From an optimization exercise on the open Yosys and OpenROAD flow, aimed at small area, a short achievable clock period and few clock cycles; shortcuts taken in it are not production practice.
RTL that was checked went through simulation tests only; none was proved equivalent to the original.
Not every run is shown, and edits may drop behaviour that the tests do not exercise.
Function not checked in runs 4 to 9: the RTL went through the layout flow alone.

===== flow/design.v =====
module grayscale(
  input clk,
  input rst,
  input en,
  input [23:0] d,
  output reg [7:0] q
  );
wire [11:0] r;
wire [11:0] g;
wire [11:0] b;
assign r = { 4'b0000, d[7:0] };
assign g = { 4'b0000, d[15:8] };
assign b = { 4'b0000, d[23:16]};
wire [11:0] y_r;
wire [11:0] y_g;
wire [11:0] y_b;
assign y_r=(r<<2)+r;
assign y_g = (g<<3) + g;
assign y_b = (b << 1);
wire [11:0] total;
assign total = y_r + y_g + y_b;
always @(posedge rst or posedge clk)begin
  if(rst) q <= 8'b0;
  else begin
    if(en)
      q <= total[11:4];
  end
end
endmodule
module err_dif(clk, rst, ld, en, addr, d, q);
input                             clk;
input                             rst;
input                             ld;      
input                             en;
input  [2:0]                      addr;
input  [8-1:0]      d;
output   [8-1:0]    q;
reg [8+4-1:0] error1, error3, error5, error7;
reg addsub;
reg [8-1:0] q;
reg [8-1:0]   Out_C_pixel,Out_R_pixel,Out_LL_pixel,Out_LC_pixel,Out_LR_pixel;
always @(posedge clk or posedge rst) begin
        if(rst)begin
                Out_C_pixel <= 8'b0;
                Out_R_pixel <= 8'b0;
                Out_LL_pixel <= 8'b0;
                Out_LC_pixel <= 8'b0;
                Out_LR_pixel <= 8'b0;
                error1 <= 12'b0;
                error3 <= 12'b0;
                error5 <= 12'b0;
                error7 <= 12'b0;
                addsub <= 1'b0;
        end
        else if(ld && (en==0))begin
          case(addr)
            3'b000:begin
                   if(d[8-1]==1)begin
                     Out_C_pixel <= 8'd255;
                     error1 <= (12'b111111111111&(8'b11111111-d));
                     error3 <= (12'b111111111111&(8'b11111111-d)*3);
                     error5 <= (12'b111111111111&(8'b11111111-d)*5);
                     error7 <= (12'b111111111111&(8'b11111111-d)*7);
                     addsub <= 1'b1;
                   end
                   else begin
                     Out_C_pixel <= 8'b0;
                     error1 <= (12'b111111111111&d);
                     error3 <= (12'b111111111111&(d*3));
                     error5 <= (12'b111111111111&(d*5));
                     error7 <= (12'b111111111111&(d*7));
                     addsub <= 1'b0;
                   end
                   end
            3'b001:begin
                   if(addsub)begin
                     if(d>error7[11:4])Out_R_pixel<=d-error7[11:4];
                     else Out_R_pixel<=8'b00000000;
                   end
                   else begin
                     if({1'b0,d}+{1'b0,error7[11:4]}<255)Out_R_pixel<=d+error7[11:4];
                     else Out_R_pixel<=8'b11111111;
                   end
                   end
            3'b010:begin
                   if(addsub)begin
                     if(d>error3[11:4])Out_LL_pixel<=d-error3[11:4];
                     else Out_LL_pixel<=8'b00000000;
                   end
                   else begin
                     if({1'b0,d}+{1'b0,error3[11:4]}<255)Out_LL_pixel<=d+error3[11:4];
                     else Out_LL_pixel<=8'b11111111;
                   end
                   end
            3'b011:begin
                   if(addsub)begin
                     if(d>error5[11:4])Out_LC_pixel<=d-error5[11:4];
                     else Out_LC_pixel<=8'b00000000;
                   end
                   else begin
                     if({1'b0,d}+{1'b0,error5[11:4]}<255)Out_LC_pixel<=d+error5[11:4];
                     else Out_LC_pixel<=8'b11111111;
                   end
                   end
            3'b100:begin
                   if(addsub)begin
                     if(d>error1[11:4])Out_LR_pixel<=d-error1[11:4];
                     else Out_LR_pixel<=8'b00000000;
                   end
                   else begin
                     if({1'b0,d}+{1'b0,error1[11:4]}<255)Out_LR_pixel<=d+error1[11:4];
                     else Out_LR_pixel<=8'b11111111;
                   end
                   end
            default:begin
                   end
          endcase
        end
end
always @(*) begin
  case(addr)
    3'b000:q = Out_C_pixel;
    3'b001:q = Out_R_pixel;
    3'b010:q = Out_LL_pixel;
    3'b011:q = Out_LC_pixel;
    3'b100:q = Out_LR_pixel;
    default:q = 8'b0;
  endcase
end
endmodule
module controller(clk,
                  rst,
                  en_in_mem,
                  in_mem_addr,
                  en_gray,
                  mux_sel,
                  en_out_mem,
                  out_mem_read,
                  out_mem_write,
                  out_mem_addr,
                  en_err_dif,
                  ld_err_dif,
                  err_dif_addr,
                  done
                  );
  input         clk;
  input         rst;
  output        en_in_mem;
  output [31:0] in_mem_addr;
  output        en_gray;
  output        mux_sel;
  output        en_out_mem;
  output        out_mem_read;
  output        out_mem_write;
  output [31:0] out_mem_addr;
  output        en_err_dif;
  output        ld_err_dif;
  output [2:0]  err_dif_addr;
  output        done;
  reg           en_in_mem;
  reg [31:0]    in_mem_addr;
  reg           en_gray;
  reg           mux_sel;
  reg           en_out_mem;
  reg           out_mem_read;
  reg           out_mem_write;
  reg [31:0]    out_mem_addr;
  reg           en_err_dif;
  reg           ld_err_dif;
  reg [2:0]     err_dif_addr;
  reg           done;
  reg [3:0] cstate;
  reg [3:0] nstate;
  reg [31:0]  in_mem_addr_next;  
  parameter S_reset = 4'b0000,
          S_in_mem = 4'b0001,
          S_grayscale = 4'b0010,
          S_writeback = 4'b0011,
          S_branch1 = 4'b0100,
          S_FS_read = 4'b0101,
          S_err_dif = 4'b0110,
          S_FS_writeback = 4'b0111,
          S_branch2 = 4'b1000,
          S_done = 4'b1001;
  reg [31:0] Center;
  reg [31:0]  errdif5[4:0];      
  reg [4:0]   inside5;           
  reg [31:0]    dirty;   
  wire          at_right;
  wire          at_left;
  wire          at_top;
always @(posedge clk or posedge rst) begin
    if (rst)
      cstate <= S_reset;
    else
      cstate <= nstate;
end
always @(posedge clk or posedge rst)begin
        if(rst)begin
        in_mem_addr <= 0;
        in_mem_addr_next <= 0;
        end
        else if (cstate == S_writeback)begin
        in_mem_addr_next <= in_mem_addr;
        end
        else if (cstate == S_branch1)begin
        in_mem_addr <= in_mem_addr_next + 1;
        end
end
always @(posedge clk or posedge rst)begin
        if(rst)begin
        err_dif_addr <= 0;
        end
        else if (cstate == S_FS_read)begin
        err_dif_addr <=(err_dif_addr < 4)?(err_dif_addr + 1):0;
        end
        else if (cstate == S_FS_writeback)begin
        err_dif_addr <=(err_dif_addr < 4)?(err_dif_addr + 1):0;
        end
end
always @(posedge clk or posedge rst)begin
        if(rst)begin
        Center <= 479200;  
        end
        else if(cstate == S_branch2)begin
        Center <= ((Center % 800) == 799)?(Center - 1599): Center + 1;   
        end
end
assign at_right = ((Center % 800) == 799);
assign at_left  = ((Center % 800) == 0);
assign at_top   = (Center < 800);
always @(*)begin
        dirty = 799;
        errdif5[0] = Center;
        errdif5[1] = at_right?dirty:(Center+1);
        errdif5[2] = (at_top || at_left)?dirty:(Center - 800 -1) ;
        errdif5[3] = at_top? dirty:(Center -800);
        errdif5[4] = (at_top || at_right)?dirty:(Center -800 +1);
        inside5[0] = 1'b1;
        inside5[1] = !at_right;
        inside5[2] = !(at_top || at_left);
        inside5[3] = !at_top;
        inside5[4] = !(at_top || at_right);
end
always @(*) begin
    en_in_mem = 0;
    en_gray = 0;
    en_out_mem = 0;
    out_mem_read = 0;
    out_mem_write = 0;
    en_err_dif = 0;
    ld_err_dif = 0;
    mux_sel = 0;
    done = 0;
    out_mem_addr = 0;
    nstate = cstate;
    case (cstate)
      S_reset:
      begin
        nstate = S_in_mem;
      end
      S_in_mem:
      begin
        en_in_mem = 1;
        nstate = S_grayscale;
      end
      S_grayscale:
      begin
        en_gray = 1;
        nstate = S_writeback;
      end
      S_writeback:
      begin
        en_out_mem = 1;
        out_mem_write = 1;
        nstate = S_branch1;
        out_mem_addr = in_mem_addr;
      end
      S_branch1:
      begin
        nstate = (in_mem_addr>= 32'd479999)?S_FS_read:S_in_mem;
      end
      S_FS_read:
      begin
        en_in_mem = 1;
        en_out_mem = 1;
        out_mem_read = 1;
        ld_err_dif = 1;
        mux_sel = 1;
        out_mem_addr = errdif5[err_dif_addr];
        nstate = (err_dif_addr == 4)?S_FS_writeback:S_FS_read;
      end
      S_FS_writeback:
      begin
        en_out_mem = inside5[err_dif_addr];
        out_mem_write = inside5[err_dif_addr];
        en_err_dif = 1;
        mux_sel = 1;
        out_mem_addr = errdif5[err_dif_addr];
        nstate = (err_dif_addr ==4)?S_branch2:S_FS_writeback;
      end
      S_branch2:
      begin
        mux_sel = 1;
        nstate = (Center==799)?S_done:S_FS_read;
      end
      S_done:
      begin
        mux_sel = 1;
        done = 1;
        nstate = S_done;
      end
      default:
      begin
        nstate = S_reset;
      end
    endcase
end
endmodule
module top(clk,
           rst,
           done,
           in_mem_data,
           out_mem_data,
           mux_data,
           en_in_mem,
           in_mem_addr,
           en_out_mem,
           out_mem_addr,
           out_mem_read,
           out_mem_write
           );
  input  clk;
  input  rst;
  input  [23:0]  in_mem_data;
  input  [7:0]   out_mem_data;
  output [7:0]   mux_data;
  output         en_in_mem;
  output [31:0]  in_mem_addr;
  output         en_out_mem;
  output [31:0]  out_mem_addr;
  output         out_mem_read;
  output         out_mem_write;
  output done;
  wire [7:0]   gray_data;
  wire [7:0]   err_dif_data;
  wire         en_gray;
  wire         mux_sel;
  wire         en_err_dif;
  wire         ld_err_dif;
  wire [2:0]   err_dif_addr;
  wire         done;
assign mux_data=(mux_sel)?err_dif_data:gray_data;
  grayscale gray(.clk(clk),
                 .rst(rst),
                 .en(en_gray),
                 .d(in_mem_data),
                 .q(gray_data)
                 );
  err_dif ed(.clk(clk),
             .rst(rst),
             .ld(ld_err_dif),
             .en(en_err_dif),
             .addr(err_dif_addr),
             .d(out_mem_data),
             .q(err_dif_data)
             );
  controller ctrl(.clk(clk),
                  .rst(rst),
                  .en_in_mem(en_in_mem),
                  .in_mem_addr(in_mem_addr),
                  .en_gray(en_gray),
                  .mux_sel(mux_sel),
                  .en_out_mem(en_out_mem),
                  .out_mem_read(out_mem_read),
                  .out_mem_write(out_mem_write),
                  .out_mem_addr(out_mem_addr),
                  .en_err_dif(en_err_dif),
                  .ld_err_dif(ld_err_dif),
                  .err_dif_addr(err_dif_addr),
                  .done(done)
                  );
endmodule

===== flow/run.sh =====
#!/bin/bash
# synth_recipe.tcl (not shown) runs the flow's synth.tcl, then flattens the netlist and writes it again
# the make line also repeats each setting of config.mk as NAME=value (left out here)
make -C /OpenROAD-flow-scripts/flow DESIGN_CONFIG=/design/flow/config.mk WORK_HOME=/design/flow/orfs CLKGATE_MAP_FILE= SYNTH_SCRIPT=/design/flow/synth_recipe.tcl finish

===== flow/config.mk =====
export PLATFORM = sky130hd
export DESIGN_NAME = top
export DESIGN_NICKNAME = top
export VERILOG_FILES = /design/flow/design.v
export SDC_FILE = /design/flow/constraint.sdc
export NUM_CORES = 4
export LEC_CHECK = 0
export CAP_MARGIN = 20
export CORE_MARGIN = 2
export CORE_UTILIZATION = 40
export SLEW_MARGIN = 20

===== flow/constraint.sdc =====
create_clock -name core_clock -period 24.0 [get_ports {clk}]
set_input_delay 4.8000 -clock core_clock [delete_from_list [all_inputs] [get_ports {clk}]]
set_output_delay 4.8000 -clock core_clock [all_outputs]
set_load 0.01 [all_outputs]

==> impl_metrics.json, run 1 <==
{
  "status": "finished clean",
  "drive_above_1_share_pct": 9.69,
  "synth_top_family_by_area": "compound AO/OA/AOI/OAI gates",
  "grt_pass1_wl_um": 115000,
  "holdCritPathClass": "flip-flop to flip-flop",
  "worst_hold_startpoint": "ed.Out_LR_pixel[1]$_DFFE_PP0P_",
  "synth-edff-count": 0,
  "syn_area_per_cell_um2": 7.45,
  "final_cell_area_um2": 25200,
  "r2r-start": "ctrl.Center[8]$_DFFE_PP1N_",
  "antenna_left": 0,
  "grt_util_all_layers_pct": 24.5,
  "cts_made_buffers": 17,
  "cts_hold_buf": 0,
  "vias_per_cell": 5.99,
  "hold_ws_ns": 0.485,
  "cts_root_buffer": "clkbuf_16",
  "fin_skew_ns": 0.0152,
  "min_period_ns": 23.33,
  "dp_hpwl_um": 54400,
  "crit_fanout": 22,
  "place_area_um2": 23900,
  "core_um2": 55100,
  "clk_latency_ns": 0.47,
  "synth_seq_cells": 167,
  "gp_congestion": 1.01,
  "synthTopCellsByArea": "dfrtp_1 (18%), ha_1 (7.3%), xnor2_1 (6.6%)",
  "htreeDepth": 4,
  "crit_slowest_cell": "nor4_1",
  "yosys.area.top_type_share_pct": 17.5,
  "hold_end": "ed.Out_LR_pixel[1]$_DFFE_PP0P_",
  "synth_most_common_cell": "nand2_1",
  "critPathLaunchType": "flip-flop",
  "finalSetupViolations": 0,
  "setup_slack_ns": 0.672,
  "cts_tree": "yes",
  "die_area_um2": 57600,
  "wl_um": 72100,
  "drv_cap": 0,
  "muxShareOfSynthArea_pct": 2.56,
  "arrival_ns": 18.53,
  "reg2reg_to": "ctrl.Center[22]$_DFFE_PP0N_",
  "grt_max_degree": 64,
  "die_h_um": 240,
  "synthArstFlopShare_pct": 100,
  "synth_flop_cell": "dfrtp_1",
  "holdPathStages": 2,
  "num_io_pins": 111,
  "endpoint": "out_mem_addr[0]",
  "avgRoutedWirePerCell_um": 19.1,
  "grt-ovfl-total": 0,
  "ys_seq_area_share_pct": 18.8,
  "crit_type": "flip-flop to output pin",
  "fp.dieW_um": 240,
  "synth-simple-area-share_pct": 24.1,
  "synth_cell_type_count": 132,
  "synth_compound_area_share_pct": 28.5,
  "vias": 22600,
  "mostFrequentLayoutCell": "nand2_1",
  "synth_common_cells": "nand2_1 (330), nor2_1 (278), a21oi_1 (235), o21ai_0 (173), xnor2_1 (169)",
  "critPathRequiredTime_ns": 19.20,
  "clock-sinks": 167,
  "dp_slack_ns": 0.335,
  "yosys_warnings": 4,
  "synth_xor_area_share_pct": 9.92,
  "final_nets": 3208,
  "grt_pass1_vias": 21500,
  "synth_fa_ha_area_share_pct": 10.4,
  "post_cts_buffers": 0,
  "slew_viol_final": 0,
  "worst_pin_slew_ns": 1.15
}
Testbench counts for the RTL of run 1, summed over its fixed seeds: cycles 28,800,008.
## run 1: worst max-delay path: cells and delay by family, from the launching register on
family	cells	cell delay, ns
AOI/OAI and AO/OA	28	7.47
and+or+nand+nor	19	6.82
muxes	6	2.24
buffers and inverters	2	0.83
DFF	1	0.53
xor gates and xnor gates	1	0.16
## run 1: final cells by class
class	instances	area, um2
multi-input cells	2509	17300
clock inverters	13	154
clock buffers	19	453
repair buffers	177	1620
inverters	139	534
flip-flops and latches	167	4190
diodes	1	2.50
fillers	5570	29900
well taps	748	936
## run 1: through the flow
step                      instances  TNS [ns]
after floorplan                2988         0
after global placement         3714         0
after detailed placement       3714         0
after CTS                      3746         0
after global routing           3772     -2.07
final                          3773         0
## run 1: routing by layer
layer	wire length [um]	global-route usage (%)	up-vias
li1	-	-	10900
met1	30900	31.0	10800
met2	35100	42.5	779
met3	3510	3.05	164
met4	2620	9.45	0
met5	0	0	-
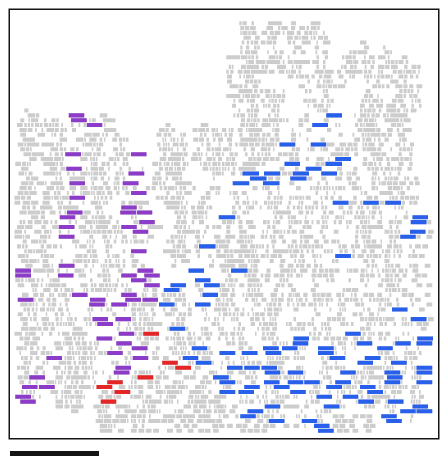
(run_1/blocks.png)
The bar under the picture is 50 um long.
| color | scope | flops |
|---|---|---|
| blue | `ctrl` | 103 |
| red | `gray` | 8 |
| purple | `ed` | 56 |

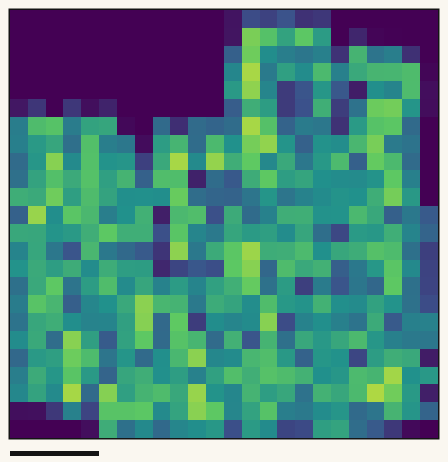
(run_1/util_map.png)
The bar under the picture is 50 um long. 24 x 24 tiles, from dark purple (low) to yellow (high), 0 to 100% covered.
tiles over 75% full: 6.1%
fullest tile: 88%
mean over tiles: 42%
final design utilization: 45.7%
Initial Util: 40.4%

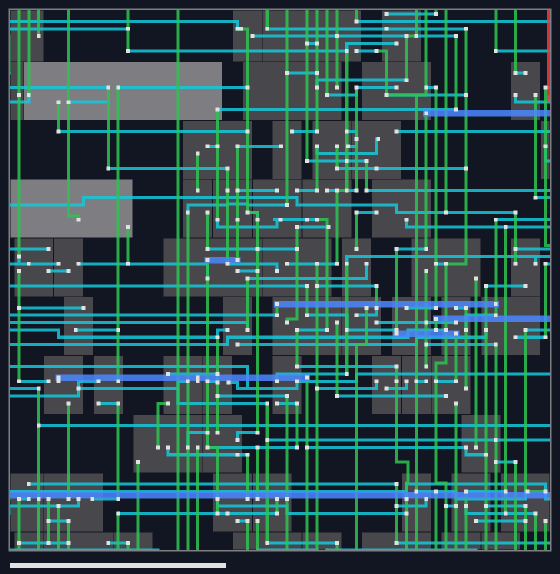
(run_1/closeup.png)
The bar under the picture is 10 um long. Region (107, 59) to (132, 84) um. Cells in gray, sequential cells in the stronger gray; small squares are vias.
| color | layer |
|---|---|
| red | M4 |
| green | M2 |
| blue | M3 |
| cyan | M1 |
netlist names of flops here include: `ctrl.Center` (2)
sequential cells in the window: 2
cells with their middle in the window: 49
most frequent: nand2_1 (9)

--- run 2 (changed files replaced; the others as in run 1) ---
==> flow/design.v <==
module grayscale(
  input  [23:0] d,
  output [7:0]  q
  );
wire [11:0] r = {4'b0000, d[7:0]};
wire [11:0] g = {4'b0000, d[15:8]};
wire [11:0] b = {4'b0000, d[23:16]};
wire [11:0] total = (r << 2) + r + (g << 3) + g + (b << 1);
assign q = total[11:4];
endmodule
module sat_add(
  input  [7:0] a,
  input  [7:0] m,
  input        neg,
  output [7:0] q
  );
wire [8:0] r = {1'b0, a} + {1'b0, m ^ {8{neg}}} + {8'b0, neg};
wire       ovf = r[8] ^ neg;
assign q = ovf ? {8{~neg}} : r[7:0];
endmodule
module err_dif(
  input  [7:0] a,
  input  [6:0] c7,
  input  [6:0] ep,
  input        sp,
  input        m3,
  output [7:0] v,
  output       s,
  output [6:0] e,
  output [5:0] d7
  );
wire [8:0] ep3 = {2'b00, ep} + {1'b0, ep, 1'b0};
wire [4:0] d3  = m3 ? ep3[8:4] : 5'd0;
wire [7:0] t;
sat_add u_t(.a(a), .m({3'b000, d3}), .neg(sp), .q(t));
sat_add u_v(.a(t), .m({2'b00, c7[5:0]}), .neg(c7[6]), .q(v));
assign s  = v[7];
assign e  = v[6:0] ^ {7{v[7]}};
wire [9:0] e7 = {e, 3'b000} - {3'b000, e};
assign d7 = e7[9:4];
endmodule
module controller #(
  parameter W  = 800,
  parameter H  = 600,
  parameter K  = 4,
  parameter AW = 19
  ) (
  input               clk,
  input               rst,
  output reg [CW-1:0] c,
  output reg [XW-1:0] xo,
  output reg [AW-1:0] oa,
  output reg [AW-1:0] ia,
  output reg          rd,
  output reg          wr,
  output reg          en_o,
  output reg          en_i,
  output reg          done
  );
function integer lg2;
  input integer n;
  integer i;
  begin
    lg2 = 0;
    for (i = n - 1; i > 0; i = i >> 1)
      lg2 = lg2 + 1;
  end
endfunction
localparam integer NB  = H / K;
localparam integer CW  = lg2(K + 2);
localparam integer XW  = lg2(W);
localparam integer BW  = lg2(NB + 2);
localparam integer WK1 = W * (K + 1);
localparam [AW-1:0] D_RD   = W * K + K + 2;
localparam [AW-1:0] D_RDW  = W * K + K + 2 - WK1;
localparam [AW-1:0] D_L0   = -1;
localparam [AW-1:0] D_L0W  = WK1 - 1;
localparam [AW-1:0] D_LN   = -W - 1;
localparam [AW-1:0] D_LNW  = WK1 - W - 1;
localparam [AW-1:0] I_L2   = -2 * W - 2;
localparam [AW-1:0] I_L2W  = WK1 - 2 * W - 2;
localparam [AW-1:0] I_L3   = -3 * W - 2;
localparam [AW-1:0] I_L3W  = WK1 - 3 * W - 2;
localparam [AW-1:0] I_L0   = W * (K - 1) + K + 1;
localparam [AW-1:0] I_L0W  = W * (K - 1) + K + 1 - WK1;
localparam [AW-1:0] OA0    = W * (H - 1) + W - 3 - K;
localparam [XW-1:0] XO0    = W - 3 - K;
reg [BW-1:0] bo;
reg [CW-1:0] c_n;
reg [XW-1:0] xo_n;
reg [BW-1:0] bo_n;
reg [AW-1:0] doa, dia;
reg [XW:0]   xs;
reg          rd_n, wr_n, done_n;
always @(*) begin
  c_n = (c == K + 1) ? {CW{1'b0}} : c + 1'b1;
  xs  = {1'b0, xo} + (K + 2);
  bo_n = bo;
  if (c == 0) begin
    if (xs >= W) begin
      xo_n = xs - W;
      doa  = D_RDW;
      bo_n = bo + 1'b1;
    end else begin
      xo_n = xs[XW-1:0];
      doa  = D_RD;
    end
  end else begin
    if (xo == 0) begin
      xo_n = W - 1;
      doa  = (c == 1) ? D_L0W : D_LNW;
      bo_n = bo - 1'b1;
    end else begin
      xo_n = xo - 1'b1;
      doa  = (c == 1) ? D_L0 : D_LN;
    end
  end
  if (c_n == 1)
    dia = (xo_n < 2) ? I_L2W : I_L2;
  else if (c_n == 0 || c_n == K + 1)
    dia = ({1'b0, xo_n} + (K + 1) >= W) ? I_L0W : I_L0;
  else
    dia = (xo_n < 2) ? I_L3W : I_L3;
  done_n = done || (c == K + 1 && bo == NB && xo == W - 1);
  rd_n = 1'b0;
  wr_n = 1'b0;
  if (c_n == 1)
    rd_n = (bo_n >= 2 && bo_n <= NB);
  else if (c_n == 0)
    wr_n = (bo_n >= 1 && bo_n <= NB - 1);
  else
    wr_n = (bo_n >= 1 && bo_n <= NB);
  rd_n = rd_n && !done_n;
  wr_n = wr_n && !done_n;
end
always @(posedge clk or posedge rst) begin
  if (rst) begin
    c    <= 0;
    xo   <= XO0;
    bo   <= 0;
    oa   <= OA0;
    ia   <= 0;
    rd   <= 1'b0;
    wr   <= 1'b0;
    en_o <= 1'b0;
    en_i <= 1'b0;
    done <= 1'b0;
  end else begin
    c    <= c_n;
    xo   <= xo_n;
    bo   <= bo_n;
    oa   <= oa + doa;
    ia   <= oa + doa + dia;
    rd   <= rd_n;
    wr   <= wr_n;
    en_o <= rd_n || wr_n;
    en_i <= !done_n;
    done <= done_n;
  end
end
endmodule
module sipu_core #(
  parameter W  = 800,
  parameter H  = 600,
  parameter K  = 4,
  parameter AW = 19
  ) (
  input           clk,
  input           rst,
  input  [23:0]   in_mem_data,
  input  [7:0]    out_mem_data,
  output reg [7:0] mux_data,
  output          en_in_mem,
  output [AW-1:0] in_mem_addr,
  output          en_out_mem,
  output [AW-1:0] out_mem_addr,
  output          out_mem_read,
  output          out_mem_write,
  output          done
  );
function integer lg2;
  input integer n;
  integer i;
  begin
    lg2 = 0;
    for (i = n - 1; i > 0; i = i >> 1)
      lg2 = lg2 + 1;
  end
endfunction
localparam integer CW = lg2(K + 2);
localparam integer XW = lg2(W);
localparam integer RW = 19;
wire [CW-1:0] c;
wire [XW-1:0] xo;
controller #(.W(W), .H(H), .K(K), .AW(AW)) ctrl(
  .clk(clk), .rst(rst), .c(c), .xo(xo), .oa(out_mem_addr), .ia(in_mem_addr),
  .rd(out_mem_read), .wr(out_mem_write), .en_o(en_out_mem), .en_i(en_in_mem),
  .done(done));
reg [RW*(K+2)-1:0] ring;
reg [23:0]         in_q;
reg [6:0]          e_q;
reg                s_q;
wire [RW-1:0] head = ring[RW-1:0];
wire [7:0]    a    = head[7:0];
wire [3:0]    d1   = head[11:8];
wire [6:0]    c7   = head[18:12];
wire lane0 = (c == 1);
wire laneK = (c == K + 1);
wire x_last = (xo == 0);        
wire x_next_last = (xo == W - 1);
wire [7:0] v;
wire       s;
wire [6:0] e;
wire [5:0] d7;
wire m3 = !lane0 && !x_last;
err_dif ed(.a(a), .c7(c7), .ep(e_q), .sp(s_q && m3), .m3(m3),
           .v(v), .s(s), .e(e), .d7(d7));
wire [9:0] ep5 = {3'b000, e_q} + {1'b0, e_q, 2'b00};
wire [5:0] d5  = lane0 ? 6'd0 : ep5[9:4];
wire [2:0] d1n = (lane0 || x_next_last) ? 3'd0 : e_q[6:4];
wire [7:0] g, g1, a_calc;
grayscale gray(.d(in_q), .q(g));
sat_add u_g1(.a(g), .m({5'b00000, d1[2:0]}), .neg(d1[3]), .q(g1));
sat_add u_g5(.a(g1), .m({2'b00, d5}), .neg(s_q && !lane0), .q(a_calc));
wire [7:0] a_n  = (lane0 && out_mem_read) ? out_mem_data : a_calc;
wire [6:0] c7_n = (x_last || laneK) ? 7'd0 : {s, d7};
wire [3:0] d1_n = {s_q && !lane0 && !x_next_last, d1n};
always @(posedge clk) begin
  ring     <= {c7_n, d1_n, a_n, ring[RW*(K+2)-1:RW]};
  in_q     <= in_mem_data;
  e_q      <= e;
  s_q      <= s;
  mux_data <= laneK ? v : {8{s}};
end
endmodule
module top(clk,
           rst,
           done,
           in_mem_data,
           out_mem_data,
           mux_data,
           en_in_mem,
           in_mem_addr,
           en_out_mem,
           out_mem_addr,
           out_mem_read,
           out_mem_write
           );
  input  clk;
  input  rst;
  input  [23:0]  in_mem_data;
  input  [7:0]   out_mem_data;
  output [7:0]   mux_data;
  output         en_in_mem;
  output [31:0]  in_mem_addr;
  output         en_out_mem;
  output [31:0]  out_mem_addr;
  output         out_mem_read;
  output         out_mem_write;
  output done;
  wire [18:0] in_addr;
  wire [18:0] out_addr;
  assign in_mem_addr  = {13'd0, in_addr};
  assign out_mem_addr = {13'd0, out_addr};
  sipu_core #(.W(800), .H(600), .K(4), .AW(19)) core(
    .clk(clk), .rst(rst),
    .in_mem_data(in_mem_data), .out_mem_data(out_mem_data),
    .mux_data(mux_data),
    .en_in_mem(en_in_mem), .in_mem_addr(in_addr),
    .en_out_mem(en_out_mem), .out_mem_addr(out_addr),
    .out_mem_read(out_mem_read), .out_mem_write(out_mem_write),
    .done(done));
endmodule
==> run 2 against run 1 <==
Still clean. Cell count shrank 56%. Synthesized area shrank 48%. Sequential cell count grew 50. Sequential share of layout area rose by 18 points. Critical endpoint is now core.ring[112]$_SDFF_PP0_.
==> impl_metrics.json, run 2 <==
{
  "mostFrequentLayoutCell": "dfxtp_1",
  "clk_latency_ns": 0.52,
  "antenna_left": 0,
  "fillers": 2685,
  "wl_met1_um": 11000,
  "ys_seq_area_share_pct": 40.4,
  "synth_seq_cells": 217,
  "yosys.area.top_type_share_pct": 26.4,
  "htreeDepth": 1,
  "seq_share_pct": 34.8,
  "crit_buf_inv": 2,
  "bufAreaShareNonClock_pct": 6.35,
  "path_depth": 27,
  "wl_met3_um": 1180,
  "grt_pass1_vias": 8032,
  "holdPathStages": 0,
  "die_h_um": 174,
  "ff_latch_area_um2": 4690,
  "status": "finished clean",
  "nWellTaps": 384,
  "final_nets": 1433,
  "cts_hold_buf": 0,
  "non_clock_inverter_count": 101,
  "holdCritPathClass": "flip-flop to flip-flop",
  "hold_end": "core.ring[27]$_DFF_P_",
  "crit_fanout": 12,
  "largest_cell_class": "multi-input combinational cells",
  "signal_buffers": 86,
  "worst_hold_startpoint": "core.ring[46]$_DFF_P_",
  "vias_per_cell": 4.92,
  "yosys_warnings": 2,
  "critPathRequiredTime_ns": 24.45,
  "syn_area_per_cell_um2": 9.73,
  "synthArstFlopShare_pct": 29.5,
  "min_period_ns": 7.50,
  "nClkBuffers": 25,
  "gp_congestion": 0.868,
  "core_um2": 28600,
  "setup_slack_ns": 16.50,
  "synth_common_cells": "dfxtp_1 (153), ha_1 (98), inv_1 (98), nand2_1 (94), nor2_1 (92)",
  "endpoint": "core.ring[112]$_SDFF_PP0_",
  "crit_type": "flip-flop to flip-flop",
  "die_area_um2": 30400,
  "arrival_ns": 7.95,
  "multiInputCombCellCount": 845,
  "synth_most_common_cell": "dfxtp_1",
  "cts_tree": "yes",
  "n_antenna_cell": 0,
  "post_cts_buffers": 0,
  "worst_pin_slew_ns": 0.947,
  "synth_flop_cell": "dfxtp_1",
  "slew_viol_final": 0,
  "fp.dieW_um": 174,
  "clock-sinks": 217,
  "critPathLaunchType": "flip-flop",
  "num_io_pins": 111,
  "reg2reg_to": "core.ring[112]$_SDFF_PP0_",
  "grt-ovfl-total": 0,
  "dp_slack_ns": 16.58,
  "synthTopCellsByArea": "dfxtp_1 (26%), ha_1 (11%), dfrtp_1 (10%)",
  "drive_above_1_share_pct": 7.20,
  "initial_core_util_pct": 40.5,
  "grt_max_degree": 65,
  "finalSetupViolations": 0,
  "cts_root_buffer": "clkbuf_16",
  "multi_input_area_share_pct": 46.6
}
Testbench counts for the RTL of run 2, summed over its fixed seeds: cycles 2,880,124.
==> run 2: cell count changes after synthesis, moves of 107 or more <==
cell,before,now
xnor2_1,169,62
dfrtp_1,156,47
nand2_1,330,94
nor2_1,278,92
o21ai_0,173,40
a21oi_1,235,58
clkbuf_1,132,16
dfxtp_1,0,153
==> run 2: stage by stage <==
stage	hold slack (ns)	utilization (%)	cells	instance area (um2)
2_1_floorplan	0.310	-	1217	11700
3_3_place_gp	0.310	44.3	1633	12700
3_5_place_dp	0.312	44.3	1633	12700
4_1_cts	0.320	47.1	1675	13500
5_1_grt	0.327	47.1	1675	13500
6_report	0.319	47.1	1675	13500
==> run 2: logic make-up after synthesis <==
family / Yosys count / synth area share [%]
simple gates: 314 / 13.0
compound gates: 247 / 14.6
flops: 217 / 40.4
buf+inv: 155 / 6.19
fa+ha+maj: 137 / 16.2
xor+xnor: 115 / 9.08
mux: 6 / 0.529
other cells: 1 / 0.0323
==> run 2: routing by layer <==
metal	global-route usage (%)	vias up
li1	-	4216
met1	20.9	3807
met2	24.9	177
met3	3.08	41
met4	4.83	0
met5	0	-
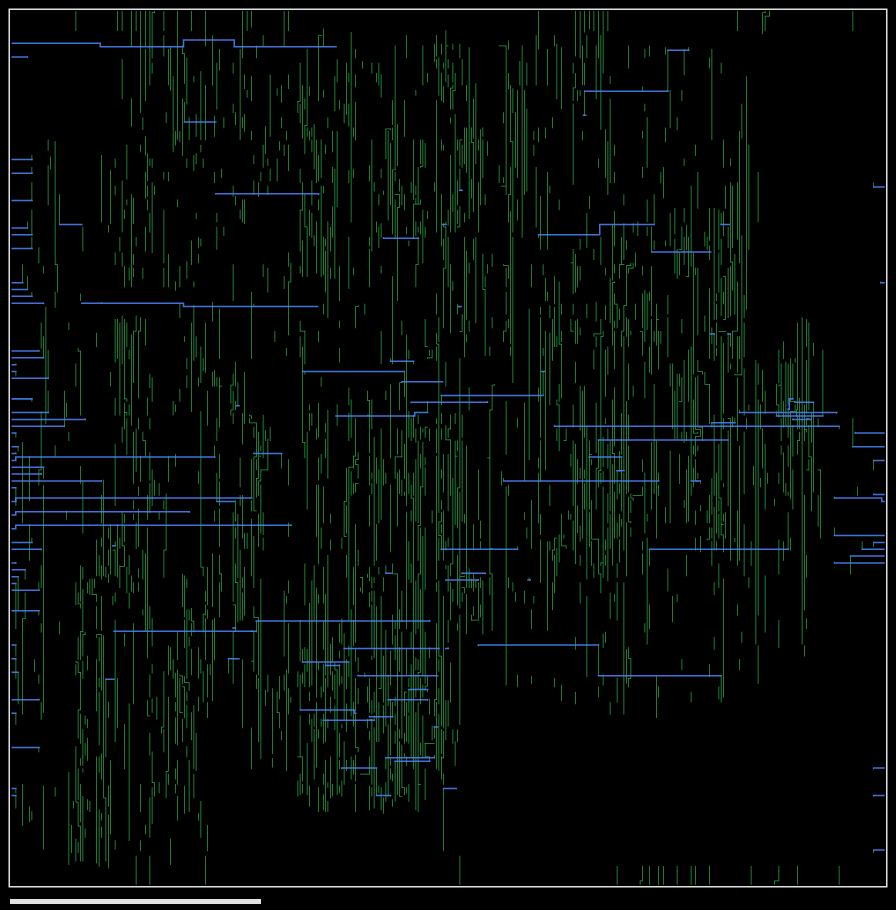
(run_2/layers.png)
The bar under the picture is 50 um long. Only two layers are drawn.
| color | layer | wire length |
|---|---|---|
| blue | M3 | 1,180 um |
| green | M2 | 10,700 um |
WL/cell: 14.0 um
GR Util All Layers: 15.5%
WL final: 23,500 um
via count: 8,241

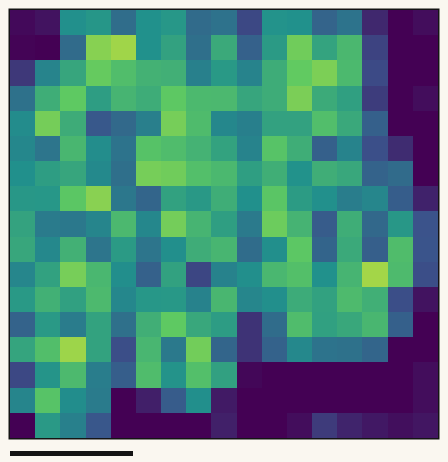
(run_2/util_map.png)
The bar under the picture is 50 um long. 17 x 17 tiles, from dark purple (low) to yellow (high), 0 to 100% covered.
nearly empty tiles: 13%
emptiest ninth of the die: bottom right
mean over tiles: 43%
fullest tile: 86%
tiles over 75% full: 6.6%

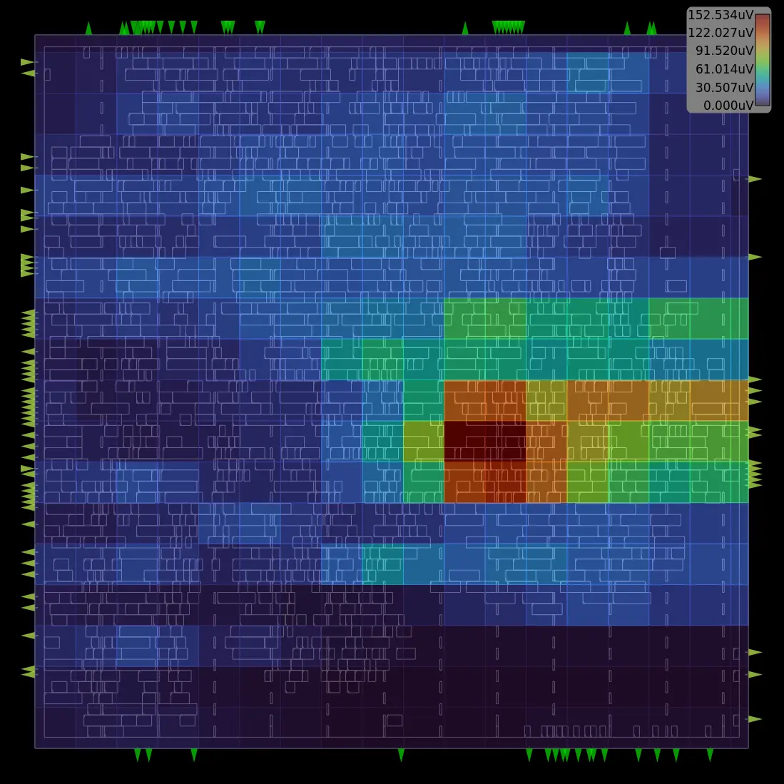
(run_2/ir_map.png)

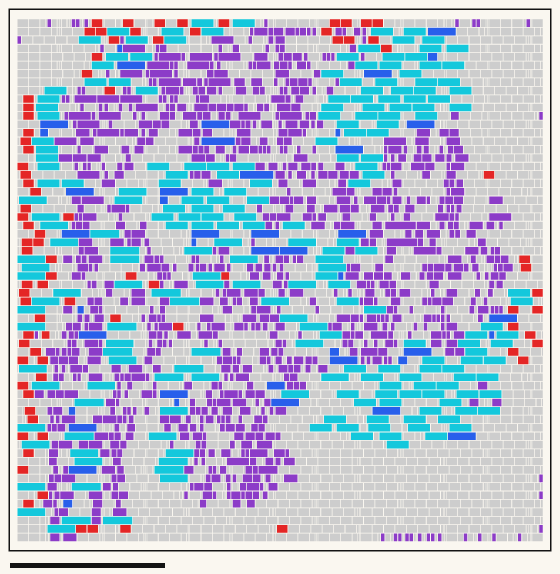
(run_2/class_map.png)
The bar under the picture is 50 um long. Fill, decap, tap and diode cells in gray.
| color | class | cells |
|---|---|---|
| blue | clock drivers and dummy loads | 42 |
| cyan | sequential cells | 217 |
| purple | remaining logic cells | 946 |
| red | remaining buffers and delay cells | 86 |

==> inputs of run 3 (changes only) <==
--- a/flow/design.v
+++ b/flow/design.v
@@ -262,7 +262,7 @@
   wire [18:0] out_addr;
   assign in_mem_addr  = {13'd0, in_addr};
   assign out_mem_addr = {13'd0, out_addr};
-  sipu_core #(.W(800), .H(600), .K(4), .AW(19)) core(
+  sipu_core #(.W(800), .H(600), .K(6), .AW(19)) core(
     .clk(clk), .rst(rst),
     .in_mem_data(in_mem_data), .out_mem_data(out_mem_data),
     .mux_data(mux_data),
==> run 3 against run 2 <==
Critical path depth shrank 4. Sequential cell count grew 37.
==> impl_metrics.json, run 3 <==
{
  "antenna_left": 0,
  "ff_latch_area_um2": 5420,
  "setup_slack_ns": 16.68,
  "synth_xor_area_share_pct": 7.83,
  "synth_top_family_by_area": "adder cells",
  "synth_cell_type_count": 92,
  "path_delay_family": "compound AO/OA/AOI/OAI gates",
  "synth_flop_cell": "dfxtp_1",
  "post_cts_resized": 0,
  "wl_met3_um": 1320,
  "grt-ovfl-total": 0,
  "holdCritPathClass": "flip-flop to flip-flop",
  "antenna_found_initial": 0,
  "syn-cell-area_um2": 12200,
  "finalSetupViolations": 0,
  "final_nets": 1460,
  "clock-sinks": 254,
  "crit_fanout": 13,
  "cts_made_buffers": 27,
  "ys_seq_area_share_pct": 44.4,
  "drv_cap": 0,
  "synthTopCellsByArea": "dfxtp_1 (31%), ha_1 (10%), dfrtp_1 (9.0%)",
  "synth-simple-area-share_pct": 12.2,
  "critPathLaunchType": "flip-flop",
  "layout.cells.non_filler": 1709,
  "synth_most_common_cell": "dfxtp_1",
  "min_period_ns": 7.32,
  "grtUsageMet3_pct": 3.73,
  "yosys.area.top_type_share_pct": 31.3,
  "synthArstFlopShare_pct": 24.8,
  "dp_hpwl_um": 17500,
  "cts_hold_buf": 0,
  "crit_type": "flip-flop to flip-flop",
  "syn_area_per_cell_um2": 10.1,
  "critPathRequiredTime_ns": 24.47,
  "wl_met1_um": 10900,
  "clk_latency_ns": 0.54,
  "fp.dieW_um": 179,
  "arrival_ns": 7.79,
  "clkTransAtPathRegs_ns": 0.07,
  "use_met1_pct": 19.1,
  "hold_ws_ns": 0.316,
  "num_io_pins": 111,
  "holdPathStages": 0,
  "slew_viol_final": 0,
  "synth_common_cells": "dfxtp_1 (191), inv_1 (105), ha_1 (101), nor2_1 (92), nand2_1 (72)",
  "synth-edff-count": 0,
  "top_usage_layer": "met2",
  "path_depth": 23,
  "post_cts_buffers": 0,
  "met2_length_um": 10600,
  "mostFrequentLayoutCell": "dfxtp_1",
  "dp_slack_ns": 16.68,
  "vias_per_cell": 4.84,
  "status": "finished clean",
  "worst_pin_slew_ns": 0.936,
  "synth_compound_area_share_pct": 13.9,
  "grt_pass1_wl_um": 38100,
  "rsz0062_at_grt": "false",
  "met2_usage_pct": 24.4,
  "fillers": 2743,
  "gp_congestion": 0.852,
  "place_area_um2": 13400,
  "dp_cells": 1660,
  "cts_root_buffer": "clkbuf_16",
  "maxUsedRoutingLayer": "met4",
  "multi_input_area_um2": 6190,
  "n_antenna_cell": 0,
  "die_h_um": 179,
  "synth_seq_cells": 254,
  "htreeDepth": 1,
  "fin_tns_setup_ns": 0,
  "crit_slowest_cell": "a21boi_1",
  "crit_buf_inv": 2,
  "yosys_warnings": 2
}
Testbench counts for the RTL of run 3, summed over its fixed seeds: cycles 2,560,228.
## run 3: changes by cell type after synthesis, moves of 6 or more
cell | previous run | this run
dfxtp_1 | 153 | 191
nand2_1 | 94 | 72
a21oi_1 | 58 | 71
a31oi_1 | 16 | 7
o31ai_1 | 10 | 1
xor2_1 | 50 | 42
inv_1 | 98 | 105
a21boi_0 | 11 | 5
nor2b_1 | 6 | 12
## run 3: worst paths after layout
check	slack, ns	start	to
setup / recovery	16.68	core.ctrl.xo[3]$_DFF_PP0_	core.ring[150]$_SDFF_PP0_
hold / removal	0.32	core.ring[103]$_DFF_P_	core.ring[84]$_DFF_P_
setup reg to reg	16.68	core.ctrl.xo[3]$_DFF_PP0_	core.ring[150]$_SDFF_PP0_
hold reg to reg	0.32	core.ring[103]$_DFF_P_	core.ring[84]$_DFF_P_
max in group asynchronous	18.66	rst	core.ctrl.ia[4]$_DFF_PP0_
min in group asynchronous	4.81	rst	core.ctrl.ia[17]$_DFF_PP0_
## run 3: area by class of cell
cell class / count / share of cell area (%)
multi-input combinational: 821 / 43.2
sequential: 254 / 37.8
timing repair buffer: 87 / 6.02
clock buffer: 34 / 5.24
tap: 390 / 3.40
inverter: 108 / 2.83
clock inverter: 15 / 1.51
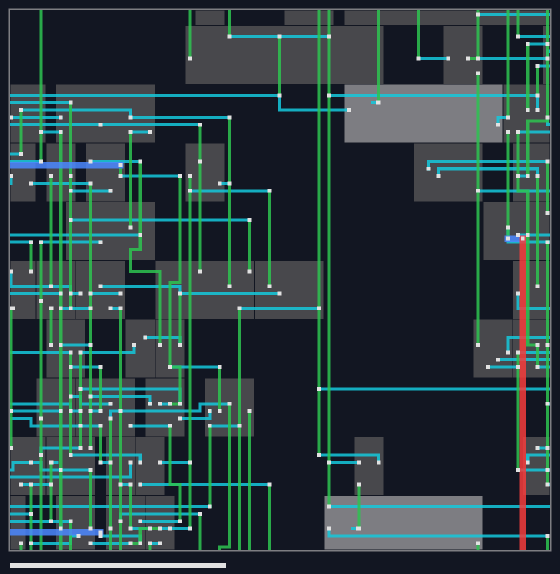
(run_3/closeup.png)
The bar under the picture is 10 um long. Region (77, 41) to (102, 66) um. Cells in gray, sequential cells in the stronger gray; small squares are vias.

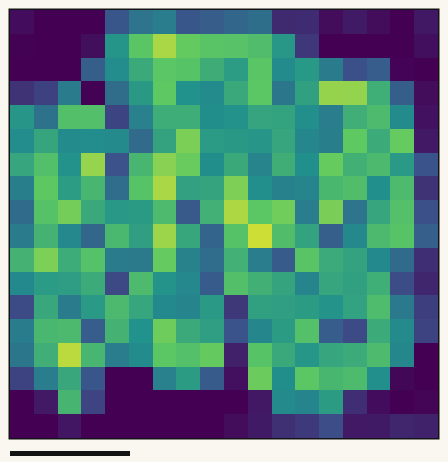
(run_3/util_map.png)
The bar under the picture is 50 um long. 18 x 18 tiles, from dark purple (low) to yellow (high), 0 to 100% covered.
fullest tile: 93%
tiles over 75% full: 7.7%
nearly empty tiles: 12%
mean over tiles: 43%
final design utilization: 48.0%
Initial Util: 40.9%
Core ar.: 29,900 um2

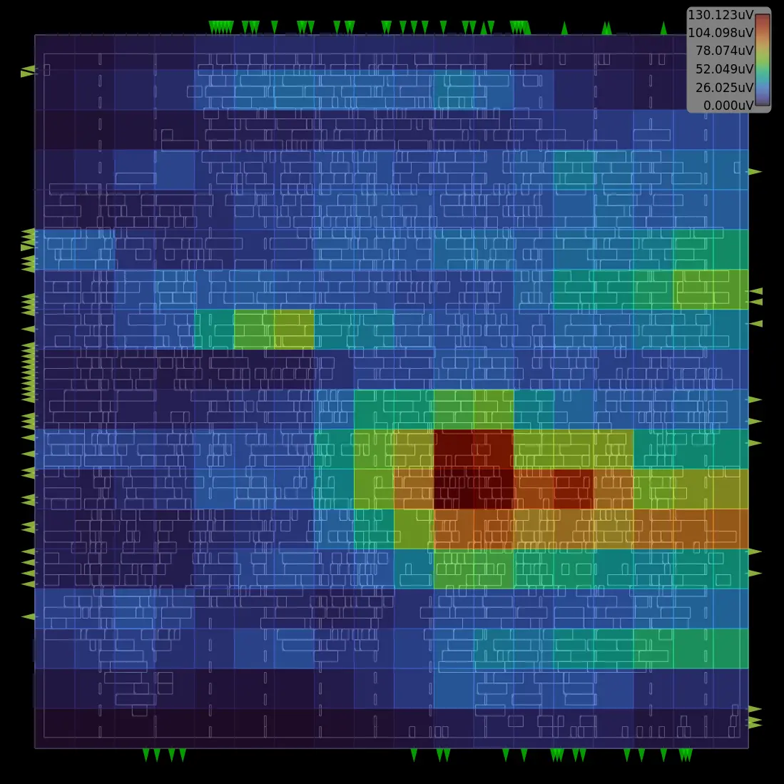
(run_3/ir_map.png)

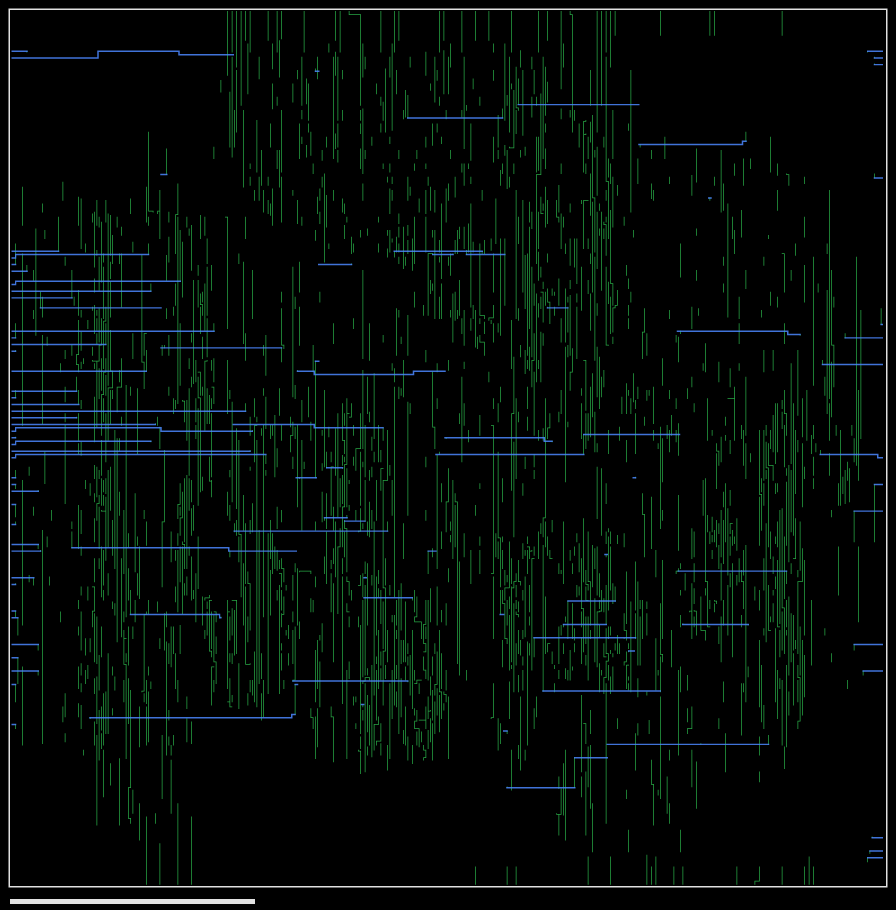
(run_3/layers.png)
The bar under the picture is 50 um long. Only two layers are drawn.
GR Util All Layers: 14.7%
WL final: 23,300 um
via count: 8,274
WL/cell: 13.6 um

--- run 4 (changed files replaced; the others as in run 3) ---
==> flow/design.v <==
module grayscale(
  input  [23:0] d,
  output [7:0]  q
  );
wire [11:0] r = {4'b0000, d[7:0]};
wire [11:0] g = {4'b0000, d[15:8]};
wire [11:0] b = {4'b0000, d[23:16]};
wire [11:0] total = (r << 2) + r + (g << 3) + g + (b << 1);
assign q = total[11:4];
endmodule
module sat_add(
  input  [7:0] a,
  input  [7:0] m,
  input        neg,
  output [7:0] q
  );
wire [8:0] r = {1'b0, a} + {1'b0, m ^ {8{neg}}} + {8'b0, neg};
wire       ovf = r[8] ^ neg;
assign q = ovf ? {8{~neg}} : r[7:0];
endmodule
module err_dif(
  input  [7:0] a,
  input  [7:0] c7,
  input  [6:0] ep,
  input        sp,
  input        m3,
  output [7:0] v,
  output       s,
  output [6:0] e
  );
wire [8:0] ep3 = {2'b00, ep} + {1'b0, ep, 1'b0};
wire [4:0] d3  = m3 ? ep3[8:4] : 5'd0;
wire [9:0] e7  = {c7[6:0], 3'b000} - {3'b000, c7[6:0]};
wire [7:0] t;
sat_add u_t(.a(a), .m({3'b000, d3}), .neg(sp), .q(t));
sat_add u_v(.a(t), .m({2'b00, e7[9:4]}), .neg(c7[7]), .q(v));
assign s  = v[7];
assign e  = v[6:0] ^ {7{v[7]}};
endmodule
module controller #(
  parameter W  = 800,
  parameter H  = 600,
  parameter K  = 4,
  parameter AW = 19
  ) (
  input               clk,
  input               rst,
  output reg [CW-1:0] c,
  output reg [XW-1:0] xo,
  output reg [AW-1:0] oa,
  output reg [AW-1:0] ia,
  output reg          rd,
  output reg          wr,
  output reg          en_o,
  output reg          done,
  output reg          idle,      
  output reg          lane_k,    
  output reg          x_last,    
  output reg          x_nlast    
  );
function integer lg2;
  input integer n;
  integer i;
  begin
    lg2 = 0;
    for (i = n - 1; i > 0; i = i >> 1)
      lg2 = lg2 + 1;
  end
endfunction
localparam integer NB  = H / K;
localparam integer CW  = lg2(K + 2);
localparam integer XW  = lg2(W);
localparam integer BW  = lg2(NB + 2);
localparam integer WK1 = W * (K + 1);
localparam [AW-1:0] D_RD   = W * K + K + 2;
localparam [AW-1:0] D_RDW  = W * K + K + 2 - WK1;
localparam [AW-1:0] D_L0   = -1;
localparam [AW-1:0] D_L0W  = WK1 - 1;
localparam [AW-1:0] D_LN   = -W - 1;
localparam [AW-1:0] D_LNW  = WK1 - W - 1;
localparam [AW-1:0] I_L2   = -2 * W - 2;
localparam [AW-1:0] I_L2W  = WK1 - 2 * W - 2;
localparam [AW-1:0] I_L3   = -3 * W - 2;
localparam [AW-1:0] I_L3W  = WK1 - 3 * W - 2;
localparam [AW-1:0] I_L0   = W * (K - 1) + K + 1;
localparam [AW-1:0] I_L0W  = W * (K - 1) + K + 1 - WK1;
localparam [AW-1:0] OA0    = W * (H - 1) + W - 3 - K;
localparam [XW-1:0] XO0    = W - 3 - K;
reg [BW-1:0] bo;
reg [CW-1:0] c_n;
reg [XW-1:0] xo_n;
reg [BW-1:0] bo_n;
reg [AW-1:0] doa, dia;
reg [XW:0]   xs;
reg          rd_n, wr_n, done_n;
always @(*) begin
  c_n = (c == K + 1) ? {CW{1'b0}} : c + 1'b1;
  xs  = {1'b0, xo} + (K + 2);
  bo_n = bo;
  if (c == 0) begin
    if (xs >= W) begin
      xo_n = xs - W;
      doa  = D_RDW;
      bo_n = bo + 1'b1;
    end else begin
      xo_n = xs[XW-1:0];
      doa  = D_RD;
    end
  end else begin
    if (xo == 0) begin
      xo_n = W - 1;
      doa  = (c == 1) ? D_L0W : D_LNW;
      bo_n = bo - 1'b1;
    end else begin
      xo_n = xo - 1'b1;
      doa  = (c == 1) ? D_L0 : D_LN;
    end
  end
  if (c_n == 1)
    dia = (xo_n < 2) ? I_L2W : I_L2;
  else if (c_n == 0 || c_n == K + 1)
    dia = ({1'b0, xo_n} + (K + 1) >= W) ? I_L0W : I_L0;
  else
    dia = (xo_n < 2) ? I_L3W : I_L3;
  done_n = done || (c == K + 1 && bo == NB && xo == W - 1);
  rd_n = 1'b0;
  wr_n = 1'b0;
  if (c_n == 1)
    rd_n = (bo_n >= 2 && bo_n <= NB);
  else if (c_n == 0)
    wr_n = (bo_n >= 1 && bo_n <= NB - 1);
  else
    wr_n = (bo_n >= 1 && bo_n <= NB);
  rd_n = rd_n && !done_n;
  wr_n = wr_n && !done_n;
end
always @(posedge clk)
  ia <= oa + doa + dia;
always @(posedge clk or posedge rst) begin
  if (rst) begin
    c    <= 0;
    xo   <= XO0;
    bo   <= 0;
    oa   <= OA0;
    rd   <= 1'b0;
    wr   <= 1'b0;
    en_o <= 1'b0;
    done <= 1'b0;
    idle <= 1'b1;
    lane_k <= 1'b0;
    x_last <= 1'b0;
    x_nlast <= 1'b0;
  end else begin
    c    <= c_n;
    xo   <= xo_n;
    bo   <= bo_n;
    oa   <= oa + doa;
    rd   <= rd_n;
    wr   <= wr_n;
    en_o <= rd_n || wr_n;
    done <= done_n;
    idle <= (c_n == 0);
    lane_k <= (c_n == K + 1);
    x_last <= (xo_n == 0);
    x_nlast <= (xo_n == W - 1);
  end
end
endmodule
module sipu_core #(
  parameter W  = 800,
  parameter H  = 600,
  parameter K  = 4,
  parameter AW = 19
  ) (
  input           clk,
  input           rst,
  input  [23:0]   in_mem_data,
  input  [7:0]    out_mem_data,
  output reg [7:0] mux_data,
  output          en_in_mem,
  output [AW-1:0] in_mem_addr,
  output          en_out_mem,
  output [AW-1:0] out_mem_addr,
  output          out_mem_read,
  output          out_mem_write,
  output          done
  );
localparam integer RW = 20;
wire idle, lane_k, x_last, x_nlast;
controller #(.W(W), .H(H), .K(K), .AW(AW)) ctrl(
  .clk(clk), .rst(rst), .c(), .xo(), .oa(out_mem_addr), .ia(in_mem_addr),
  .rd(out_mem_read), .wr(out_mem_write), .en_o(en_out_mem), .done(done),
  .idle(idle), .lane_k(lane_k), .x_last(x_last), .x_nlast(x_nlast));
assign en_in_mem = 1'b1;
reg [RW*(K+2)-1:0] ring;
reg [23:0]         in_q;
reg [6:0]          e_q;      
reg                s_q;      
wire [RW-1:0] head = ring[RW-1:0];
wire [7:0]    a    = head[7:0];
wire [3:0]    d1   = head[11:8];
wire [7:0]    c7   = head[19:12];
wire [7:0] v;
wire       s;
wire [6:0] e;
err_dif ed(.a(a), .c7(c7), .ep(e_q), .sp(s_q), .m3(!x_last),
           .v(v), .s(s), .e(e));
wire [9:0] ep5 = {3'b000, e_q} + {1'b0, e_q, 2'b00};
wire [2:0] d1n = x_nlast ? 3'd0 : e_q[6:4];
wire [7:0] g, g1, a_calc;
grayscale gray(.d(in_q), .q(g));
sat_add u_g1(.a(g), .m({5'b00000, d1[2:0]}), .neg(d1[3]), .q(g1));
sat_add u_g5(.a(g1), .m({2'b00, ep5[9:4]}), .neg(s_q), .q(a_calc));
wire [7:0] a_n  = out_mem_read ? out_mem_data : a_calc;
wire [7:0] c7_n = (x_last || lane_k) ? 8'd0 : {s, e};
wire [3:0] d1_n = {s_q && !x_nlast, d1n};
always @(posedge clk) begin
  ring     <= {c7_n, d1_n, a_n, ring[RW*(K+2)-1:RW]};
  in_q     <= in_mem_data;
  e_q      <= idle ? 7'd0 : e;
  s_q      <= s && !idle;
  mux_data <= lane_k ? v : {8{s}};
end
endmodule
module top(clk,
           rst,
           done,
           in_mem_data,
           out_mem_data,
           mux_data,
           en_in_mem,
           in_mem_addr,
           en_out_mem,
           out_mem_addr,
           out_mem_read,
           out_mem_write
           );
  input  clk;
  input  rst;
  input  [23:0]  in_mem_data;
  input  [7:0]   out_mem_data;
  output [7:0]   mux_data;
  output         en_in_mem;
  output [31:0]  in_mem_addr;
  output         en_out_mem;
  output [31:0]  out_mem_addr;
  output         out_mem_read;
  output         out_mem_write;
  output done;
  wire [18:0] in_addr;
  wire [18:0] out_addr;
  assign in_mem_addr  = {13'd0, in_addr};
  assign out_mem_addr = {13'd0, out_addr};
  sipu_core #(.W(800), .H(600), .K(6), .AW(19)) core(
    .clk(clk), .rst(rst),
    .in_mem_data(in_mem_data), .out_mem_data(out_mem_data),
    .mux_data(mux_data),
    .en_in_mem(en_in_mem), .in_mem_addr(in_addr),
    .en_out_mem(en_out_mem), .out_mem_addr(out_addr),
    .out_mem_read(out_mem_read), .out_mem_write(out_mem_write),
    .done(done));
endmodule
==> run 4 against run 3 <==
Count of clock-buffer cells in the layout rose by 3. Synthesized area rose by 0.83%. Cell count rose by 0.47%. Synthesized cell count rose by 0.17%. Hold slack got worse by 0.028 ns. Clock skew rose by 0.031 ns. Global-route usage fell by 0.11 points. Critical endpoint is now core.ring[147]$_DFF_P_. Worst setup slack got worse by 0.17 ns. Largest cell class unchanged.
==> impl_metrics.json, run 4 <==
{
  "reg2reg_to": "core.ring[147]$_DFF_P_",
  "first_pass_iters": 4,
  "portBuffers": 83,
  "crit_type": "flip-flop to flip-flop",
  "muxShareOfSynthArea_pct": 0.437,
  "nClkBuffers": 37,
  "finalSetupViolations": 0,
  "min_period_ns": 7.49,
  "seq_share_pct": 38.8,
  "multi_input_area_share_pct": 42.4,
  "grt_pass1_vias": 8355,
  "top_usage_layer": "met2",
  "worst_hold_startpoint": "core.ring[102]$_DFF_P_",
  "synth_compound_area_share_pct": 12.5,
  "vias": 8300,
  "antenna_found_initial": 0,
  "bufAreaShareNonClock_pct": 6.03,
  "grtUsageMet3_pct": 2.98,
  "ff_latch_area_um2": 5590,
  "layout_common_cells": "dfxtp_1 (219), inv_1 (107), ha_1 (102)",
  "non_clock_inverter_count": 109,
  "use_met1_pct": 19.5,
  "clock-sinks": 266,
  "post_cts_buffers": 0,
  "antenna_left": 0,
  "hold_end": "core.ring[82]$_DFF_P_",
  "cts_buffer_depth": 3,
  "vias_per_cell": 4.83,
  "synth_xor_area_share_pct": 7.82,
  "critPathCaptureType": "flip-flop",
  "clock_area_share_pct": 6.52,
  "core_um2": 30400,
  "synth-simple-area-share_pct": 12.6,
  "multiInputCombCellCount": 807,
  "drv_cap": 0,
  "gp_congestion": 0.812,
  "synth_cell_type_count": 87,
  "critPathLaunchType": "flip-flop",
  "grt_util_all_layers_pct": 14.6,
  "maxUsedRoutingLayer": "met4",
  "synthArstFlopShare_pct": 17.7,
  "finalCritPeriodShare_pct": 31.2,
  "regMostFlops": "core.ring",
  "cts_made_buffers": 28,
  "initial_core_util_pct": 40.5,
  "dp_hpwl_um": 17400,
  "slew_headroom_pct": 57.8,
  "crit_start": "core.in_q[1]$_DFF_P_",
  "crit_slowest_cell": "fa_1",
  "crit_fanout": 9,
  "yosys_warnings": 2,
  "synth_flop_cell": "dfxtp_1",
  "grt-ovfl-total": 0,
  "hold_ws_ns": 0.288,
  "nWellTaps": 396,
  "post_cts_resized": 0,
  "postSynthCellCount": 1209,
  "synth_top_family_by_area": "adder cells",
  "critPathMostFrequentCell": "a21oi_1",
  "synthTopCellsByArea": "dfxtp_1 (36%), ha_1 (10%), dfrtp_1 (5.5%)",
  "drive_above_1_share_pct": 8.40,
  "synth-edff-count": 0,
  "synth_most_common_cell": "dfxtp_1",
  "mostFrequentLayoutCell": "dfxtp_1",
  "num_io_pins": 111,
  "die_h_um": 179,
  "arrival_ns": 7.88,
  "synth_seq_cells": 266,
  "largest_register_ffs": 160,
  "avgRoutedWirePerCell_um": 13.8,
  "met2_usage_pct": 24.1,
  "std_cell_rows": 64,
  "crit_buf_inv": 3,
  "slew_viol_final": 0,
  "syn-cell-area_um2": 12300,
  "syn_area_per_cell_um2": 10.2,
  "endpoint": "core.ring[147]$_DFF_P_",
  "rr_worst_depth": 30,
  "n_antenna_cell": 0,
  "multi_input_area_um2": 6100,
  "largest_cell_class": "multi-input combinational cells",
  "drtIter0Drc": 344,
  "reg_top3": "core.ring: 160 flops, core.in_q: 24 flops",
  "critPathMaxStageDelay_ns": 0.53,
  "r2r-start": "core.in_q[1]$_DFF_P_",
  "syn_to_final_growth_pct": 16.8,
  "final_nets": 1462,
  "r2r_slack_ns": 16.51,
  "fin_tns_setup_ns": 0,
  "final_hold_viol_count": 0,
  "status": "finished clean",
  "ys_seq_area_share_pct": 45.3,
  "grt_max_degree": 48,
  "cts_hold_buf": 0,
  "holdCritPathClass": "flip-flop to flip-flop",
  "grt_pass1_wl_um": 39900,
  "timing.fmax_ghz": 0.134,
  "fp.dieW_um": 179,
  "die_area_um2": 32200,
  "cts_tree": "yes",
  "signal_buffers": 88,
  "wl_met3_um": 1050,
  "wl_met1_um": 11100,
  "yosysTopAreaCell": "dfxtp_1",
  "worst_pin_slew_ns": 0.617,
  "htreeDepth": 1,
  "yosys.area.top_type_share_pct": 35.6,
  "rsz0062_at_grt": "false",
  "clk_latency_ns": 0.57,
  "path_depth": 30,
  "drc_errors": 0,
  "met2_length_um": 10900,
  "synth_fa_ha_area_share_pct": 15.4,
  "clkTransAtPathRegs_ns": 0.06,
  "fin_skew_ns": 0.0445,
  "fillers": 2904,
  "path_delay_family": "adder cells",
  "critPathRequiredTime_ns": 24.39,
  "wl_um": 23600,
  "holdPathStages": 0,
  "synth_common_cells": "dfxtp_1 (219), inv_1 (108), ha_1 (102), nor2_1 (92), a21oi_1 (64)"
}
[run 4: cell count changes in the layout (fill, tap and decap cells not counted), sizes merged, moves of 4 or more]
| cell | before | now |
|---|---|---|
| or3 | 5 | 11 |
| a21boi | 8 | 3 |
| a31oi | 9 | 5 |
| dfxtp | 191 | 219 |
| a21oi | 72 | 65 |
| and2 | 13 | 8 |
| a221oi | 6 | 0 |
| and3 | 6 | 10 |
| nand2 | 73 | 59 |
| o21ai | 44 | 50 |
| xor2 | 44 | 48 |
| dfrtp | 44 | 27 |
| o22ai | 7 | 2 |
| o21bai | 6 | 13 |
[run 4: through the flow]
step	area [um2]	instances	setup WS (ns)	utilization [%]
finish	14400	1717	16.51	47.3
global route	14400	1717	15.84	47.3
CTS	14400	1717	16.46	47.3
detailed placement	13500	1666	16.47	44.2
global placement	13500	1666	16.71	44.2
floorplan	12400	1234	17.21	-
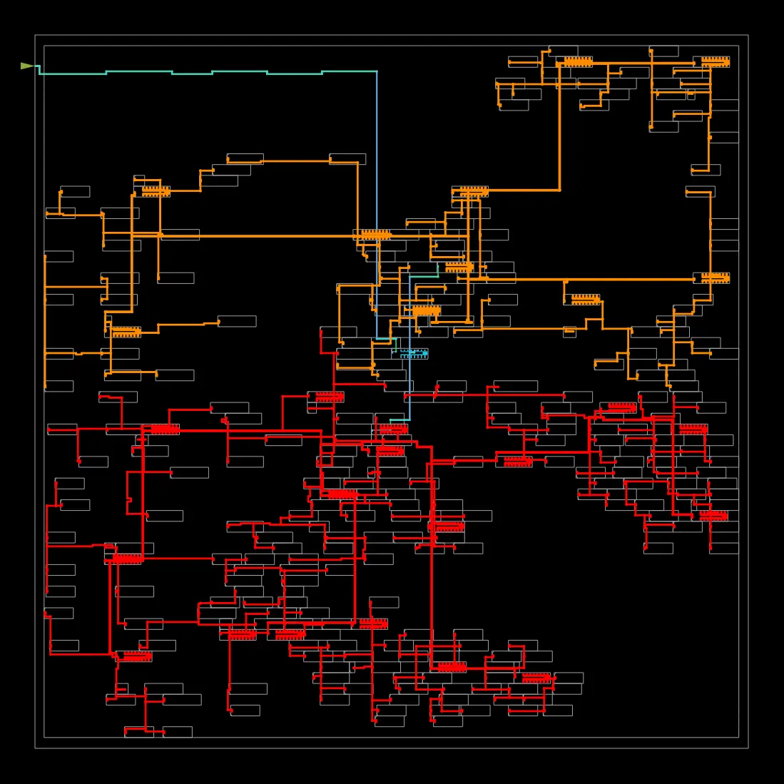
(run_4/cts.png)
Seq Cell Count: 266
CTS Root Cell: clkbuf_16

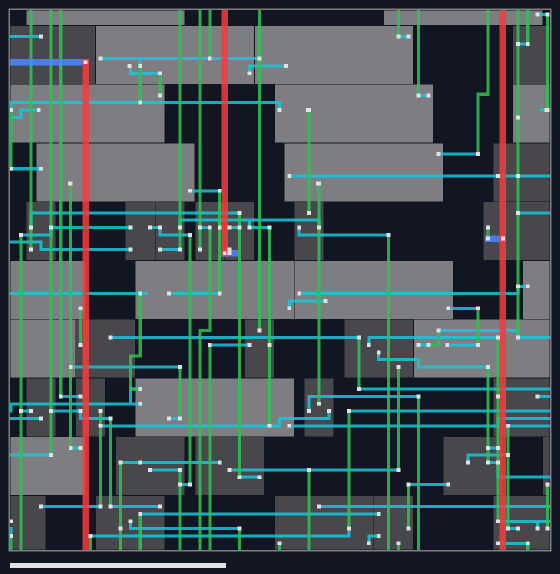
(run_4/closeup.png)
The bar under the picture is 10 um long. Region (77, 41) to (102, 66) um. Cells in gray, sequential cells in the stronger gray; small squares are vias.
| color | layer |
|---|---|
| red | M4 |
| green | M2 |
| cyan | M1 |
| blue | M3 |
cells with their middle in the window: 33
netlist names of flops here include: `core.ring` (8), `core.e_q` (2)
most frequent: nor2_1 (10), dfxtp_1 (10), xor2_1 (3)
sequential cells in the window: 10

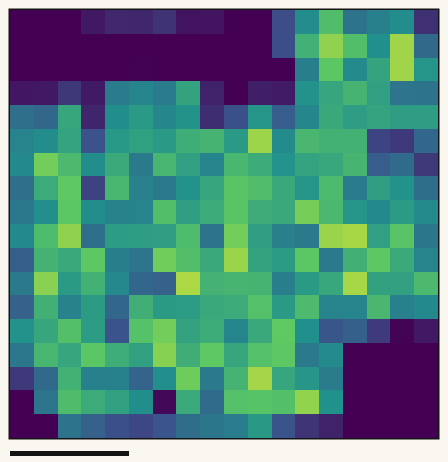
(run_4/util_map.png)
The bar under the picture is 50 um long. 18 x 18 tiles, from dark purple (low) to yellow (high), 0 to 100% covered.
mean over tiles: 43%
nearly empty tiles: 15%
fullest tile: 87%

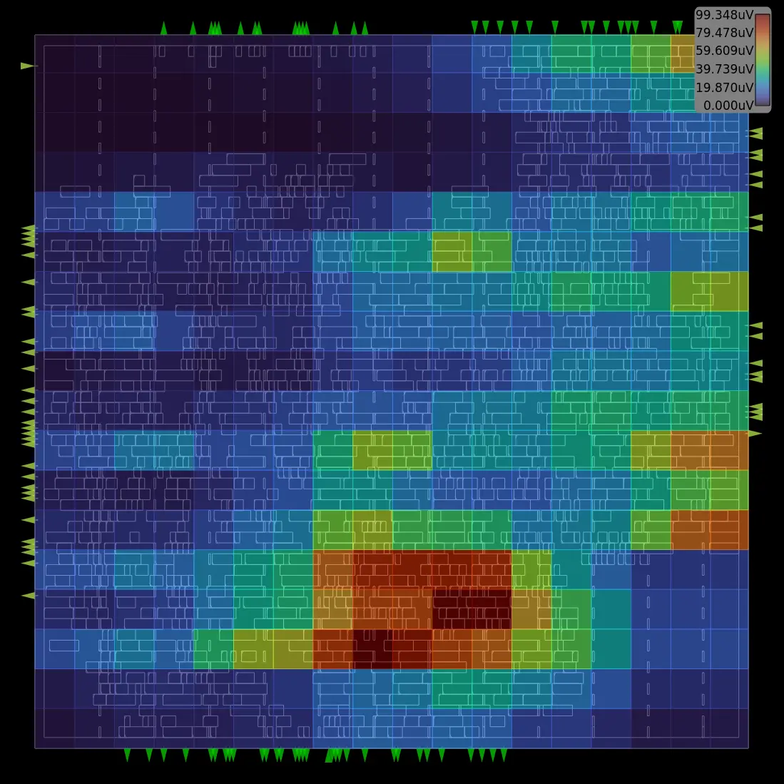
(run_4/ir_map.png)

==> inputs of run 5 (changes only) <==
--- a/flow/config.mk
+++ b/flow/config.mk
@@ -5,6 +5,7 @@
 export SDC_FILE = /design/flow/constraint.sdc
 export NUM_CORES = 4
 export LEC_CHECK = 0
+export ABC_AREA = 1
 export CAP_MARGIN = 20
 export CORE_MARGIN = 2
 export CORE_UTILIZATION = 40
==> run 5 against run 4 <==
Still clean. Via count rose by 8.7%. Global-route usage up 0.29 points. Cell count grew 12%. First-iteration DRC count stayed put. Maximum frequency is 12% higher. Hold slack gained 0.031 ns. Largest cell class unchanged.
==> impl_metrics.json, run 5 <==
{
  "r2r-start": "core.in_q[1]$_DFF_P_",
  "portBuffers": 83,
  "r2r_slack_ns": 17.33,
  "drv_cap": 0,
  "grt-ovfl-total": 0,
  "hold_ws_ns": 0.319,
  "largest_register_ffs": 160,
  "dp_hpwl_um": 19000,
  "worst_hold_startpoint": "core.ring[60]$_DFF_P_",
  "place_area_um2": 13700,
  "critPathMostFrequentCell": "inv_1",
  "yosys.area.top_type_share_pct": 35.0,
  "finalCritPeriodShare_pct": 27.8,
  "clk_latency_ns": 0.54,
  "avgRoutedWirePerCell_um": 12.9,
  "crit_slowest_cell": "fa_1",
  "cts_root_buffer": "clkbuf_16",
  "final_cell_area_um2": 14600,
  "hold_end": "core.ring[40]$_DFF_P_",
  "fin_tns_setup_ns": 0,
  "worst_pin_slew_ns": 0.890,
  "mostFrequentLayoutCell": "nand2_1",
  "synth_seq_cells": 266,
  "path_delay_family": "adder cells",
  "synth_flop_cell": "dfxtp_1",
  "grt_pass1_vias": 8769,
  "drtIter0Drc": 344,
  "clkTransAtPathRegs_ns": 0.06,
  "critPathMaxStageDelay_ns": 0.53,
  "gp_congestion": 0.908,
  "antenna_found_initial": 0,
  "yosysTopAreaCell": "dfxtp_1",
  "post_cts_buffers": 0,
  "core_um2": 30700,
  "layout_common_cells": "nand2_1 (231), dfxtp_1 (219), inv_1 (214)",
  "synth_cell_type_count": 51,
  "holdCritPathClass": "flip-flop to flip-flop",
  "die_h_um": 181,
  "reg2reg_to": "core.ring[146]$_DFF_P_",
  "ys_seq_area_share_pct": 44.5,
  "crit_buf_inv": 6,
  "reg_top3": "core.ring: 160 flops, core.in_q: 24 flops",
  "synthArstFlopShare_pct": 17.7,
  "holdPathStages": 0,
  "wl_um": 24900,
  "fin_util_pct": 47.6,
  "dp_slack_ns": 17.32,
  "slew_viol_final": 0,
  "layout.cells.non_filler": 1929,
  "first_pass_iters": 5,
  "postSynthCellCount": 1416,
  "synthTopCellsByArea": "dfxtp_1 (35%), ha_1 (10%), nand2_1 (6.9%)",
  "grt_util_all_layers_pct": 14.9,
  "arrival_ns": 7.10,
  "cts_tree": "yes",
  "slew_headroom_pct": 40.5,
  "timing.fmax_ghz": 0.150,
  "critPathRequiredTime_ns": 24.43,
  "synth-edff-count": 0,
  "rr_worst_depth": 35,
  "n_antenna_cell": 0,
  "regMostFlops": "core.ring",
  "status": "finished clean",
  "post_cts_resized": 0,
  "finalSetupViolations": 0,
  "crit_type": "flip-flop to flip-flop",
  "cts_buffer_depth": 3,
  "vias_per_cell": 4.68,
  "std_cell_rows": 64,
  "critPathCaptureType": "flip-flop",
  "syn-cell-area_um2": 12500,
  "drc_errors": 0,
  "syn_area_per_cell_um2": 8.86,
  "initial_core_util_pct": 40.8,
  "num_io_pins": 111,
  "cts_hold_buf": 0,
  "grt_max_degree": 48,
  "fp.dieW_um": 181,
  "die_area_um2": 32800,
  "crit_start": "core.in_q[1]$_DFF_P_",
  "yosys_warnings": 2,
  "setup_slack_ns": 17.33,
  "crit_fanout": 7,
  "grt_pass1_wl_um": 40600,
  "final_hold_viol_count": 0,
  "fin_skew_ns": 0.0105,
  "synth_common_cells": "nand2_1 (231), dfxtp_1 (219), inv_1 (215), ha_1 (102), a21oi_1 (100)"
}
==> run 5: changes by cell type after synthesis, moves of 13 or more <==
cell / previous run / this run
xnor2_1: 57 / 24
nor2b_1: 15 / 0
nand2b_1: 15 / 0
nor3_1: 31 / 12
a21oi_1: 64 / 100
o21a_1: 15 / 2
nand3_1: 20 / 54
inv_1: 108 / 215
nand2_1: 58 / 231
xor2_1: 48 / 72
==> run 5: per-layer routing <==
layer	global-route usage, %	share of wire [%]
met4	4.00	2.4
met3	2.94	4.1
met1	18.8	46
met5	0	0
met2	26.1	47
==> run 5: logic make-up after synthesis <==
logic type / Yosys count / share of synthesized area, %
AND/OR/NAND/NOR: 450 / 16.0
other: 2 / 0.0599
XOR/XNOR: 97 / 6.92
AO/OA/AOI/OAI: 210 / 9.30
adder cells (fa/ha/maj): 128 / 14.3
flip-flops: 266 / 44.5
buffers and inverters: 263 / 8.83
==> run 5: cell type report <==
cell class              count  area, um2
fillers                  3006      16100
multi-input cells         912       5940
flip-flops and latches    266       5590
inverters                 223        838
repair buffers             83        831
clock buffers              38        810
well taps                 396        495
clock inverters            11        130
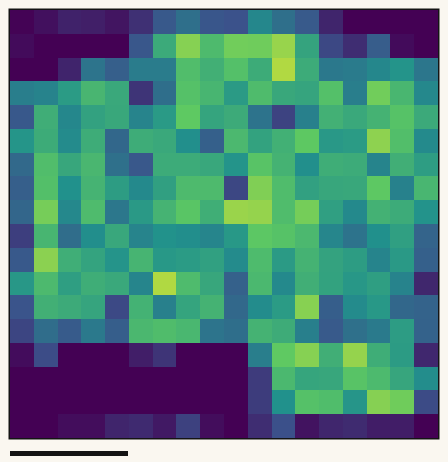
(run_5/util_map.png)
The bar under the picture is 50 um long. 18 x 18 tiles, from dark purple (low) to yellow (high), 0 to 100% covered.
emptiest ninth of the die: bottom left
fullest tile: 88%
mean over tiles: 43%
nearly empty tiles: 13%
densest ninth of the die: middle

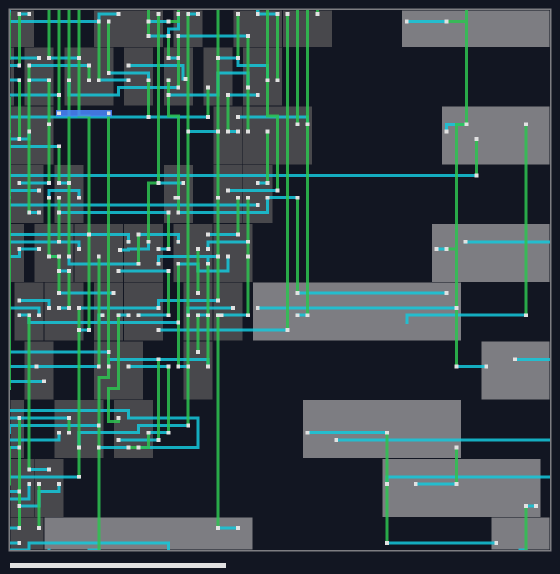
(run_5/closeup.png)
The bar under the picture is 10 um long. Region (78, 42) to (103, 67) um. Cells in gray, sequential cells in the stronger gray; small squares are vias.

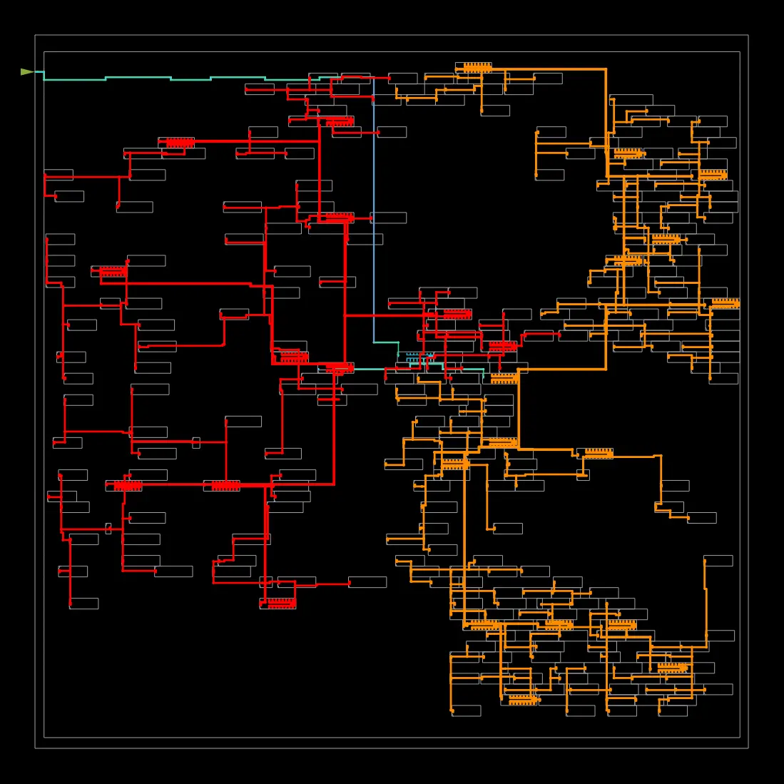
(run_5/cts.png)
cts bufs inserted: 27
htree depth: 1
Num Clock Sinks: 266

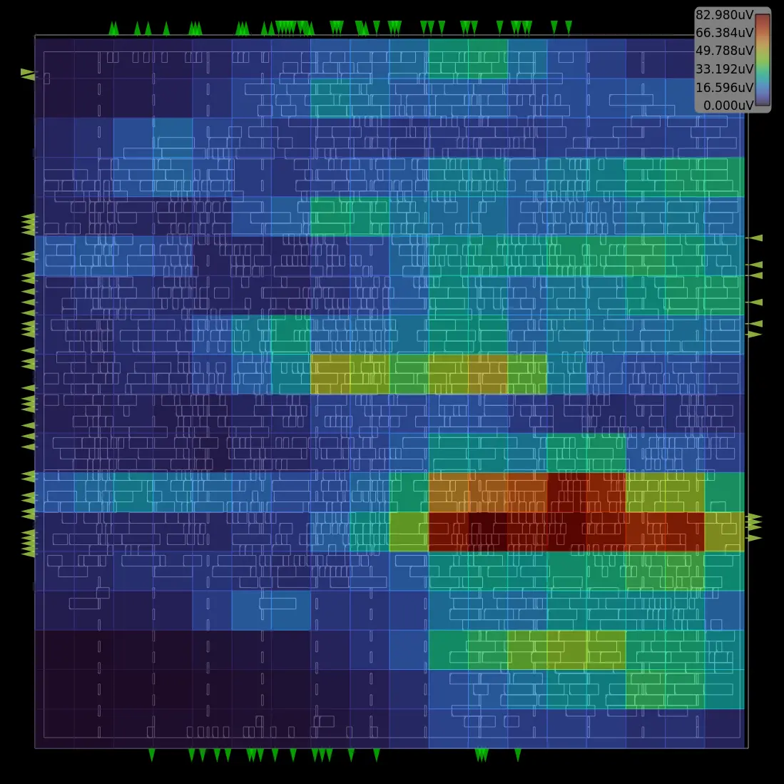
(run_5/ir_map.png)

==> inputs of run 6 (changes only) <==
--- a/flow/design.v
+++ b/flow/design.v
@@ -2,10 +2,21 @@
   input  [23:0] d,
   output [7:0]  q
   );
-wire [11:0] r = {4'b0000, d[7:0]};
-wire [11:0] g = {4'b0000, d[15:8]};
-wire [11:0] b = {4'b0000, d[23:16]};
-wire [11:0] total = (r << 2) + r + (g << 3) + g + (b << 1);
+wire [11:0] r  = {4'b0000, d[7:0]};
+wire [11:0] g  = {4'b0000, d[15:8]};
+wire [11:0] b  = {4'b0000, d[23:16]};
+wire [11:0] t0 = r;
+wire [11:0] t1 = r << 2;
+wire [11:0] t2 = g;
+wire [11:0] t3 = g << 3;
+wire [11:0] t4 = b << 1;
+wire [11:0] s1 = t0 ^ t1 ^ t2;
+wire [11:0] c1 = ((t0 & t1) | (t0 & t2) | (t1 & t2)) << 1;
+wire [11:0] s2 = s1 ^ c1 ^ t3;
+wire [11:0] c2 = ((s1 & c1) | (s1 & t3) | (c1 & t3)) << 1;
+wire [11:0] s3 = s2 ^ c2 ^ t4;
+wire [11:0] c3 = ((s2 & c2) | (s2 & t4) | (c2 & t4)) << 1;
+wire [11:0] total = s3 + c3;
 assign q = total[11:4];
 endmodule
 module sat_add(
@@ -78,12 +89,12 @@
 localparam [AW-1:0] D_L0W  = WK1 - 1;
 localparam [AW-1:0] D_LN   = -W - 1;
 localparam [AW-1:0] D_LNW  = WK1 - W - 1;
-localparam [AW-1:0] I_L2   = -2 * W - 2;
-localparam [AW-1:0] I_L2W  = WK1 - 2 * W - 2;
-localparam [AW-1:0] I_L3   = -3 * W - 2;
-localparam [AW-1:0] I_L3W  = WK1 - 3 * W - 2;
-localparam [AW-1:0] I_L0   = W * (K - 1) + K + 1;
-localparam [AW-1:0] I_L0W  = W * (K - 1) + K + 1 - WK1;
+localparam [AW-1:0] I_L3   = -3 * W - 3;
+localparam [AW-1:0] I_L3W  = WK1 - 3 * W - 3;
+localparam [AW-1:0] I_L4   = -4 * W - 3;
+localparam [AW-1:0] I_L4W  = WK1 - 4 * W - 3;
+localparam [AW-1:0] I_L0   = W * (K - 2) + K;
+localparam [AW-1:0] I_L0W  = W * (K - 2) + K - WK1;
 localparam [AW-1:0] OA0    = W * (H - 1) + W - 3 - K;
 localparam [XW-1:0] XO0    = W - 3 - K;
 reg [BW-1:0] bo;
@@ -116,12 +127,12 @@
       doa  = (c == 1) ? D_L0 : D_LN;
     end
   end
-  if (c_n == 1)
-    dia = (xo_n < 2) ? I_L2W : I_L2;
-  else if (c_n == 0 || c_n == K + 1)
-    dia = ({1'b0, xo_n} + (K + 1) >= W) ? I_L0W : I_L0;
+  if (c_n == 0 || c_n == K || c_n == K + 1)
+    dia = ({1'b0, xo_n} + K >= W) ? I_L0W : I_L0;
+  else if (c_n == 1)
+    dia = (xo_n < 3) ? I_L3W : I_L3;
   else
-    dia = (xo_n < 2) ? I_L3W : I_L3;
+    dia = (xo_n < 3) ? I_L4W : I_L4;
   done_n = done || (c == K + 1 && bo == NB && xo == W - 1);
   rd_n = 1'b0;
   wr_n = 1'b0;
@@ -194,11 +205,11 @@
 assign en_in_mem = 1'b1;
 reg [RW*(K+2)-1:0] ring;
 reg [23:0]         in_q;
+reg [7:0]          g1_q;     
 reg [6:0]          e_q;      
 reg                s_q;      
 wire [RW-1:0] head = ring[RW-1:0];
 wire [7:0]    a    = head[7:0];
-wire [3:0]    d1   = head[11:8];
 wire [7:0]    c7   = head[19:12];
 wire [7:0] v;
 wire       s;
@@ -207,16 +218,18 @@
            .v(v), .s(s), .e(e));
 wire [9:0] ep5 = {3'b000, e_q} + {1'b0, e_q, 2'b00};
 wire [2:0] d1n = x_nlast ? 3'd0 : e_q[6:4];
+wire [3:0] d1_nx = ring[2*RW-9:2*RW-12];
 wire [7:0] g, g1, a_calc;
 grayscale gray(.d(in_q), .q(g));
-sat_add u_g1(.a(g), .m({5'b00000, d1[2:0]}), .neg(d1[3]), .q(g1));
-sat_add u_g5(.a(g1), .m({2'b00, ep5[9:4]}), .neg(s_q), .q(a_calc));
+sat_add u_g1(.a(g), .m({5'b00000, d1_nx[2:0]}), .neg(d1_nx[3]), .q(g1));
+sat_add u_g5(.a(g1_q), .m({2'b00, ep5[9:4]}), .neg(s_q), .q(a_calc));
 wire [7:0] a_n  = out_mem_read ? out_mem_data : a_calc;
 wire [7:0] c7_n = (x_last || lane_k) ? 8'd0 : {s, e};
 wire [3:0] d1_n = {s_q && !x_nlast, d1n};
 always @(posedge clk) begin
   ring     <= {c7_n, d1_n, a_n, ring[RW*(K+2)-1:RW]};
   in_q     <= in_mem_data;
+  g1_q     <= g1;
   e_q      <= idle ? 7'd0 : e;
   s_q      <= s && !idle;
   mux_data <= lane_k ? v : {8{s}};
--- a/flow/config.mk
+++ b/flow/config.mk
@@ -5,7 +5,6 @@
 export SDC_FILE = /design/flow/constraint.sdc
 export NUM_CORES = 4
 export LEC_CHECK = 0
-export ABC_AREA = 1
 export CAP_MARGIN = 20
 export CORE_MARGIN = 2
 export CORE_UTILIZATION = 40
==> run 6 against run 5 <==
Still clean on timing, DRC and antenna. Register-to-register slack better by 0.39 ns. Cell area fell by 2.3%. Largest cell class unchanged. Highest routed layer unchanged.
==> impl_metrics.json, run 6 <==
{
  "status": "finished clean",
  "final_hold_viol_count": 0,
  "timing.fmax_ghz": 0.151,
  "n_antenna_cell": 0,
  "drtIter0Drc": 438,
  "cts_hold_buf": 0,
  "r2r_slack_ns": 17.72,
  "bufAreaShareNonClock_pct": 6.02,
  "crit_type": "flip-flop to output pin",
  "postSynthCellCount": 1158,
  "rr_worst_depth": 28,
  "nClkBuffers": 33,
  "vias_per_cell": 4.85,
  "portBuffers": 83,
  "gp_congestion": 0.833,
  "finalCritPeriodShare_pct": 27.6,
  "cts_root_buffer": "clkbuf_16",
  "synth-edff-count": 0,
  "die_h_um": 178,
  "regMostFlops": "core.ring",
  "avgRoutedWirePerCell_um": 13.8,
  "clkTransAtPathRegs_ns": 0.06,
  "ff_latch_area_um2": 5670,
  "holdCritPathClass": "flip-flop to flip-flop",
  "clock_area_share_pct": 6.92,
  "largest_register_ffs": 156,
  "min_period_ns": 6.62,
  "yosysTopAreaCell": "dfxtp_1",
  "post_cts_resized": 0,
  "first_pass_iters": 5,
  "worst_pin_slew_ns": 0.862,
  "synthArstFlopShare_pct": 17.4,
  "path_cells": "clkdlybuf4s50_1",
  "path_depth": 1,
  "syn_area_per_cell_um2": 10.5,
  "synth_seq_cells": 270,
  "maxUsedRoutingLayer": "met4",
  "critPathCaptureType": "output pin",
  "synth_top_family_by_area": "adder cells",
  "multi_input_area_um2": 6050,
  "grt_max_degree": 48,
  "worst_hold_startpoint": "core.ring[138]$_DFF_P_",
  "arrival_ns": 1.82,
  "grt-ovfl-total": 0,
  "mostFrequentLayoutCell": "dfxtp_1",
  "fin_tns_setup_ns": 0,
  "post_cts_buffers": 0,
  "die_area_um2": 31800,
  "syn-cell-area_um2": 12200,
  "signal_buffers": 87,
  "grt_pass1_wl_um": 38600,
  "synthTopCellsByArea": "dfxtp_1 (37%), ha_1 (11%), dfrtp_1 (5.6%)",
  "drive_above_1_share_pct": 8.39,
  "fin_skew_ns": 0.0165,
  "clk_latency_ns": 0.54,
  "reg_top3": "core.ring: 156 flops, core.in_q: 24 flops",
  "wl_met3_um": 861,
  "synth_fa_ha_area_share_pct": 16.3,
  "synth_flop_cell": "dfxtp_1",
  "r2r-start": "core.e_q[2]$_SDFF_PP0_",
  "ys_seq_area_share_pct": 46.6,
  "wl_met1_um": 11100,
  "vias": 8068,
  "grt_util_all_layers_pct": 14.8,
  "crit_fanout": 15,
  "finalSetupViolations": 0,
  "drv_cap": 0,
  "final_nets": 1420,
  "syn_to_final_growth_pct": 17.6,
  "non_clock_inverter_count": 65,
  "dp_hpwl_um": 17300,
  "seq_share_pct": 39.6,
  "drc_errors": 0,
  "synth_cell_type_count": 78,
  "std_cell_rows": 63,
  "largest_cell_class": "multi-input combinational cells",
  "crit_buf_inv": 1,
  "critPathRequiredTime_ns": 19.20,
  "holdPathStages": 0,
  "slew_headroom_pct": 42.4,
  "fillers": 2764,
  "wl_um": 23000,
  "htreeDepth": 1,
  "grt_pass1_vias": 8095,
  "path_delay_family": "flip-flops",
  "hold_end": "core.ring[118]$_DFF_P_",
  "multiInputCombCellCount": 801,
  "met2_length_um": 10600,
  "critPathMaxStageDelay_ns": 0.65,
  "cts_buffer_depth": 3,
  "endpoint": "out_mem_read",
  "synth_compound_area_share_pct": 12.4,
  "fp.dieW_um": 178,
  "antenna_found_initial": 0,
  "synth_common_cells": "dfxtp_1 (223), ha_1 (108), nor2_1 (91), xnor2_1 (67), a21oi_1 (66)",
  "synth_most_common_cell": "dfxtp_1",
  "yosys.area.top_type_share_pct": 36.7,
  "synth-simple-area-share_pct": 11.8,
  "crit_slowest_cell": "dfrtp_1",
  "critPathLaunchType": "flip-flop",
  "multi_input_area_share_pct": 42.3,
  "muxShareOfSynthArea_pct": 0.772,
  "reg2reg_to": "core.ring[152]$_SDFF_PP0_",
  "cts_tree": "yes",
  "yosys_warnings": 2,
  "synth_xor_area_share_pct": 7.61,
  "nWellTaps": 390,
  "rsz0062_at_grt": "false",
  "num_io_pins": 111,
  "crit_start": "core.ctrl.rd$_DFF_PP0_",
  "antenna_left": 0,
  "slew_viol_final": 0,
  "layout_common_cells": "dfxtp_1 (223), ha_1 (108), nor2_1 (91)"
}
-- run 6: cell count changes after synthesis, moves of 12 or more --
cell and delta:
a21o_1 +13, a21oi_1 -34, inv_1 -152, maj3_1 +13, nand2_1 -171, nand2_2 -12
nand3_1 -36, nor2b_1 +15, nor3_1 +17, o21a_1 +16, o21ai_0 -21, xnor2_1 +43
xor2_1 -36
-- run 6: per-layer routing --
layer | vias up | GRT usage, %
li1 | 4148 | -
met1 | 3754 | 20.3
met2 | 134 | 24.3
met3 | 32 | 2.39
met4 | 0 | 4.10
met5 | - | 0
-- run 6: per-stage QoR --
| step | setup slack (ns) | hold WS, ns | std cells | area, um2 |
|---|---|---|---|---|
| after floorplan | 18.12 | 0.310 | 1183 | 12300 |
| after global placement | 17.95 | 0.310 | 1613 | 13300 |
| after detailed placement | 17.76 | 0.312 | 1613 | 13300 |
| after CTS | 17.35 | 0.318 | 1665 | 14300 |
| after global routing | 17.08 | 0.324 | 1665 | 14300 |
| final | 17.38 | 0.320 | 1665 | 14300 |
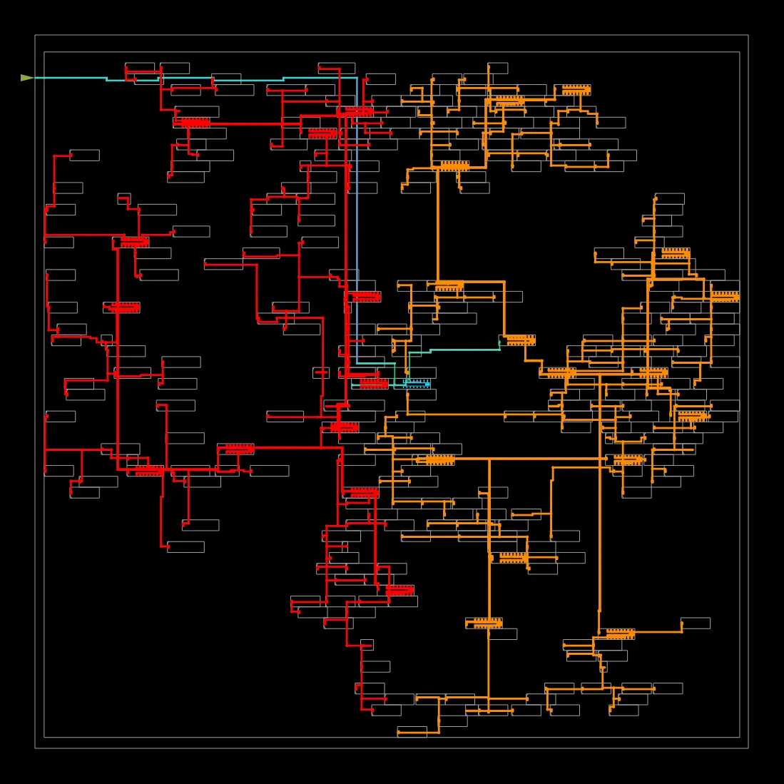
(run_6/cts.png)
Seq Cell Count: 270
cts bufs inserted: 28
Num Clock Sinks: 270

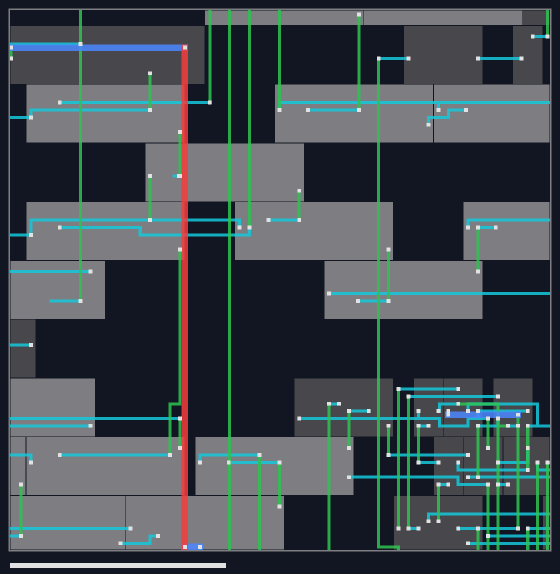
(run_6/closeup.png)
The bar under the picture is 10 um long. Region (77, 41) to (102, 66) um. Cells in gray, sequential cells in the stronger gray; small squares are vias.
| color | layer |
|---|---|
| red | M4 |
| green | M2 |
| blue | M3 |
| cyan | M1 |
netlist names of flops here include: `core.ring` (13)
sequential cells in the window: 13
most frequent: dfxtp_1 (13), a21oi_1 (2)
cells with their middle in the window: 25

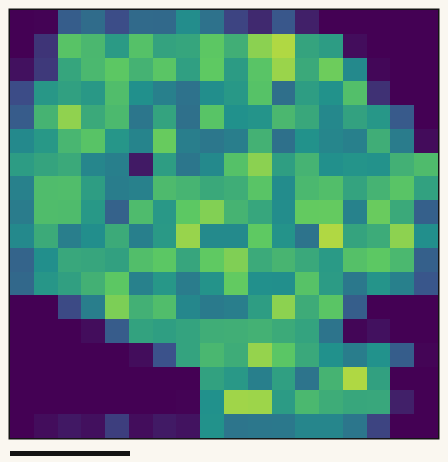
(run_6/util_map.png)
The bar under the picture is 50 um long. 18 x 18 tiles, from dark purple (low) to yellow (high), 0 to 100% covered.
Core ar.: 29,800 um2
Initial Util: 40.8%
final design utilization: 48.0%

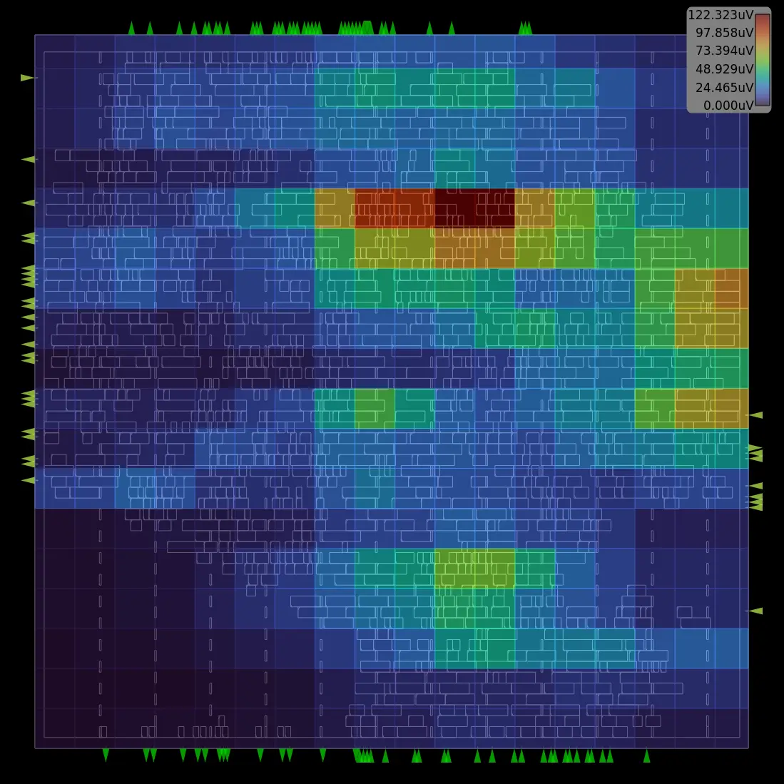
(run_6/ir_map.png)

==> inputs of run 7 (changes only) <==
--- a/flow/config.mk
+++ b/flow/config.mk
@@ -5,6 +5,7 @@
 export SDC_FILE = /design/flow/constraint.sdc
 export NUM_CORES = 4
 export LEC_CHECK = 0
+export ABC_AREA = 1
 export CAP_MARGIN = 20
 export CORE_MARGIN = 2
 export CORE_UTILIZATION = 40
==> run 7 against run 6 <==
Still clean on timing, DRC and antenna. Sequential share of layout area fell by 0.90 points. Hold slack got worse by 0.0034 ns. Critical path depth stayed put. Cell area grew 2.3%. Global-route usage increased by 0.45 points. Synthesized cell count is 18% higher. Utilization fell by 0.28 points. Worst setup slack better by 0.084 ns. Critical path type unchanged. Largest cell class unchanged. Highest routed layer unchanged.
==> impl_metrics.json, run 7 <==
{
  "status": "finished clean",
  "cts_buffer_depth": 3,
  "vias": 8917,
  "synth_top_family_by_area": "simple AND/OR/NAND/NOR gates",
  "syn-cell-area_um2": 12500,
  "fp.dieW_um": 180,
  "grt_max_degree": 48,
  "core_um2": 30700,
  "layout_common_cells": "nand2_1 (232), dfxtp_1 (223), inv_1 (177)",
  "setup_slack_ns": 17.46,
  "top_usage_layer": "met2",
  "multiInputCombCellCount": 897,
  "timing.fmax_ghz": 0.153,
  "maxUsedRoutingLayer": "met4",
  "grt_pass1_vias": 8942,
  "crit_slowest_cell": "clkdlybuf4s50_1",
  "non_clock_inverter_count": 186,
  "arrival_ns": 1.74,
  "post_cts_resized": 0,
  "gp_congestion": 0.864,
  "initial_core_util_pct": 40.6,
  "dp_hpwl_um": 18700,
  "bufAreaShareNonClock_pct": 5.78,
  "min_period_ns": 6.54,
  "hold_end": "core.ring[124]$_DFF_P_",
  "path_cells": "clkdlybuf4s50_1",
  "n_antenna_cell": 0,
  "clock_area_share_pct": 6.92,
  "drive_above_1_share_pct": 8.51,
  "drv_cap": 0,
  "final_cell_area_um2": 14600,
  "antenna_found_initial": 1,
  "use_met1_pct": 18.8,
  "crit_fanout": 10,
  "slew_viol_final": 0,
  "syn_area_per_cell_um2": 9.11,
  "rsz0062_at_grt": "false",
  "vias_per_cell": 4.72,
  "post_cts_buffers": 0,
  "met2_length_um": 11700,
  "dp_cells": 1834,
  "std_cell_rows": 64,
  "grt-ovfl-total": 0,
  "yosys_warnings": 2,
  "dp_slack_ns": 18.02,
  "seq_share_pct": 38.7,
  "synthTopCellsByArea": "dfxtp_1 (36%), ha_1 (11%), nand2_1 (7.0%)",
  "grt_pass1_wl_um": 41800,
  "die_area_um2": 32600,
  "fin_skew_ns": 0.0131,
  "die_h_um": 180,
  "ys_seq_area_share_pct": 45.5,
  "multi_input_area_share_pct": 40.2,
  "regMostFlops": "core.ring",
  "largest_register_ffs": 156,
  "yosysTopAreaCell": "dfxtp_1",
  "signal_buffers": 85,
  "worst_pin_slew_ns": 0.841,
  "synth-edff-count": 0,
  "final_hold_viol_count": 0,
  "antenna_left": 0,
  "clkTransAtPathRegs_ns": 0.07,
  "clk_latency_ns": 0.55,
  "mostFrequentLayoutCell": "nand2_1",
  "synth_fa_ha_area_share_pct": 14.9,
  "worst_hold_startpoint": "core.ring[144]$_DFF_P_",
  "nFlopsAndLatches": 270,
  "cts_tree": "yes",
  "reg2reg_to": "core.ring[157]$_SDFF_PP0_",
  "crit_buf_inv": 1,
  "hold_ws_ns": 0.317,
  "critPathLaunchType": "flip-flop",
  "postSynthCellCount": 1367,
  "path_delay_family": "buffers and inverters",
  "drc_errors": 0,
  "synth_xor_area_share_pct": 6.46,
  "multi_input_area_um2": 5880,
  "nClkBuffers": 33,
  "synth_common_cells": "nand2_1 (232), dfxtp_1 (223), inv_1 (178), ha_1 (108), nor2_1 (89)",
  "ff_latch_area_um2": 5670
}
[run 7: cell types whose count changed in the layout (fill, tap and decap cells not counted), sizes merged, moves of 22 or more]
cell / previous run / this run
nor3: 30 / 8
xor2: 36 / 61
xnor2: 67 / 30
o21ai: 39 / 70
inv: 69 / 193
nand2: 60 / 247
nand3: 20 / 68
[run 7: worst max path at each step]
stage	cells after the start	to	startpoint	slack (ns)
after floorplan	1	core.ctrl.bo[0]$_DFF_PP0_	rst	18.12
after global placement	1	out_mem_read	core.ctrl.rd$_DFF_PP0_	18.04
after detailed placement	1	out_mem_read	core.ctrl.rd$_DFF_PP0_	18.02
after CTS	1	out_mem_read	core.ctrl.rd$_DFF_PP0_	17.42
after global routing	1	out_mem_read	core.ctrl.rd$_DFF_PP0_	17.37
final	1	out_mem_read	core.ctrl.rd$_DFF_PP0_	17.46
[run 7: kinds of logic after synthesis]
group / after synthesis
flip-flops: 270
XOR/XNOR: 91
AO/OA/AOI/OAI: 181
adder cells (fa/ha/maj): 133
AND/OR/NAND/NOR: 465
buffers and inverters: 225
other: 2
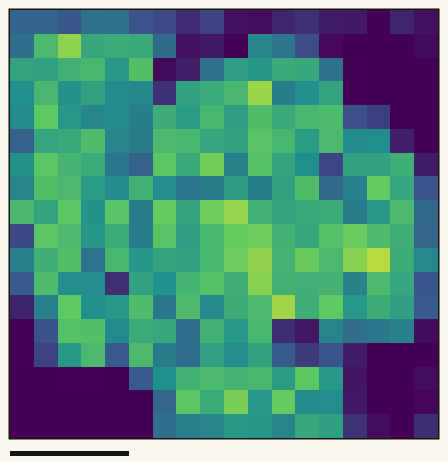
(run_7/util_map.png)
The bar under the picture is 50 um long. 18 x 18 tiles, from dark purple (low) to yellow (high), 0 to 100% covered.
nearly empty tiles: 14%
densest ninth of the die: middle
fullest tile: 89%
tiles over 75% full: 6.2%
mean over tiles: 43%

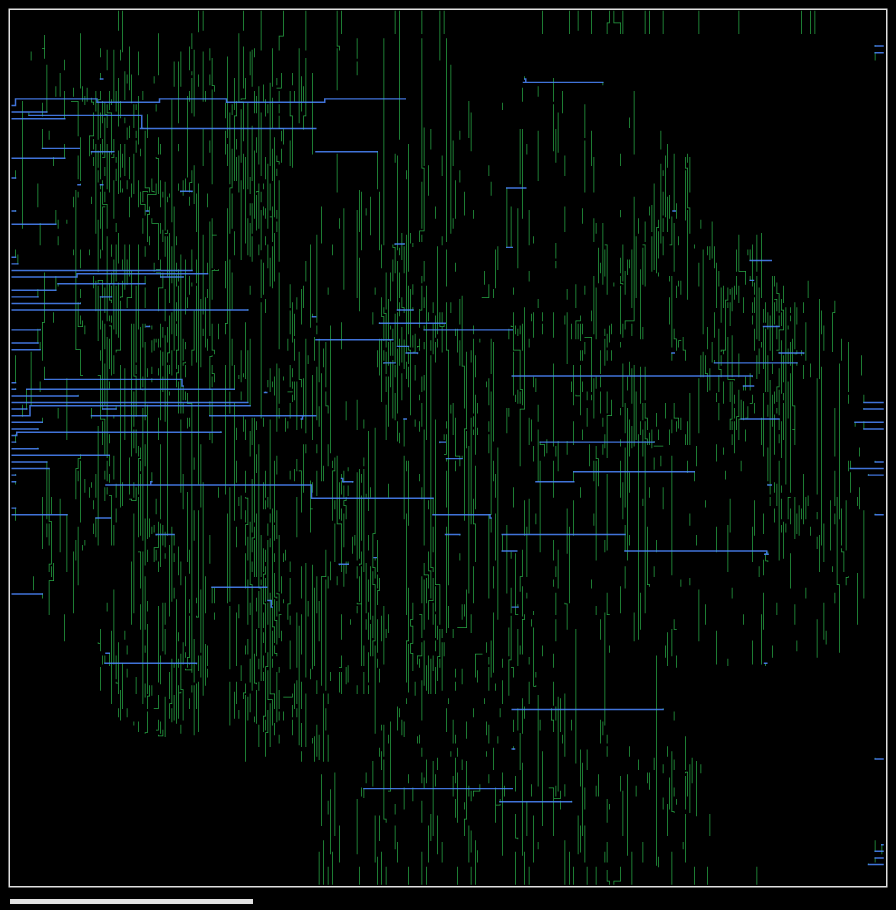
(run_7/layers.png)
The bar under the picture is 50 um long. Only two layers are drawn.
WL final: 24,700 um
WL/cell: 13.1 um
GR Util All Layers: 15.3%

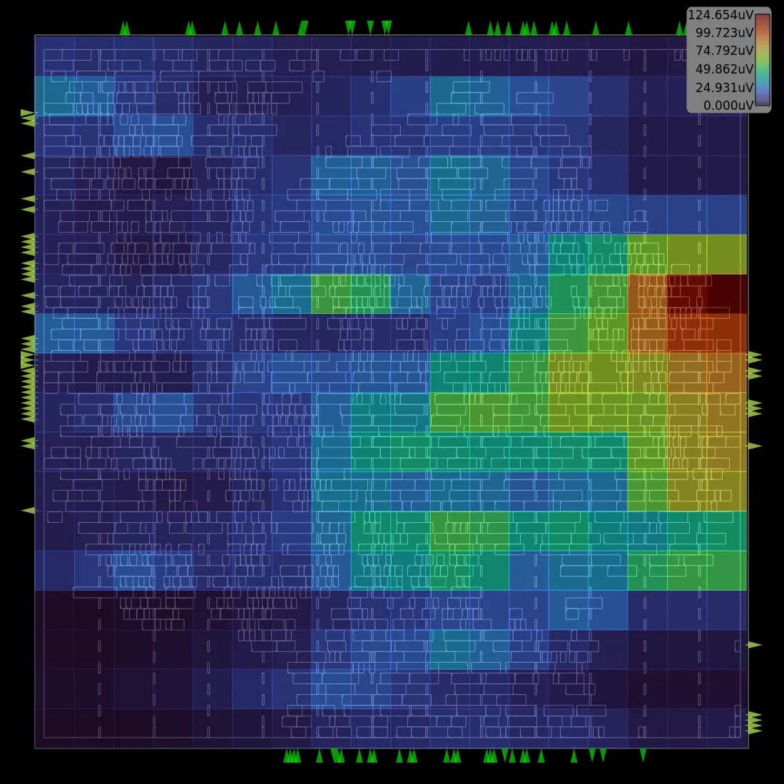
(run_7/ir_map.png)

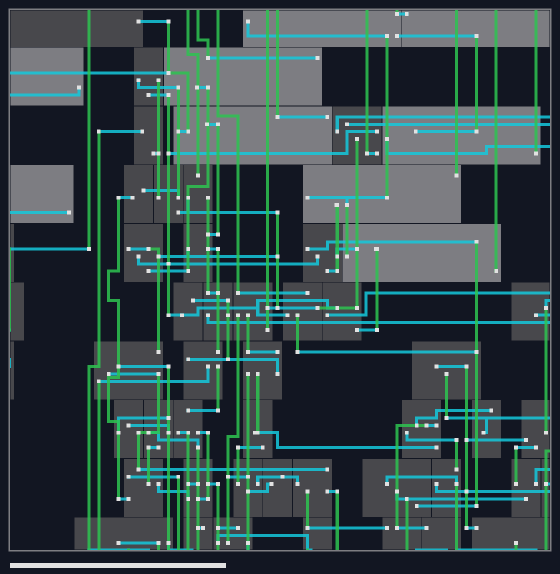
(run_7/closeup.png)
The bar under the picture is 10 um long. Region (78, 42) to (103, 67) um. Cells in gray, sequential cells in the stronger gray; small squares are vias.
| color | layer |
|---|---|
| green | M2 |
| cyan | M1 |
sequential cells in the window: 7
netlist names of flops here include: `core.g1_q` (4), `core.ring` (3)
most frequent: nand2_1 (10), o21ai_0 (9), inv_1 (8)
cells with their middle in the window: 49

==> inputs of run 8 (changes only) <==
--- a/flow/design.v
+++ b/flow/design.v
@@ -39,12 +39,24 @@
   output       s,
   output [6:0] e
   );
-wire [8:0] ep3 = {2'b00, ep} + {1'b0, ep, 1'b0};
-wire [4:0] d3  = m3 ? ep3[8:4] : 5'd0;
-wire [9:0] e7  = {c7[6:0], 3'b000} - {3'b000, c7[6:0]};
-wire [7:0] t;
-sat_add u_t(.a(a), .m({3'b000, d3}), .neg(sp), .q(t));
-sat_add u_v(.a(t), .m({2'b00, e7[9:4]}), .neg(c7[7]), .q(v));
+wire [9:0]  e7  = {c7[6:0], 3'b000} - {3'b000, c7[6:0]};
+wire [5:0]  d7  = e7[9:4];
+wire        n7  = c7[7];
+wire [6:0]  epm = m3 ? ep : 7'd0;
+wire [13:0] sx  = {14{sp}};
+wire [13:0] nx  = {2'b00, a, 4'b0000} + ({7'b0, epm} ^ sx) + ({6'b0, epm, 1'b0} ^ sx)
+                  + (sp ? 14'd17 : 14'd0);
+wire [13:0] nz  = nx + ({4'b0000, d7, 4'b0000} ^ {14{n7}}) + {13'b0, n7};
+wire [9:0]  x   = nx[13:4];
+wire [9:0]  z   = nz[13:4];
+wire x_lo = x[9];
+wire x_hi = !x[9] && x[8];
+wire z_lo = z[9];
+wire z_hi = !z[9] && z[8];
+assign v = x_lo ? (n7 ? 8'd0 : {2'b00, d7}) :
+           x_hi ? (n7 ? ~{2'b00, d7} : 8'd255) :
+           z_lo ? 8'd0 :
+           z_hi ? 8'd255 : z[7:0];
 assign s  = v[7];
 assign e  = v[6:0] ^ {7{v[7]}};
 endmodule
==> flow/flow/run.sh (new file) <==
#!/bin/bash
set -o pipefail
export BUFFER_PORTS_ARGS="-buffer_cell sky130_fd_sc_hd__buf_2"
export CTS_ARGS="-sink_clustering_enable -repair_clock_nets -dont_use_dummy_load -buf_list {sky130_fd_sc_hd__clkbuf_4 sky130_fd_sc_hd__clkbuf_8}"
bash standard.sh > standard.log 2>&1
==> flow/standard.sh (new file) <==
#!/bin/bash
# synth_recipe.tcl (not shown) runs the flow's synth.tcl, then flattens the netlist and writes it again
# the make line also repeats each setting of config.mk as NAME=value (left out here)
make -C /OpenROAD-flow-scripts/flow DESIGN_CONFIG=/design/flow/config.mk WORK_HOME=/design/flow/orfs CLKGATE_MAP_FILE= SYNTH_SCRIPT=/design/flow/synth_recipe.tcl "${@:-finish}"
--- a/flow/config.mk
+++ b/flow/config.mk
@@ -5,7 +5,6 @@
 export SDC_FILE = /design/flow/constraint.sdc
 export NUM_CORES = 4
 export LEC_CHECK = 0
-export ABC_AREA = 1
 export CAP_MARGIN = 20
 export CORE_MARGIN = 2
 export CORE_UTILIZATION = 40
removed: flow/run.sh
==> run 8 against run 7 <==
Still clean on timing, DRC and antenna. Utilization shrank 2.8 points. Die area grew 7.1%. Maximum frequency grew 5.8%. Largest cell class unchanged. Count of clock-buffer cells in the layout grew 10. Critical endpoint unchanged.
==> impl_metrics.json, run 8 <==
{
  "grt_pass1_vias": 9083,
  "multi_input_area_um2": 7100,
  "slew_headroom_pct": 47.0,
  "drive_above_1_share_pct": 14.8,
  "fp.dieW_um": 187,
  "ys_seq_area_share_pct": 42.4,
  "synth_cell_type_count": 100,
  "worst_pin_slew_ns": 0.793,
  "layout.cells.non_filler": 1836,
  "finalSetupViolations": 0,
  "reg_top3": "core.ring: 156 flops, core.in_q: 24 flops",
  "yosysTopAreaCell": "dfxtp_1",
  "largest_register_ffs": 156,
  "synthArstFlopShare_pct": 17.4,
  "synthTopCellsByArea": "dfxtp_1 (33%), ha_1 (13%), dfrtp_1 (5.1%)",
  "setup_slack_ns": 17.82,
  "antenna_found_initial": 0,
  "maxUsedRoutingLayer": "met4",
  "avgRoutedWirePerCell_um": 13.9,
  "place_area_um2": 14100,
  "antenna_left": 0,
  "grt_pass1_wl_um": 43300,
  "drv_cap": 0,
  "cts_made_buffers": 43,
  "die_h_um": 187,
  "slew_viol_final": 0,
  "critPathCaptureType": "output pin",
  "multi_input_area_share_pct": 48.4,
  "signal_buffers": 87,
  "multiInputCombCellCount": 910,
  "status": "finished clean",
  "arrival_ns": 1.38,
  "clk_latency_ns": 0.52,
  "nClkBuffers": 43,
  "synth_common_cells": "dfxtp_1 (223), ha_1 (134), nor2_1 (87), inv_1 (81), xnor2_1 (68)",
  "layout_common_cells": "dfxtp_1 (223), ha_1 (134), nor2_1 (87)",
  "ff_latch_area_um2": 5670,
  "crit_slowest_cell": "dfrtp_1",
  "crit_type": "flip-flop to output pin",
  "gp_congestion": 0.855,
  "synth_seq_cells": 270,
  "postSynthCellCount": 1300,
  "critPathRequiredTime_ns": 19.20,
  "muxShareOfSynthArea_pct": 0.890,
  "syn-cell-area_um2": 13400,
  "crit_fanout": 15,
  "first_pass_iters": 5,
  "crit_buf_inv": 1,
  "met2_length_um": 11700,
  "initial_core_util_pct": 40.9,
  "nFlopsAndLatches": 270,
  "wl_met1_um": 11800,
  "critPathMaxStageDelay_ns": 0.65,
  "drc_errors": 0,
  "clock_area_share_pct": 4.03,
  "dp_hpwl_um": 19100,
  "nWellTaps": 442,
  "cts_buffer_depth": 3,
  "bufAreaShareNonClock_pct": 3.03,
  "n_antenna_cell": 0,
  "critPathLaunchType": "flip-flop",
  "portBuffers": 83,
  "yosys_warnings": 2,
  "drtIter0Drc": 395,
  "regMostFlops": "core.ring",
  "grt_max_degree": 48,
  "synth_top_family_by_area": "adder cells",
  "syn_area_per_cell_um2": 10.3,
  "synth_flop_cell": "dfxtp_1",
  "fillers": 3160,
  "seq_share_pct": 38.6,
  "synth-simple-area-share_pct": 14.1,
  "dp_cells": 1793,
  "num_io_pins": 111,
  "fin_tns_setup_ns": 0,
  "htreeDepth": 2,
  "cts_tree": "yes",
  "non_clock_inverter_count": 84,
  "grt-ovfl-total": 0,
  "dp_slack_ns": 17.95,
  "yosys.area.top_type_share_pct": 33.4,
  "largest_cell_class": "multi-input combinational cells",
  "mostFrequentLayoutCell": "dfxtp_1",
  "die_area_um2": 34900,
  "final_nets": 1591,
  "synth_compound_area_share_pct": 13.8,
  "synth_most_common_cell": "dfxtp_1",
  "min_period_ns": 6.18,
  "fin_skew_ns": 0.0206,
  "cts_hold_buf": 0,
  "post_cts_buffers": 0,
  "timing.fmax_ghz": 0.162,
  "path_cells": "buf_2",
  "std_cell_rows": 66,
  "synth-edff-count": 0,
  "finalCritPeriodShare_pct": 25.8,
  "wl_um": 25600,
  "vias": 9146,
  "synth_fa_ha_area_share_pct": 17.3,
  "clock-sinks": 270,
  "vias_per_cell": 4.98,
  "hold_ws_ns": 0.314,
  "holdCritPathClass": "flip-flop to flip-flop",
  "clkTransAtPathRegs_ns": 0.05,
  "cts_root_buffer": "clkbuf_8",
  "post_cts_resized": 0,
  "path_delay_family": "flip-flops",
  "grt_util_all_layers_pct": 14.8,
  "final_hold_viol_count": 0,
  "wl_met3_um": 1390,
  "synth_xor_area_share_pct": 6.29,
  "syn_to_final_growth_pct": 9.86,
  "rsz0062_at_grt": "false"
}
==> run 8: cell count changes after synthesis, moves of 29 or more <==
cell	delta
xnor2_1	+38
o21ai_0	-38
nand2_1	-172
inv_1	-97
nor3_1	+29
nand3_1	-41
xor2_1	-32
==> run 8: worst paths after layout <==
kind / endpoint / depth (start not counted) / startpoint / slack (ns)
worst max-delay path: out_mem_read / 1 / core.ctrl.rd$_DFF_PP0_ / 17.82
worst min-delay path: core.ring[50]$_DFF_P_ / 0 / core.ring[70]$_DFF_P_ / 0.31
worst max register to register: core.ctrl.ia[18]$_DFF_P_ / 22 / core.ctrl.xo[3]$_DFF_PP0_ / 17.86
worst min register to register: core.ring[50]$_DFF_P_ / 0 / core.ring[70]$_DFF_P_ / 0.31
max in group asynchronous: core.ctrl.xo[7]$_DFF_PP0_ / 2 / rst / 19.10
min in group asynchronous: core.ctrl.oa[15]$_DFF_PP0_ / 2 / rst / 4.42
==> run 8: metal layers <==
metal | up-vias | global-route usage (%)
met2 | 204 | 23.8
li1 | 4676 | -
met4 | 0 | 5.95
met5 | - | 0
met3 | 50 | 3.33
met1 | 4216 | 19.2
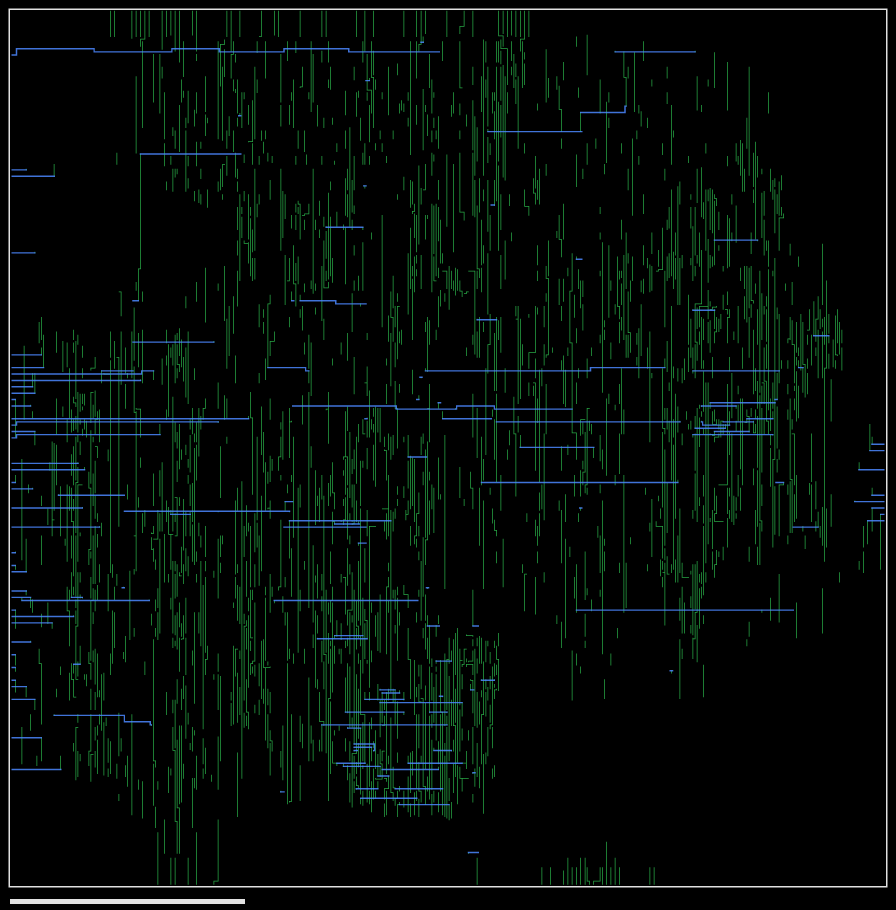
(run_8/layers.png)
The bar under the picture is 50 um long. Only two layers are drawn.
| color | layer | wire length |
|---|---|---|
| blue | M3 | 1,390 um |
| green | M2 | 11,700 um |

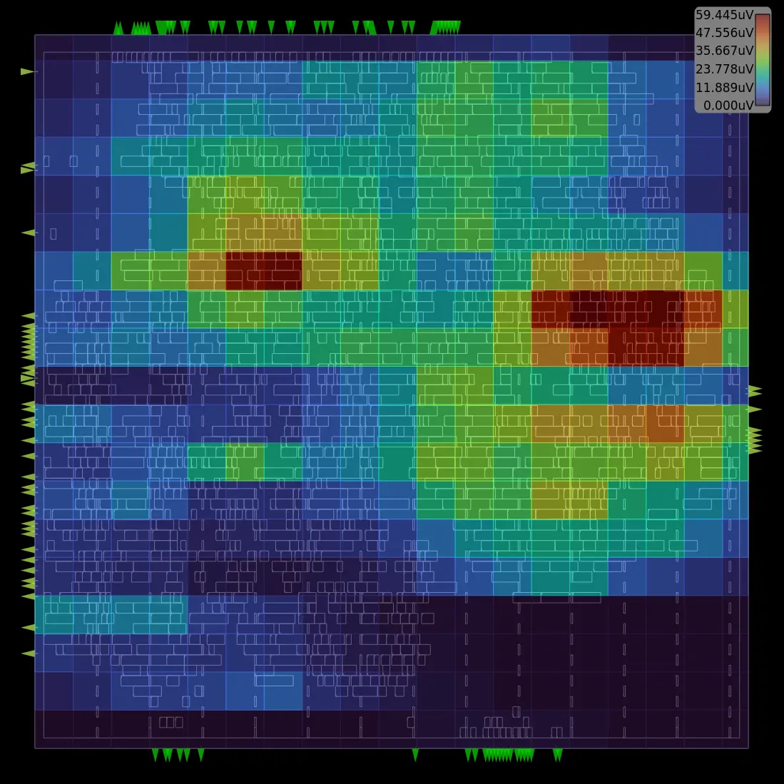
(run_8/ir_map.png)

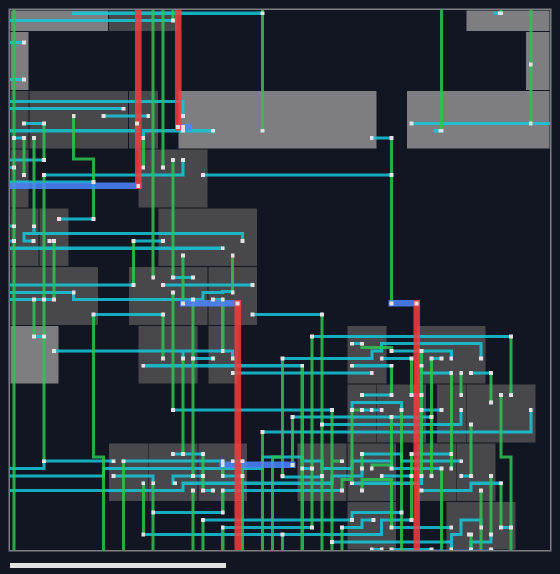
(run_8/closeup.png)
The bar under the picture is 10 um long. Region (81, 44) to (106, 69) um. Cells in gray, sequential cells in the stronger gray; small squares are vias.
| color | layer |
|---|---|
| green | M2 |
| cyan | M1 |
| blue | M3 |
| red | M4 |
most frequent: and2_1 (3), nor2_1 (3)
sequential cells in the window: 2
cells with their middle in the window: 29
netlist names of flops here include: `core.ctrl.done` (1), `core.ring` (1)

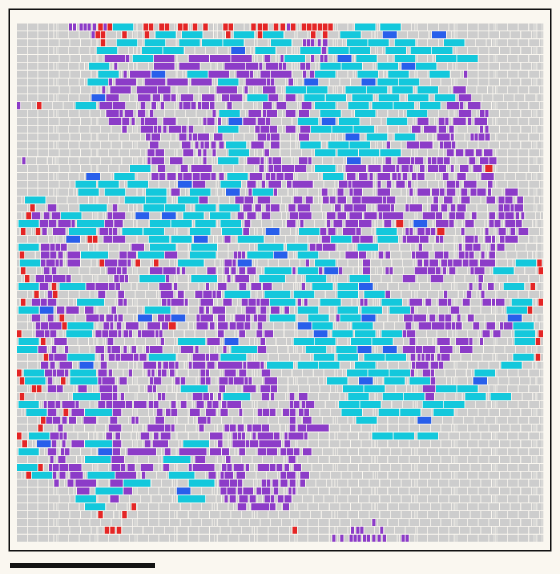
(run_8/class_map.png)
The bar under the picture is 50 um long. Fill, decap, tap and diode cells in gray.
| color | class | cells |
|---|---|---|
| cyan | sequential cells | 270 |
| purple | remaining logic cells | 994 |
| red | remaining buffers and delay cells | 87 |
| blue | clock-net drivers | 43 |
final design utilization: 44.9%
Core ar.: 32,700 um2
fin area: 14,700 um2

--- run 9: outline of the changes from run 8 ---
flow/design.v: 287 -> 262 lines; modules unchanged: 3
  err_dif: edited, 31 -> 18 lines
  controller: edited, 129 -> 114 lines
  sipu_core: edited, 58 -> 61 lines
==> module err_dif as of run 9 <==
module err_dif(
  input  [7:0] a,
  input  [6:0] c7,
  input  [6:0] ep,
  input        sp,
  input        m3,
  output [7:0] v,
  output       s,
  output [6:0] e
  );
wire [8:0] ep3 = {2'b00, ep} + {1'b0, ep, 1'b0};
wire [4:0] d3  = m3 ? ep3[8:4] : 5'd0;
wire [7:0] t;
sat_add u_t(.a(a), .m({3'b000, d3}), .neg(sp), .q(t));
sat_add u_v(.a(t), .m({2'b00, c7[5:0]}), .neg(c7[6]), .q(v));
assign s  = v[7];
assign e  = v[6:0] ^ {7{v[7]}};
endmodule
==> run 9 against run 8 <==
Worst setup slack lost 0.024 ns. Clock skew grew 0.059 ns. First-iteration DRC count fell by 11%. Utilization is 0.36 points higher. Register-to-register slack improved by 0.04 ns. Sequential cell count shrank 14. Count of clock-buffer cells in the layout is the same. Global-route usage increased by 0.14 points. Synthesized area decreased by 12%. Hold slack worse by 0.065 ns.
==> impl_metrics.json, run 9 <==
{
  "path_delay_family": "flip-flops",
  "finalCritPeriodShare_pct": 25.9,
  "wl_met3_um": 1020,
  "synth_cell_type_count": 76,
  "dp_hpwl_um": 16800,
  "status": "finished clean",
  "drc_errors": 0,
  "hold_ws_ns": 0.249,
  "wl_met1_um": 10300,
  "clk_latency_ns": 0.57,
  "die_h_um": 175,
  "crit_start": "core.ctrl.rd$_DFF_PP0_",
  "fillers": 2677,
  "reg_top3": "core.ring: 129 flops, core.in_q: 24 flops, core.tail: 20 flops",
  "holdCritPathClass": "flip-flop to flip-flop",
  "gp_congestion": 0.819,
  "std_cell_rows": 62,
  "vias": 7841,
  "syn_to_final_growth_pct": 11.2,
  "dp_slack_ns": 17.80,
  "r2r_slack_ns": 17.90,
  "reg2reg_to": "core.ctrl.ia[18]$_DFF_P_",
  "dp_cells": 1563,
  "rr_worst_depth": 22,
  "worst_hold_startpoint": "core.ring[95]$_DFF_P_",
  "crit_fanout": 15,
  "crit_type": "flip-flop to output pin",
  "regMostFlops": "core.ring",
  "grt-ovfl-total": 0,
  "num_io_pins": 111,
  "worst_pin_slew_ns": 1.01,
  "yosys_warnings": 2,
  "met2_length_um": 10700,
  "synth_flop_cell": "dfxtp_1",
  "postSynthCellCount": 1111,
  "fin_skew_ns": 0.0791,
  "yosysTopAreaCell": "dfxtp_1",
  "synth-edff-count": 0,
  "grt_pass1_vias": 7777,
  "critPathMaxStageDelay_ns": 0.68,
  "n_antenna_cell": 0,
  "critPathRequiredTime_ns": 19.20,
  "synth_common_cells": "dfxtp_1 (220), ha_1 (107), nor2_1 (73), inv_1 (70), a21oi_1 (62)",
  "clkTransAtPathRegs_ns": 0.06,
  "finalSetupViolations": 0,
  "met2_usage_pct": 25.2,
  "synth_most_common_cell": "dfxtp_1"
}
## run 9: cell types whose count changed in the layout (fill, tap and decap cells not counted), sizes merged, moves of 13 or more
| cell | delta |
|---|---|
| a31oi | -15 |
| and2 | -13 |
| ha | -27 |
| inv | -13 |
| nand2 | -16 |
| nand3 | -14 |
| nor2 | -15 |
| o21ai | +15 |
## run 9: logic make-up (layout without fill, tap and decap cells)
| group | Yosys count | count (layout) | share of synthesized area (%) |
|---|---|---|---|
| flip-flops | 256 | 256 | 45.5 |
| multiplexers | 12 | 12 | 1.06 |
| buffers and inverters | 119 | 205 | 4.98 |
| other | 2 | 27 | 0.0642 |
| adder cells (fa/ha/maj) | 151 | 151 | 17.3 |
| XOR/XNOR | 99 | 99 | 7.52 |
| AND/OR/NAND/NOR | 245 | 245 | 10.7 |
| AO/OA/AOI/OAI | 227 | 227 | 12.8 |
## run 9: area by class of cell
cell class / instances / share of cell area [%]
multi-input cells: 761 / 45.2
inverters: 75 / 2.20
flip-flops and latches: 256 / 40.9
clock buffers: 43 / 4.55
repair buffers: 87 / 3.42
well taps: 384 / 3.69
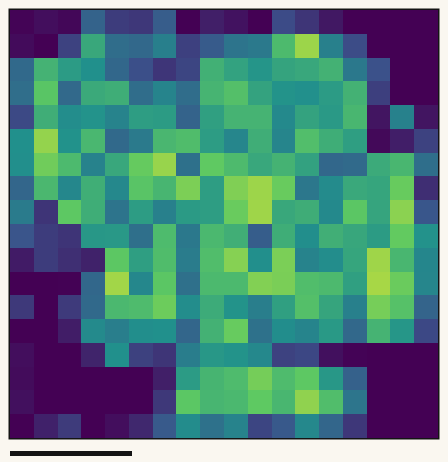
(run_9/util_map.png)
The bar under the picture is 50 um long. 18 x 18 tiles, from dark purple (low) to yellow (high), 0 to 100% covered.
Initial Util: 40.7%
final design utilization: 45.2%
Core ar.: 28,800 um2

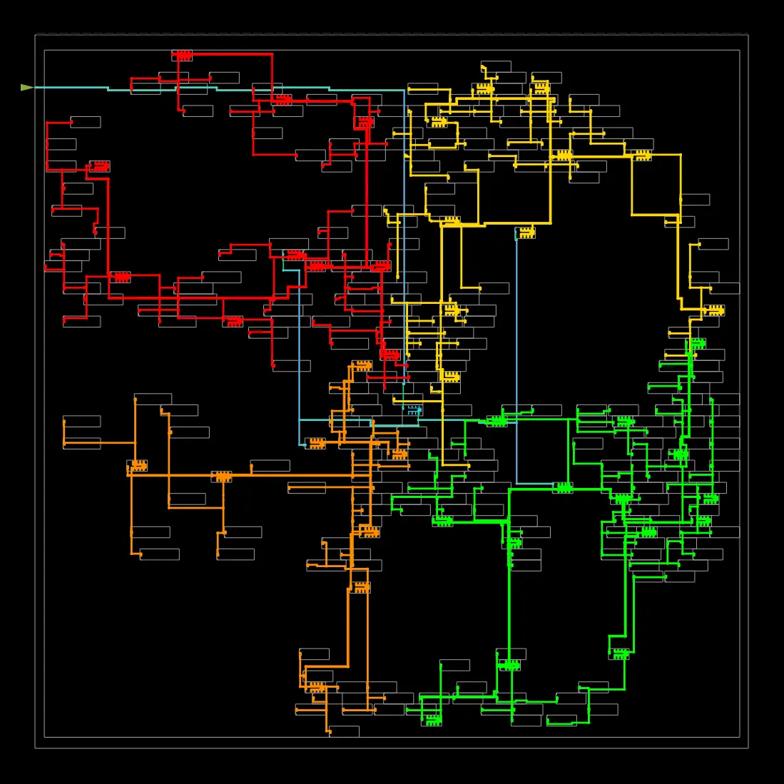
(run_9/cts.png)
htree depth: 2
cts bufs inserted: 43

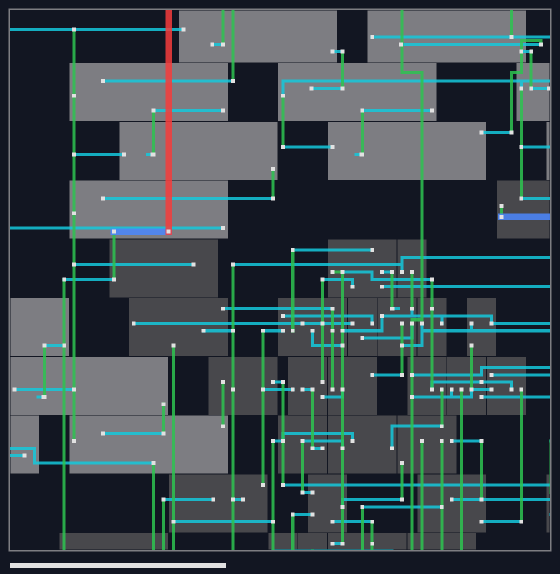
(run_9/closeup.png)
The bar under the picture is 10 um long. Region (75, 40) to (100, 65) um. Cells in gray, sequential cells in the stronger gray; small squares are vias.
| color | layer |
|---|---|
| cyan | M1 |
| blue | M3 |
| red | M4 |
| green | M2 |
netlist names of flops here include: `core.ring` (9)
sequential cells in the window: 9
cells with their middle in the window: 30
most frequent: dfxtp_1 (9), a21oi_1 (4)

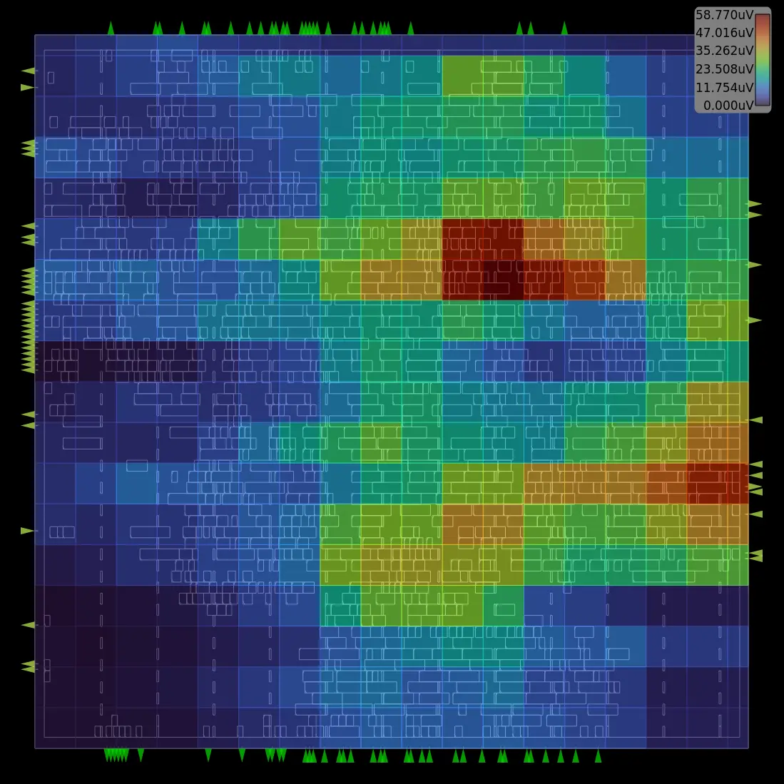
(run_9/ir_map.png)

-- what the ideal ports hide --
How much do the figures lean on ideal ports? The routed layouts below were timed once more, with nothing changed but the port constraints. Step 1 sets driving cells, clkbuf_16 on the clock port and buf_2 on the other inputs (assumed; they add their load-dependent delay and slew). Step 2 moves the port delays by t, midway between the first and last clock arrival at a register: inputs arrive t later, outputs are due t later. That takes back most of the time a late clock gives input paths. Slacks: ideal / step 1 / step 2; pairs: ideal / step 1.
| run | t, ns | slack for setup (ns) | hold slack, ns | worst setup path at the end | latest minus earliest clock arrival (ns) |
|---|---|---|---|---|---|
| run 1 | 0.523 | 0.672 / 0.616 / 1.139 | 0.485 / 0.485 / 0.485 | register to output | 0.016 / 0.016 |
| run 2 | 0.558 | 16.497 / 16.497 / 16.497 | 0.319 / 0.319 / 0.319 | register to register | 0.017 / 0.017 |
| run 3 | 0.587 | 16.681 / 16.681 / 16.681 | 0.316 / 0.316 / 0.316 | register to register | 0.017 / 0.017 |
| run 4 | 0.594 | 16.512 / 16.512 / 16.512 | 0.288 / 0.288 / 0.288 | register to register | 0.046 / 0.046 |
| run 5 | 0.586 | 17.335 / 17.335 / 17.335 | 0.319 / 0.319 / 0.319 | register to register | 0.011 / 0.010 |
| run 6 | 0.583 | 17.376 / 17.327 / 17.723 | 0.320 / 0.320 / 0.320 | register to register | 0.020 / 0.019 |
| run 7 | 0.591 | 17.459 / 17.409 / 18.000 | 0.317 / 0.317 / 0.317 | register to output | 0.013 / 0.013 |
| run 8 | 0.555 | 17.817 / 17.773 / 17.865 | 0.314 / 0.314 / 0.314 | register to register | 0.023 / 0.023 |
| run 9 | 0.571 | 17.793 / 17.750 / 17.903 | 0.249 / 0.249 / 0.249 | register to register | 0.080 / 0.080 |
After both steps every run listed still meets setup and hold.
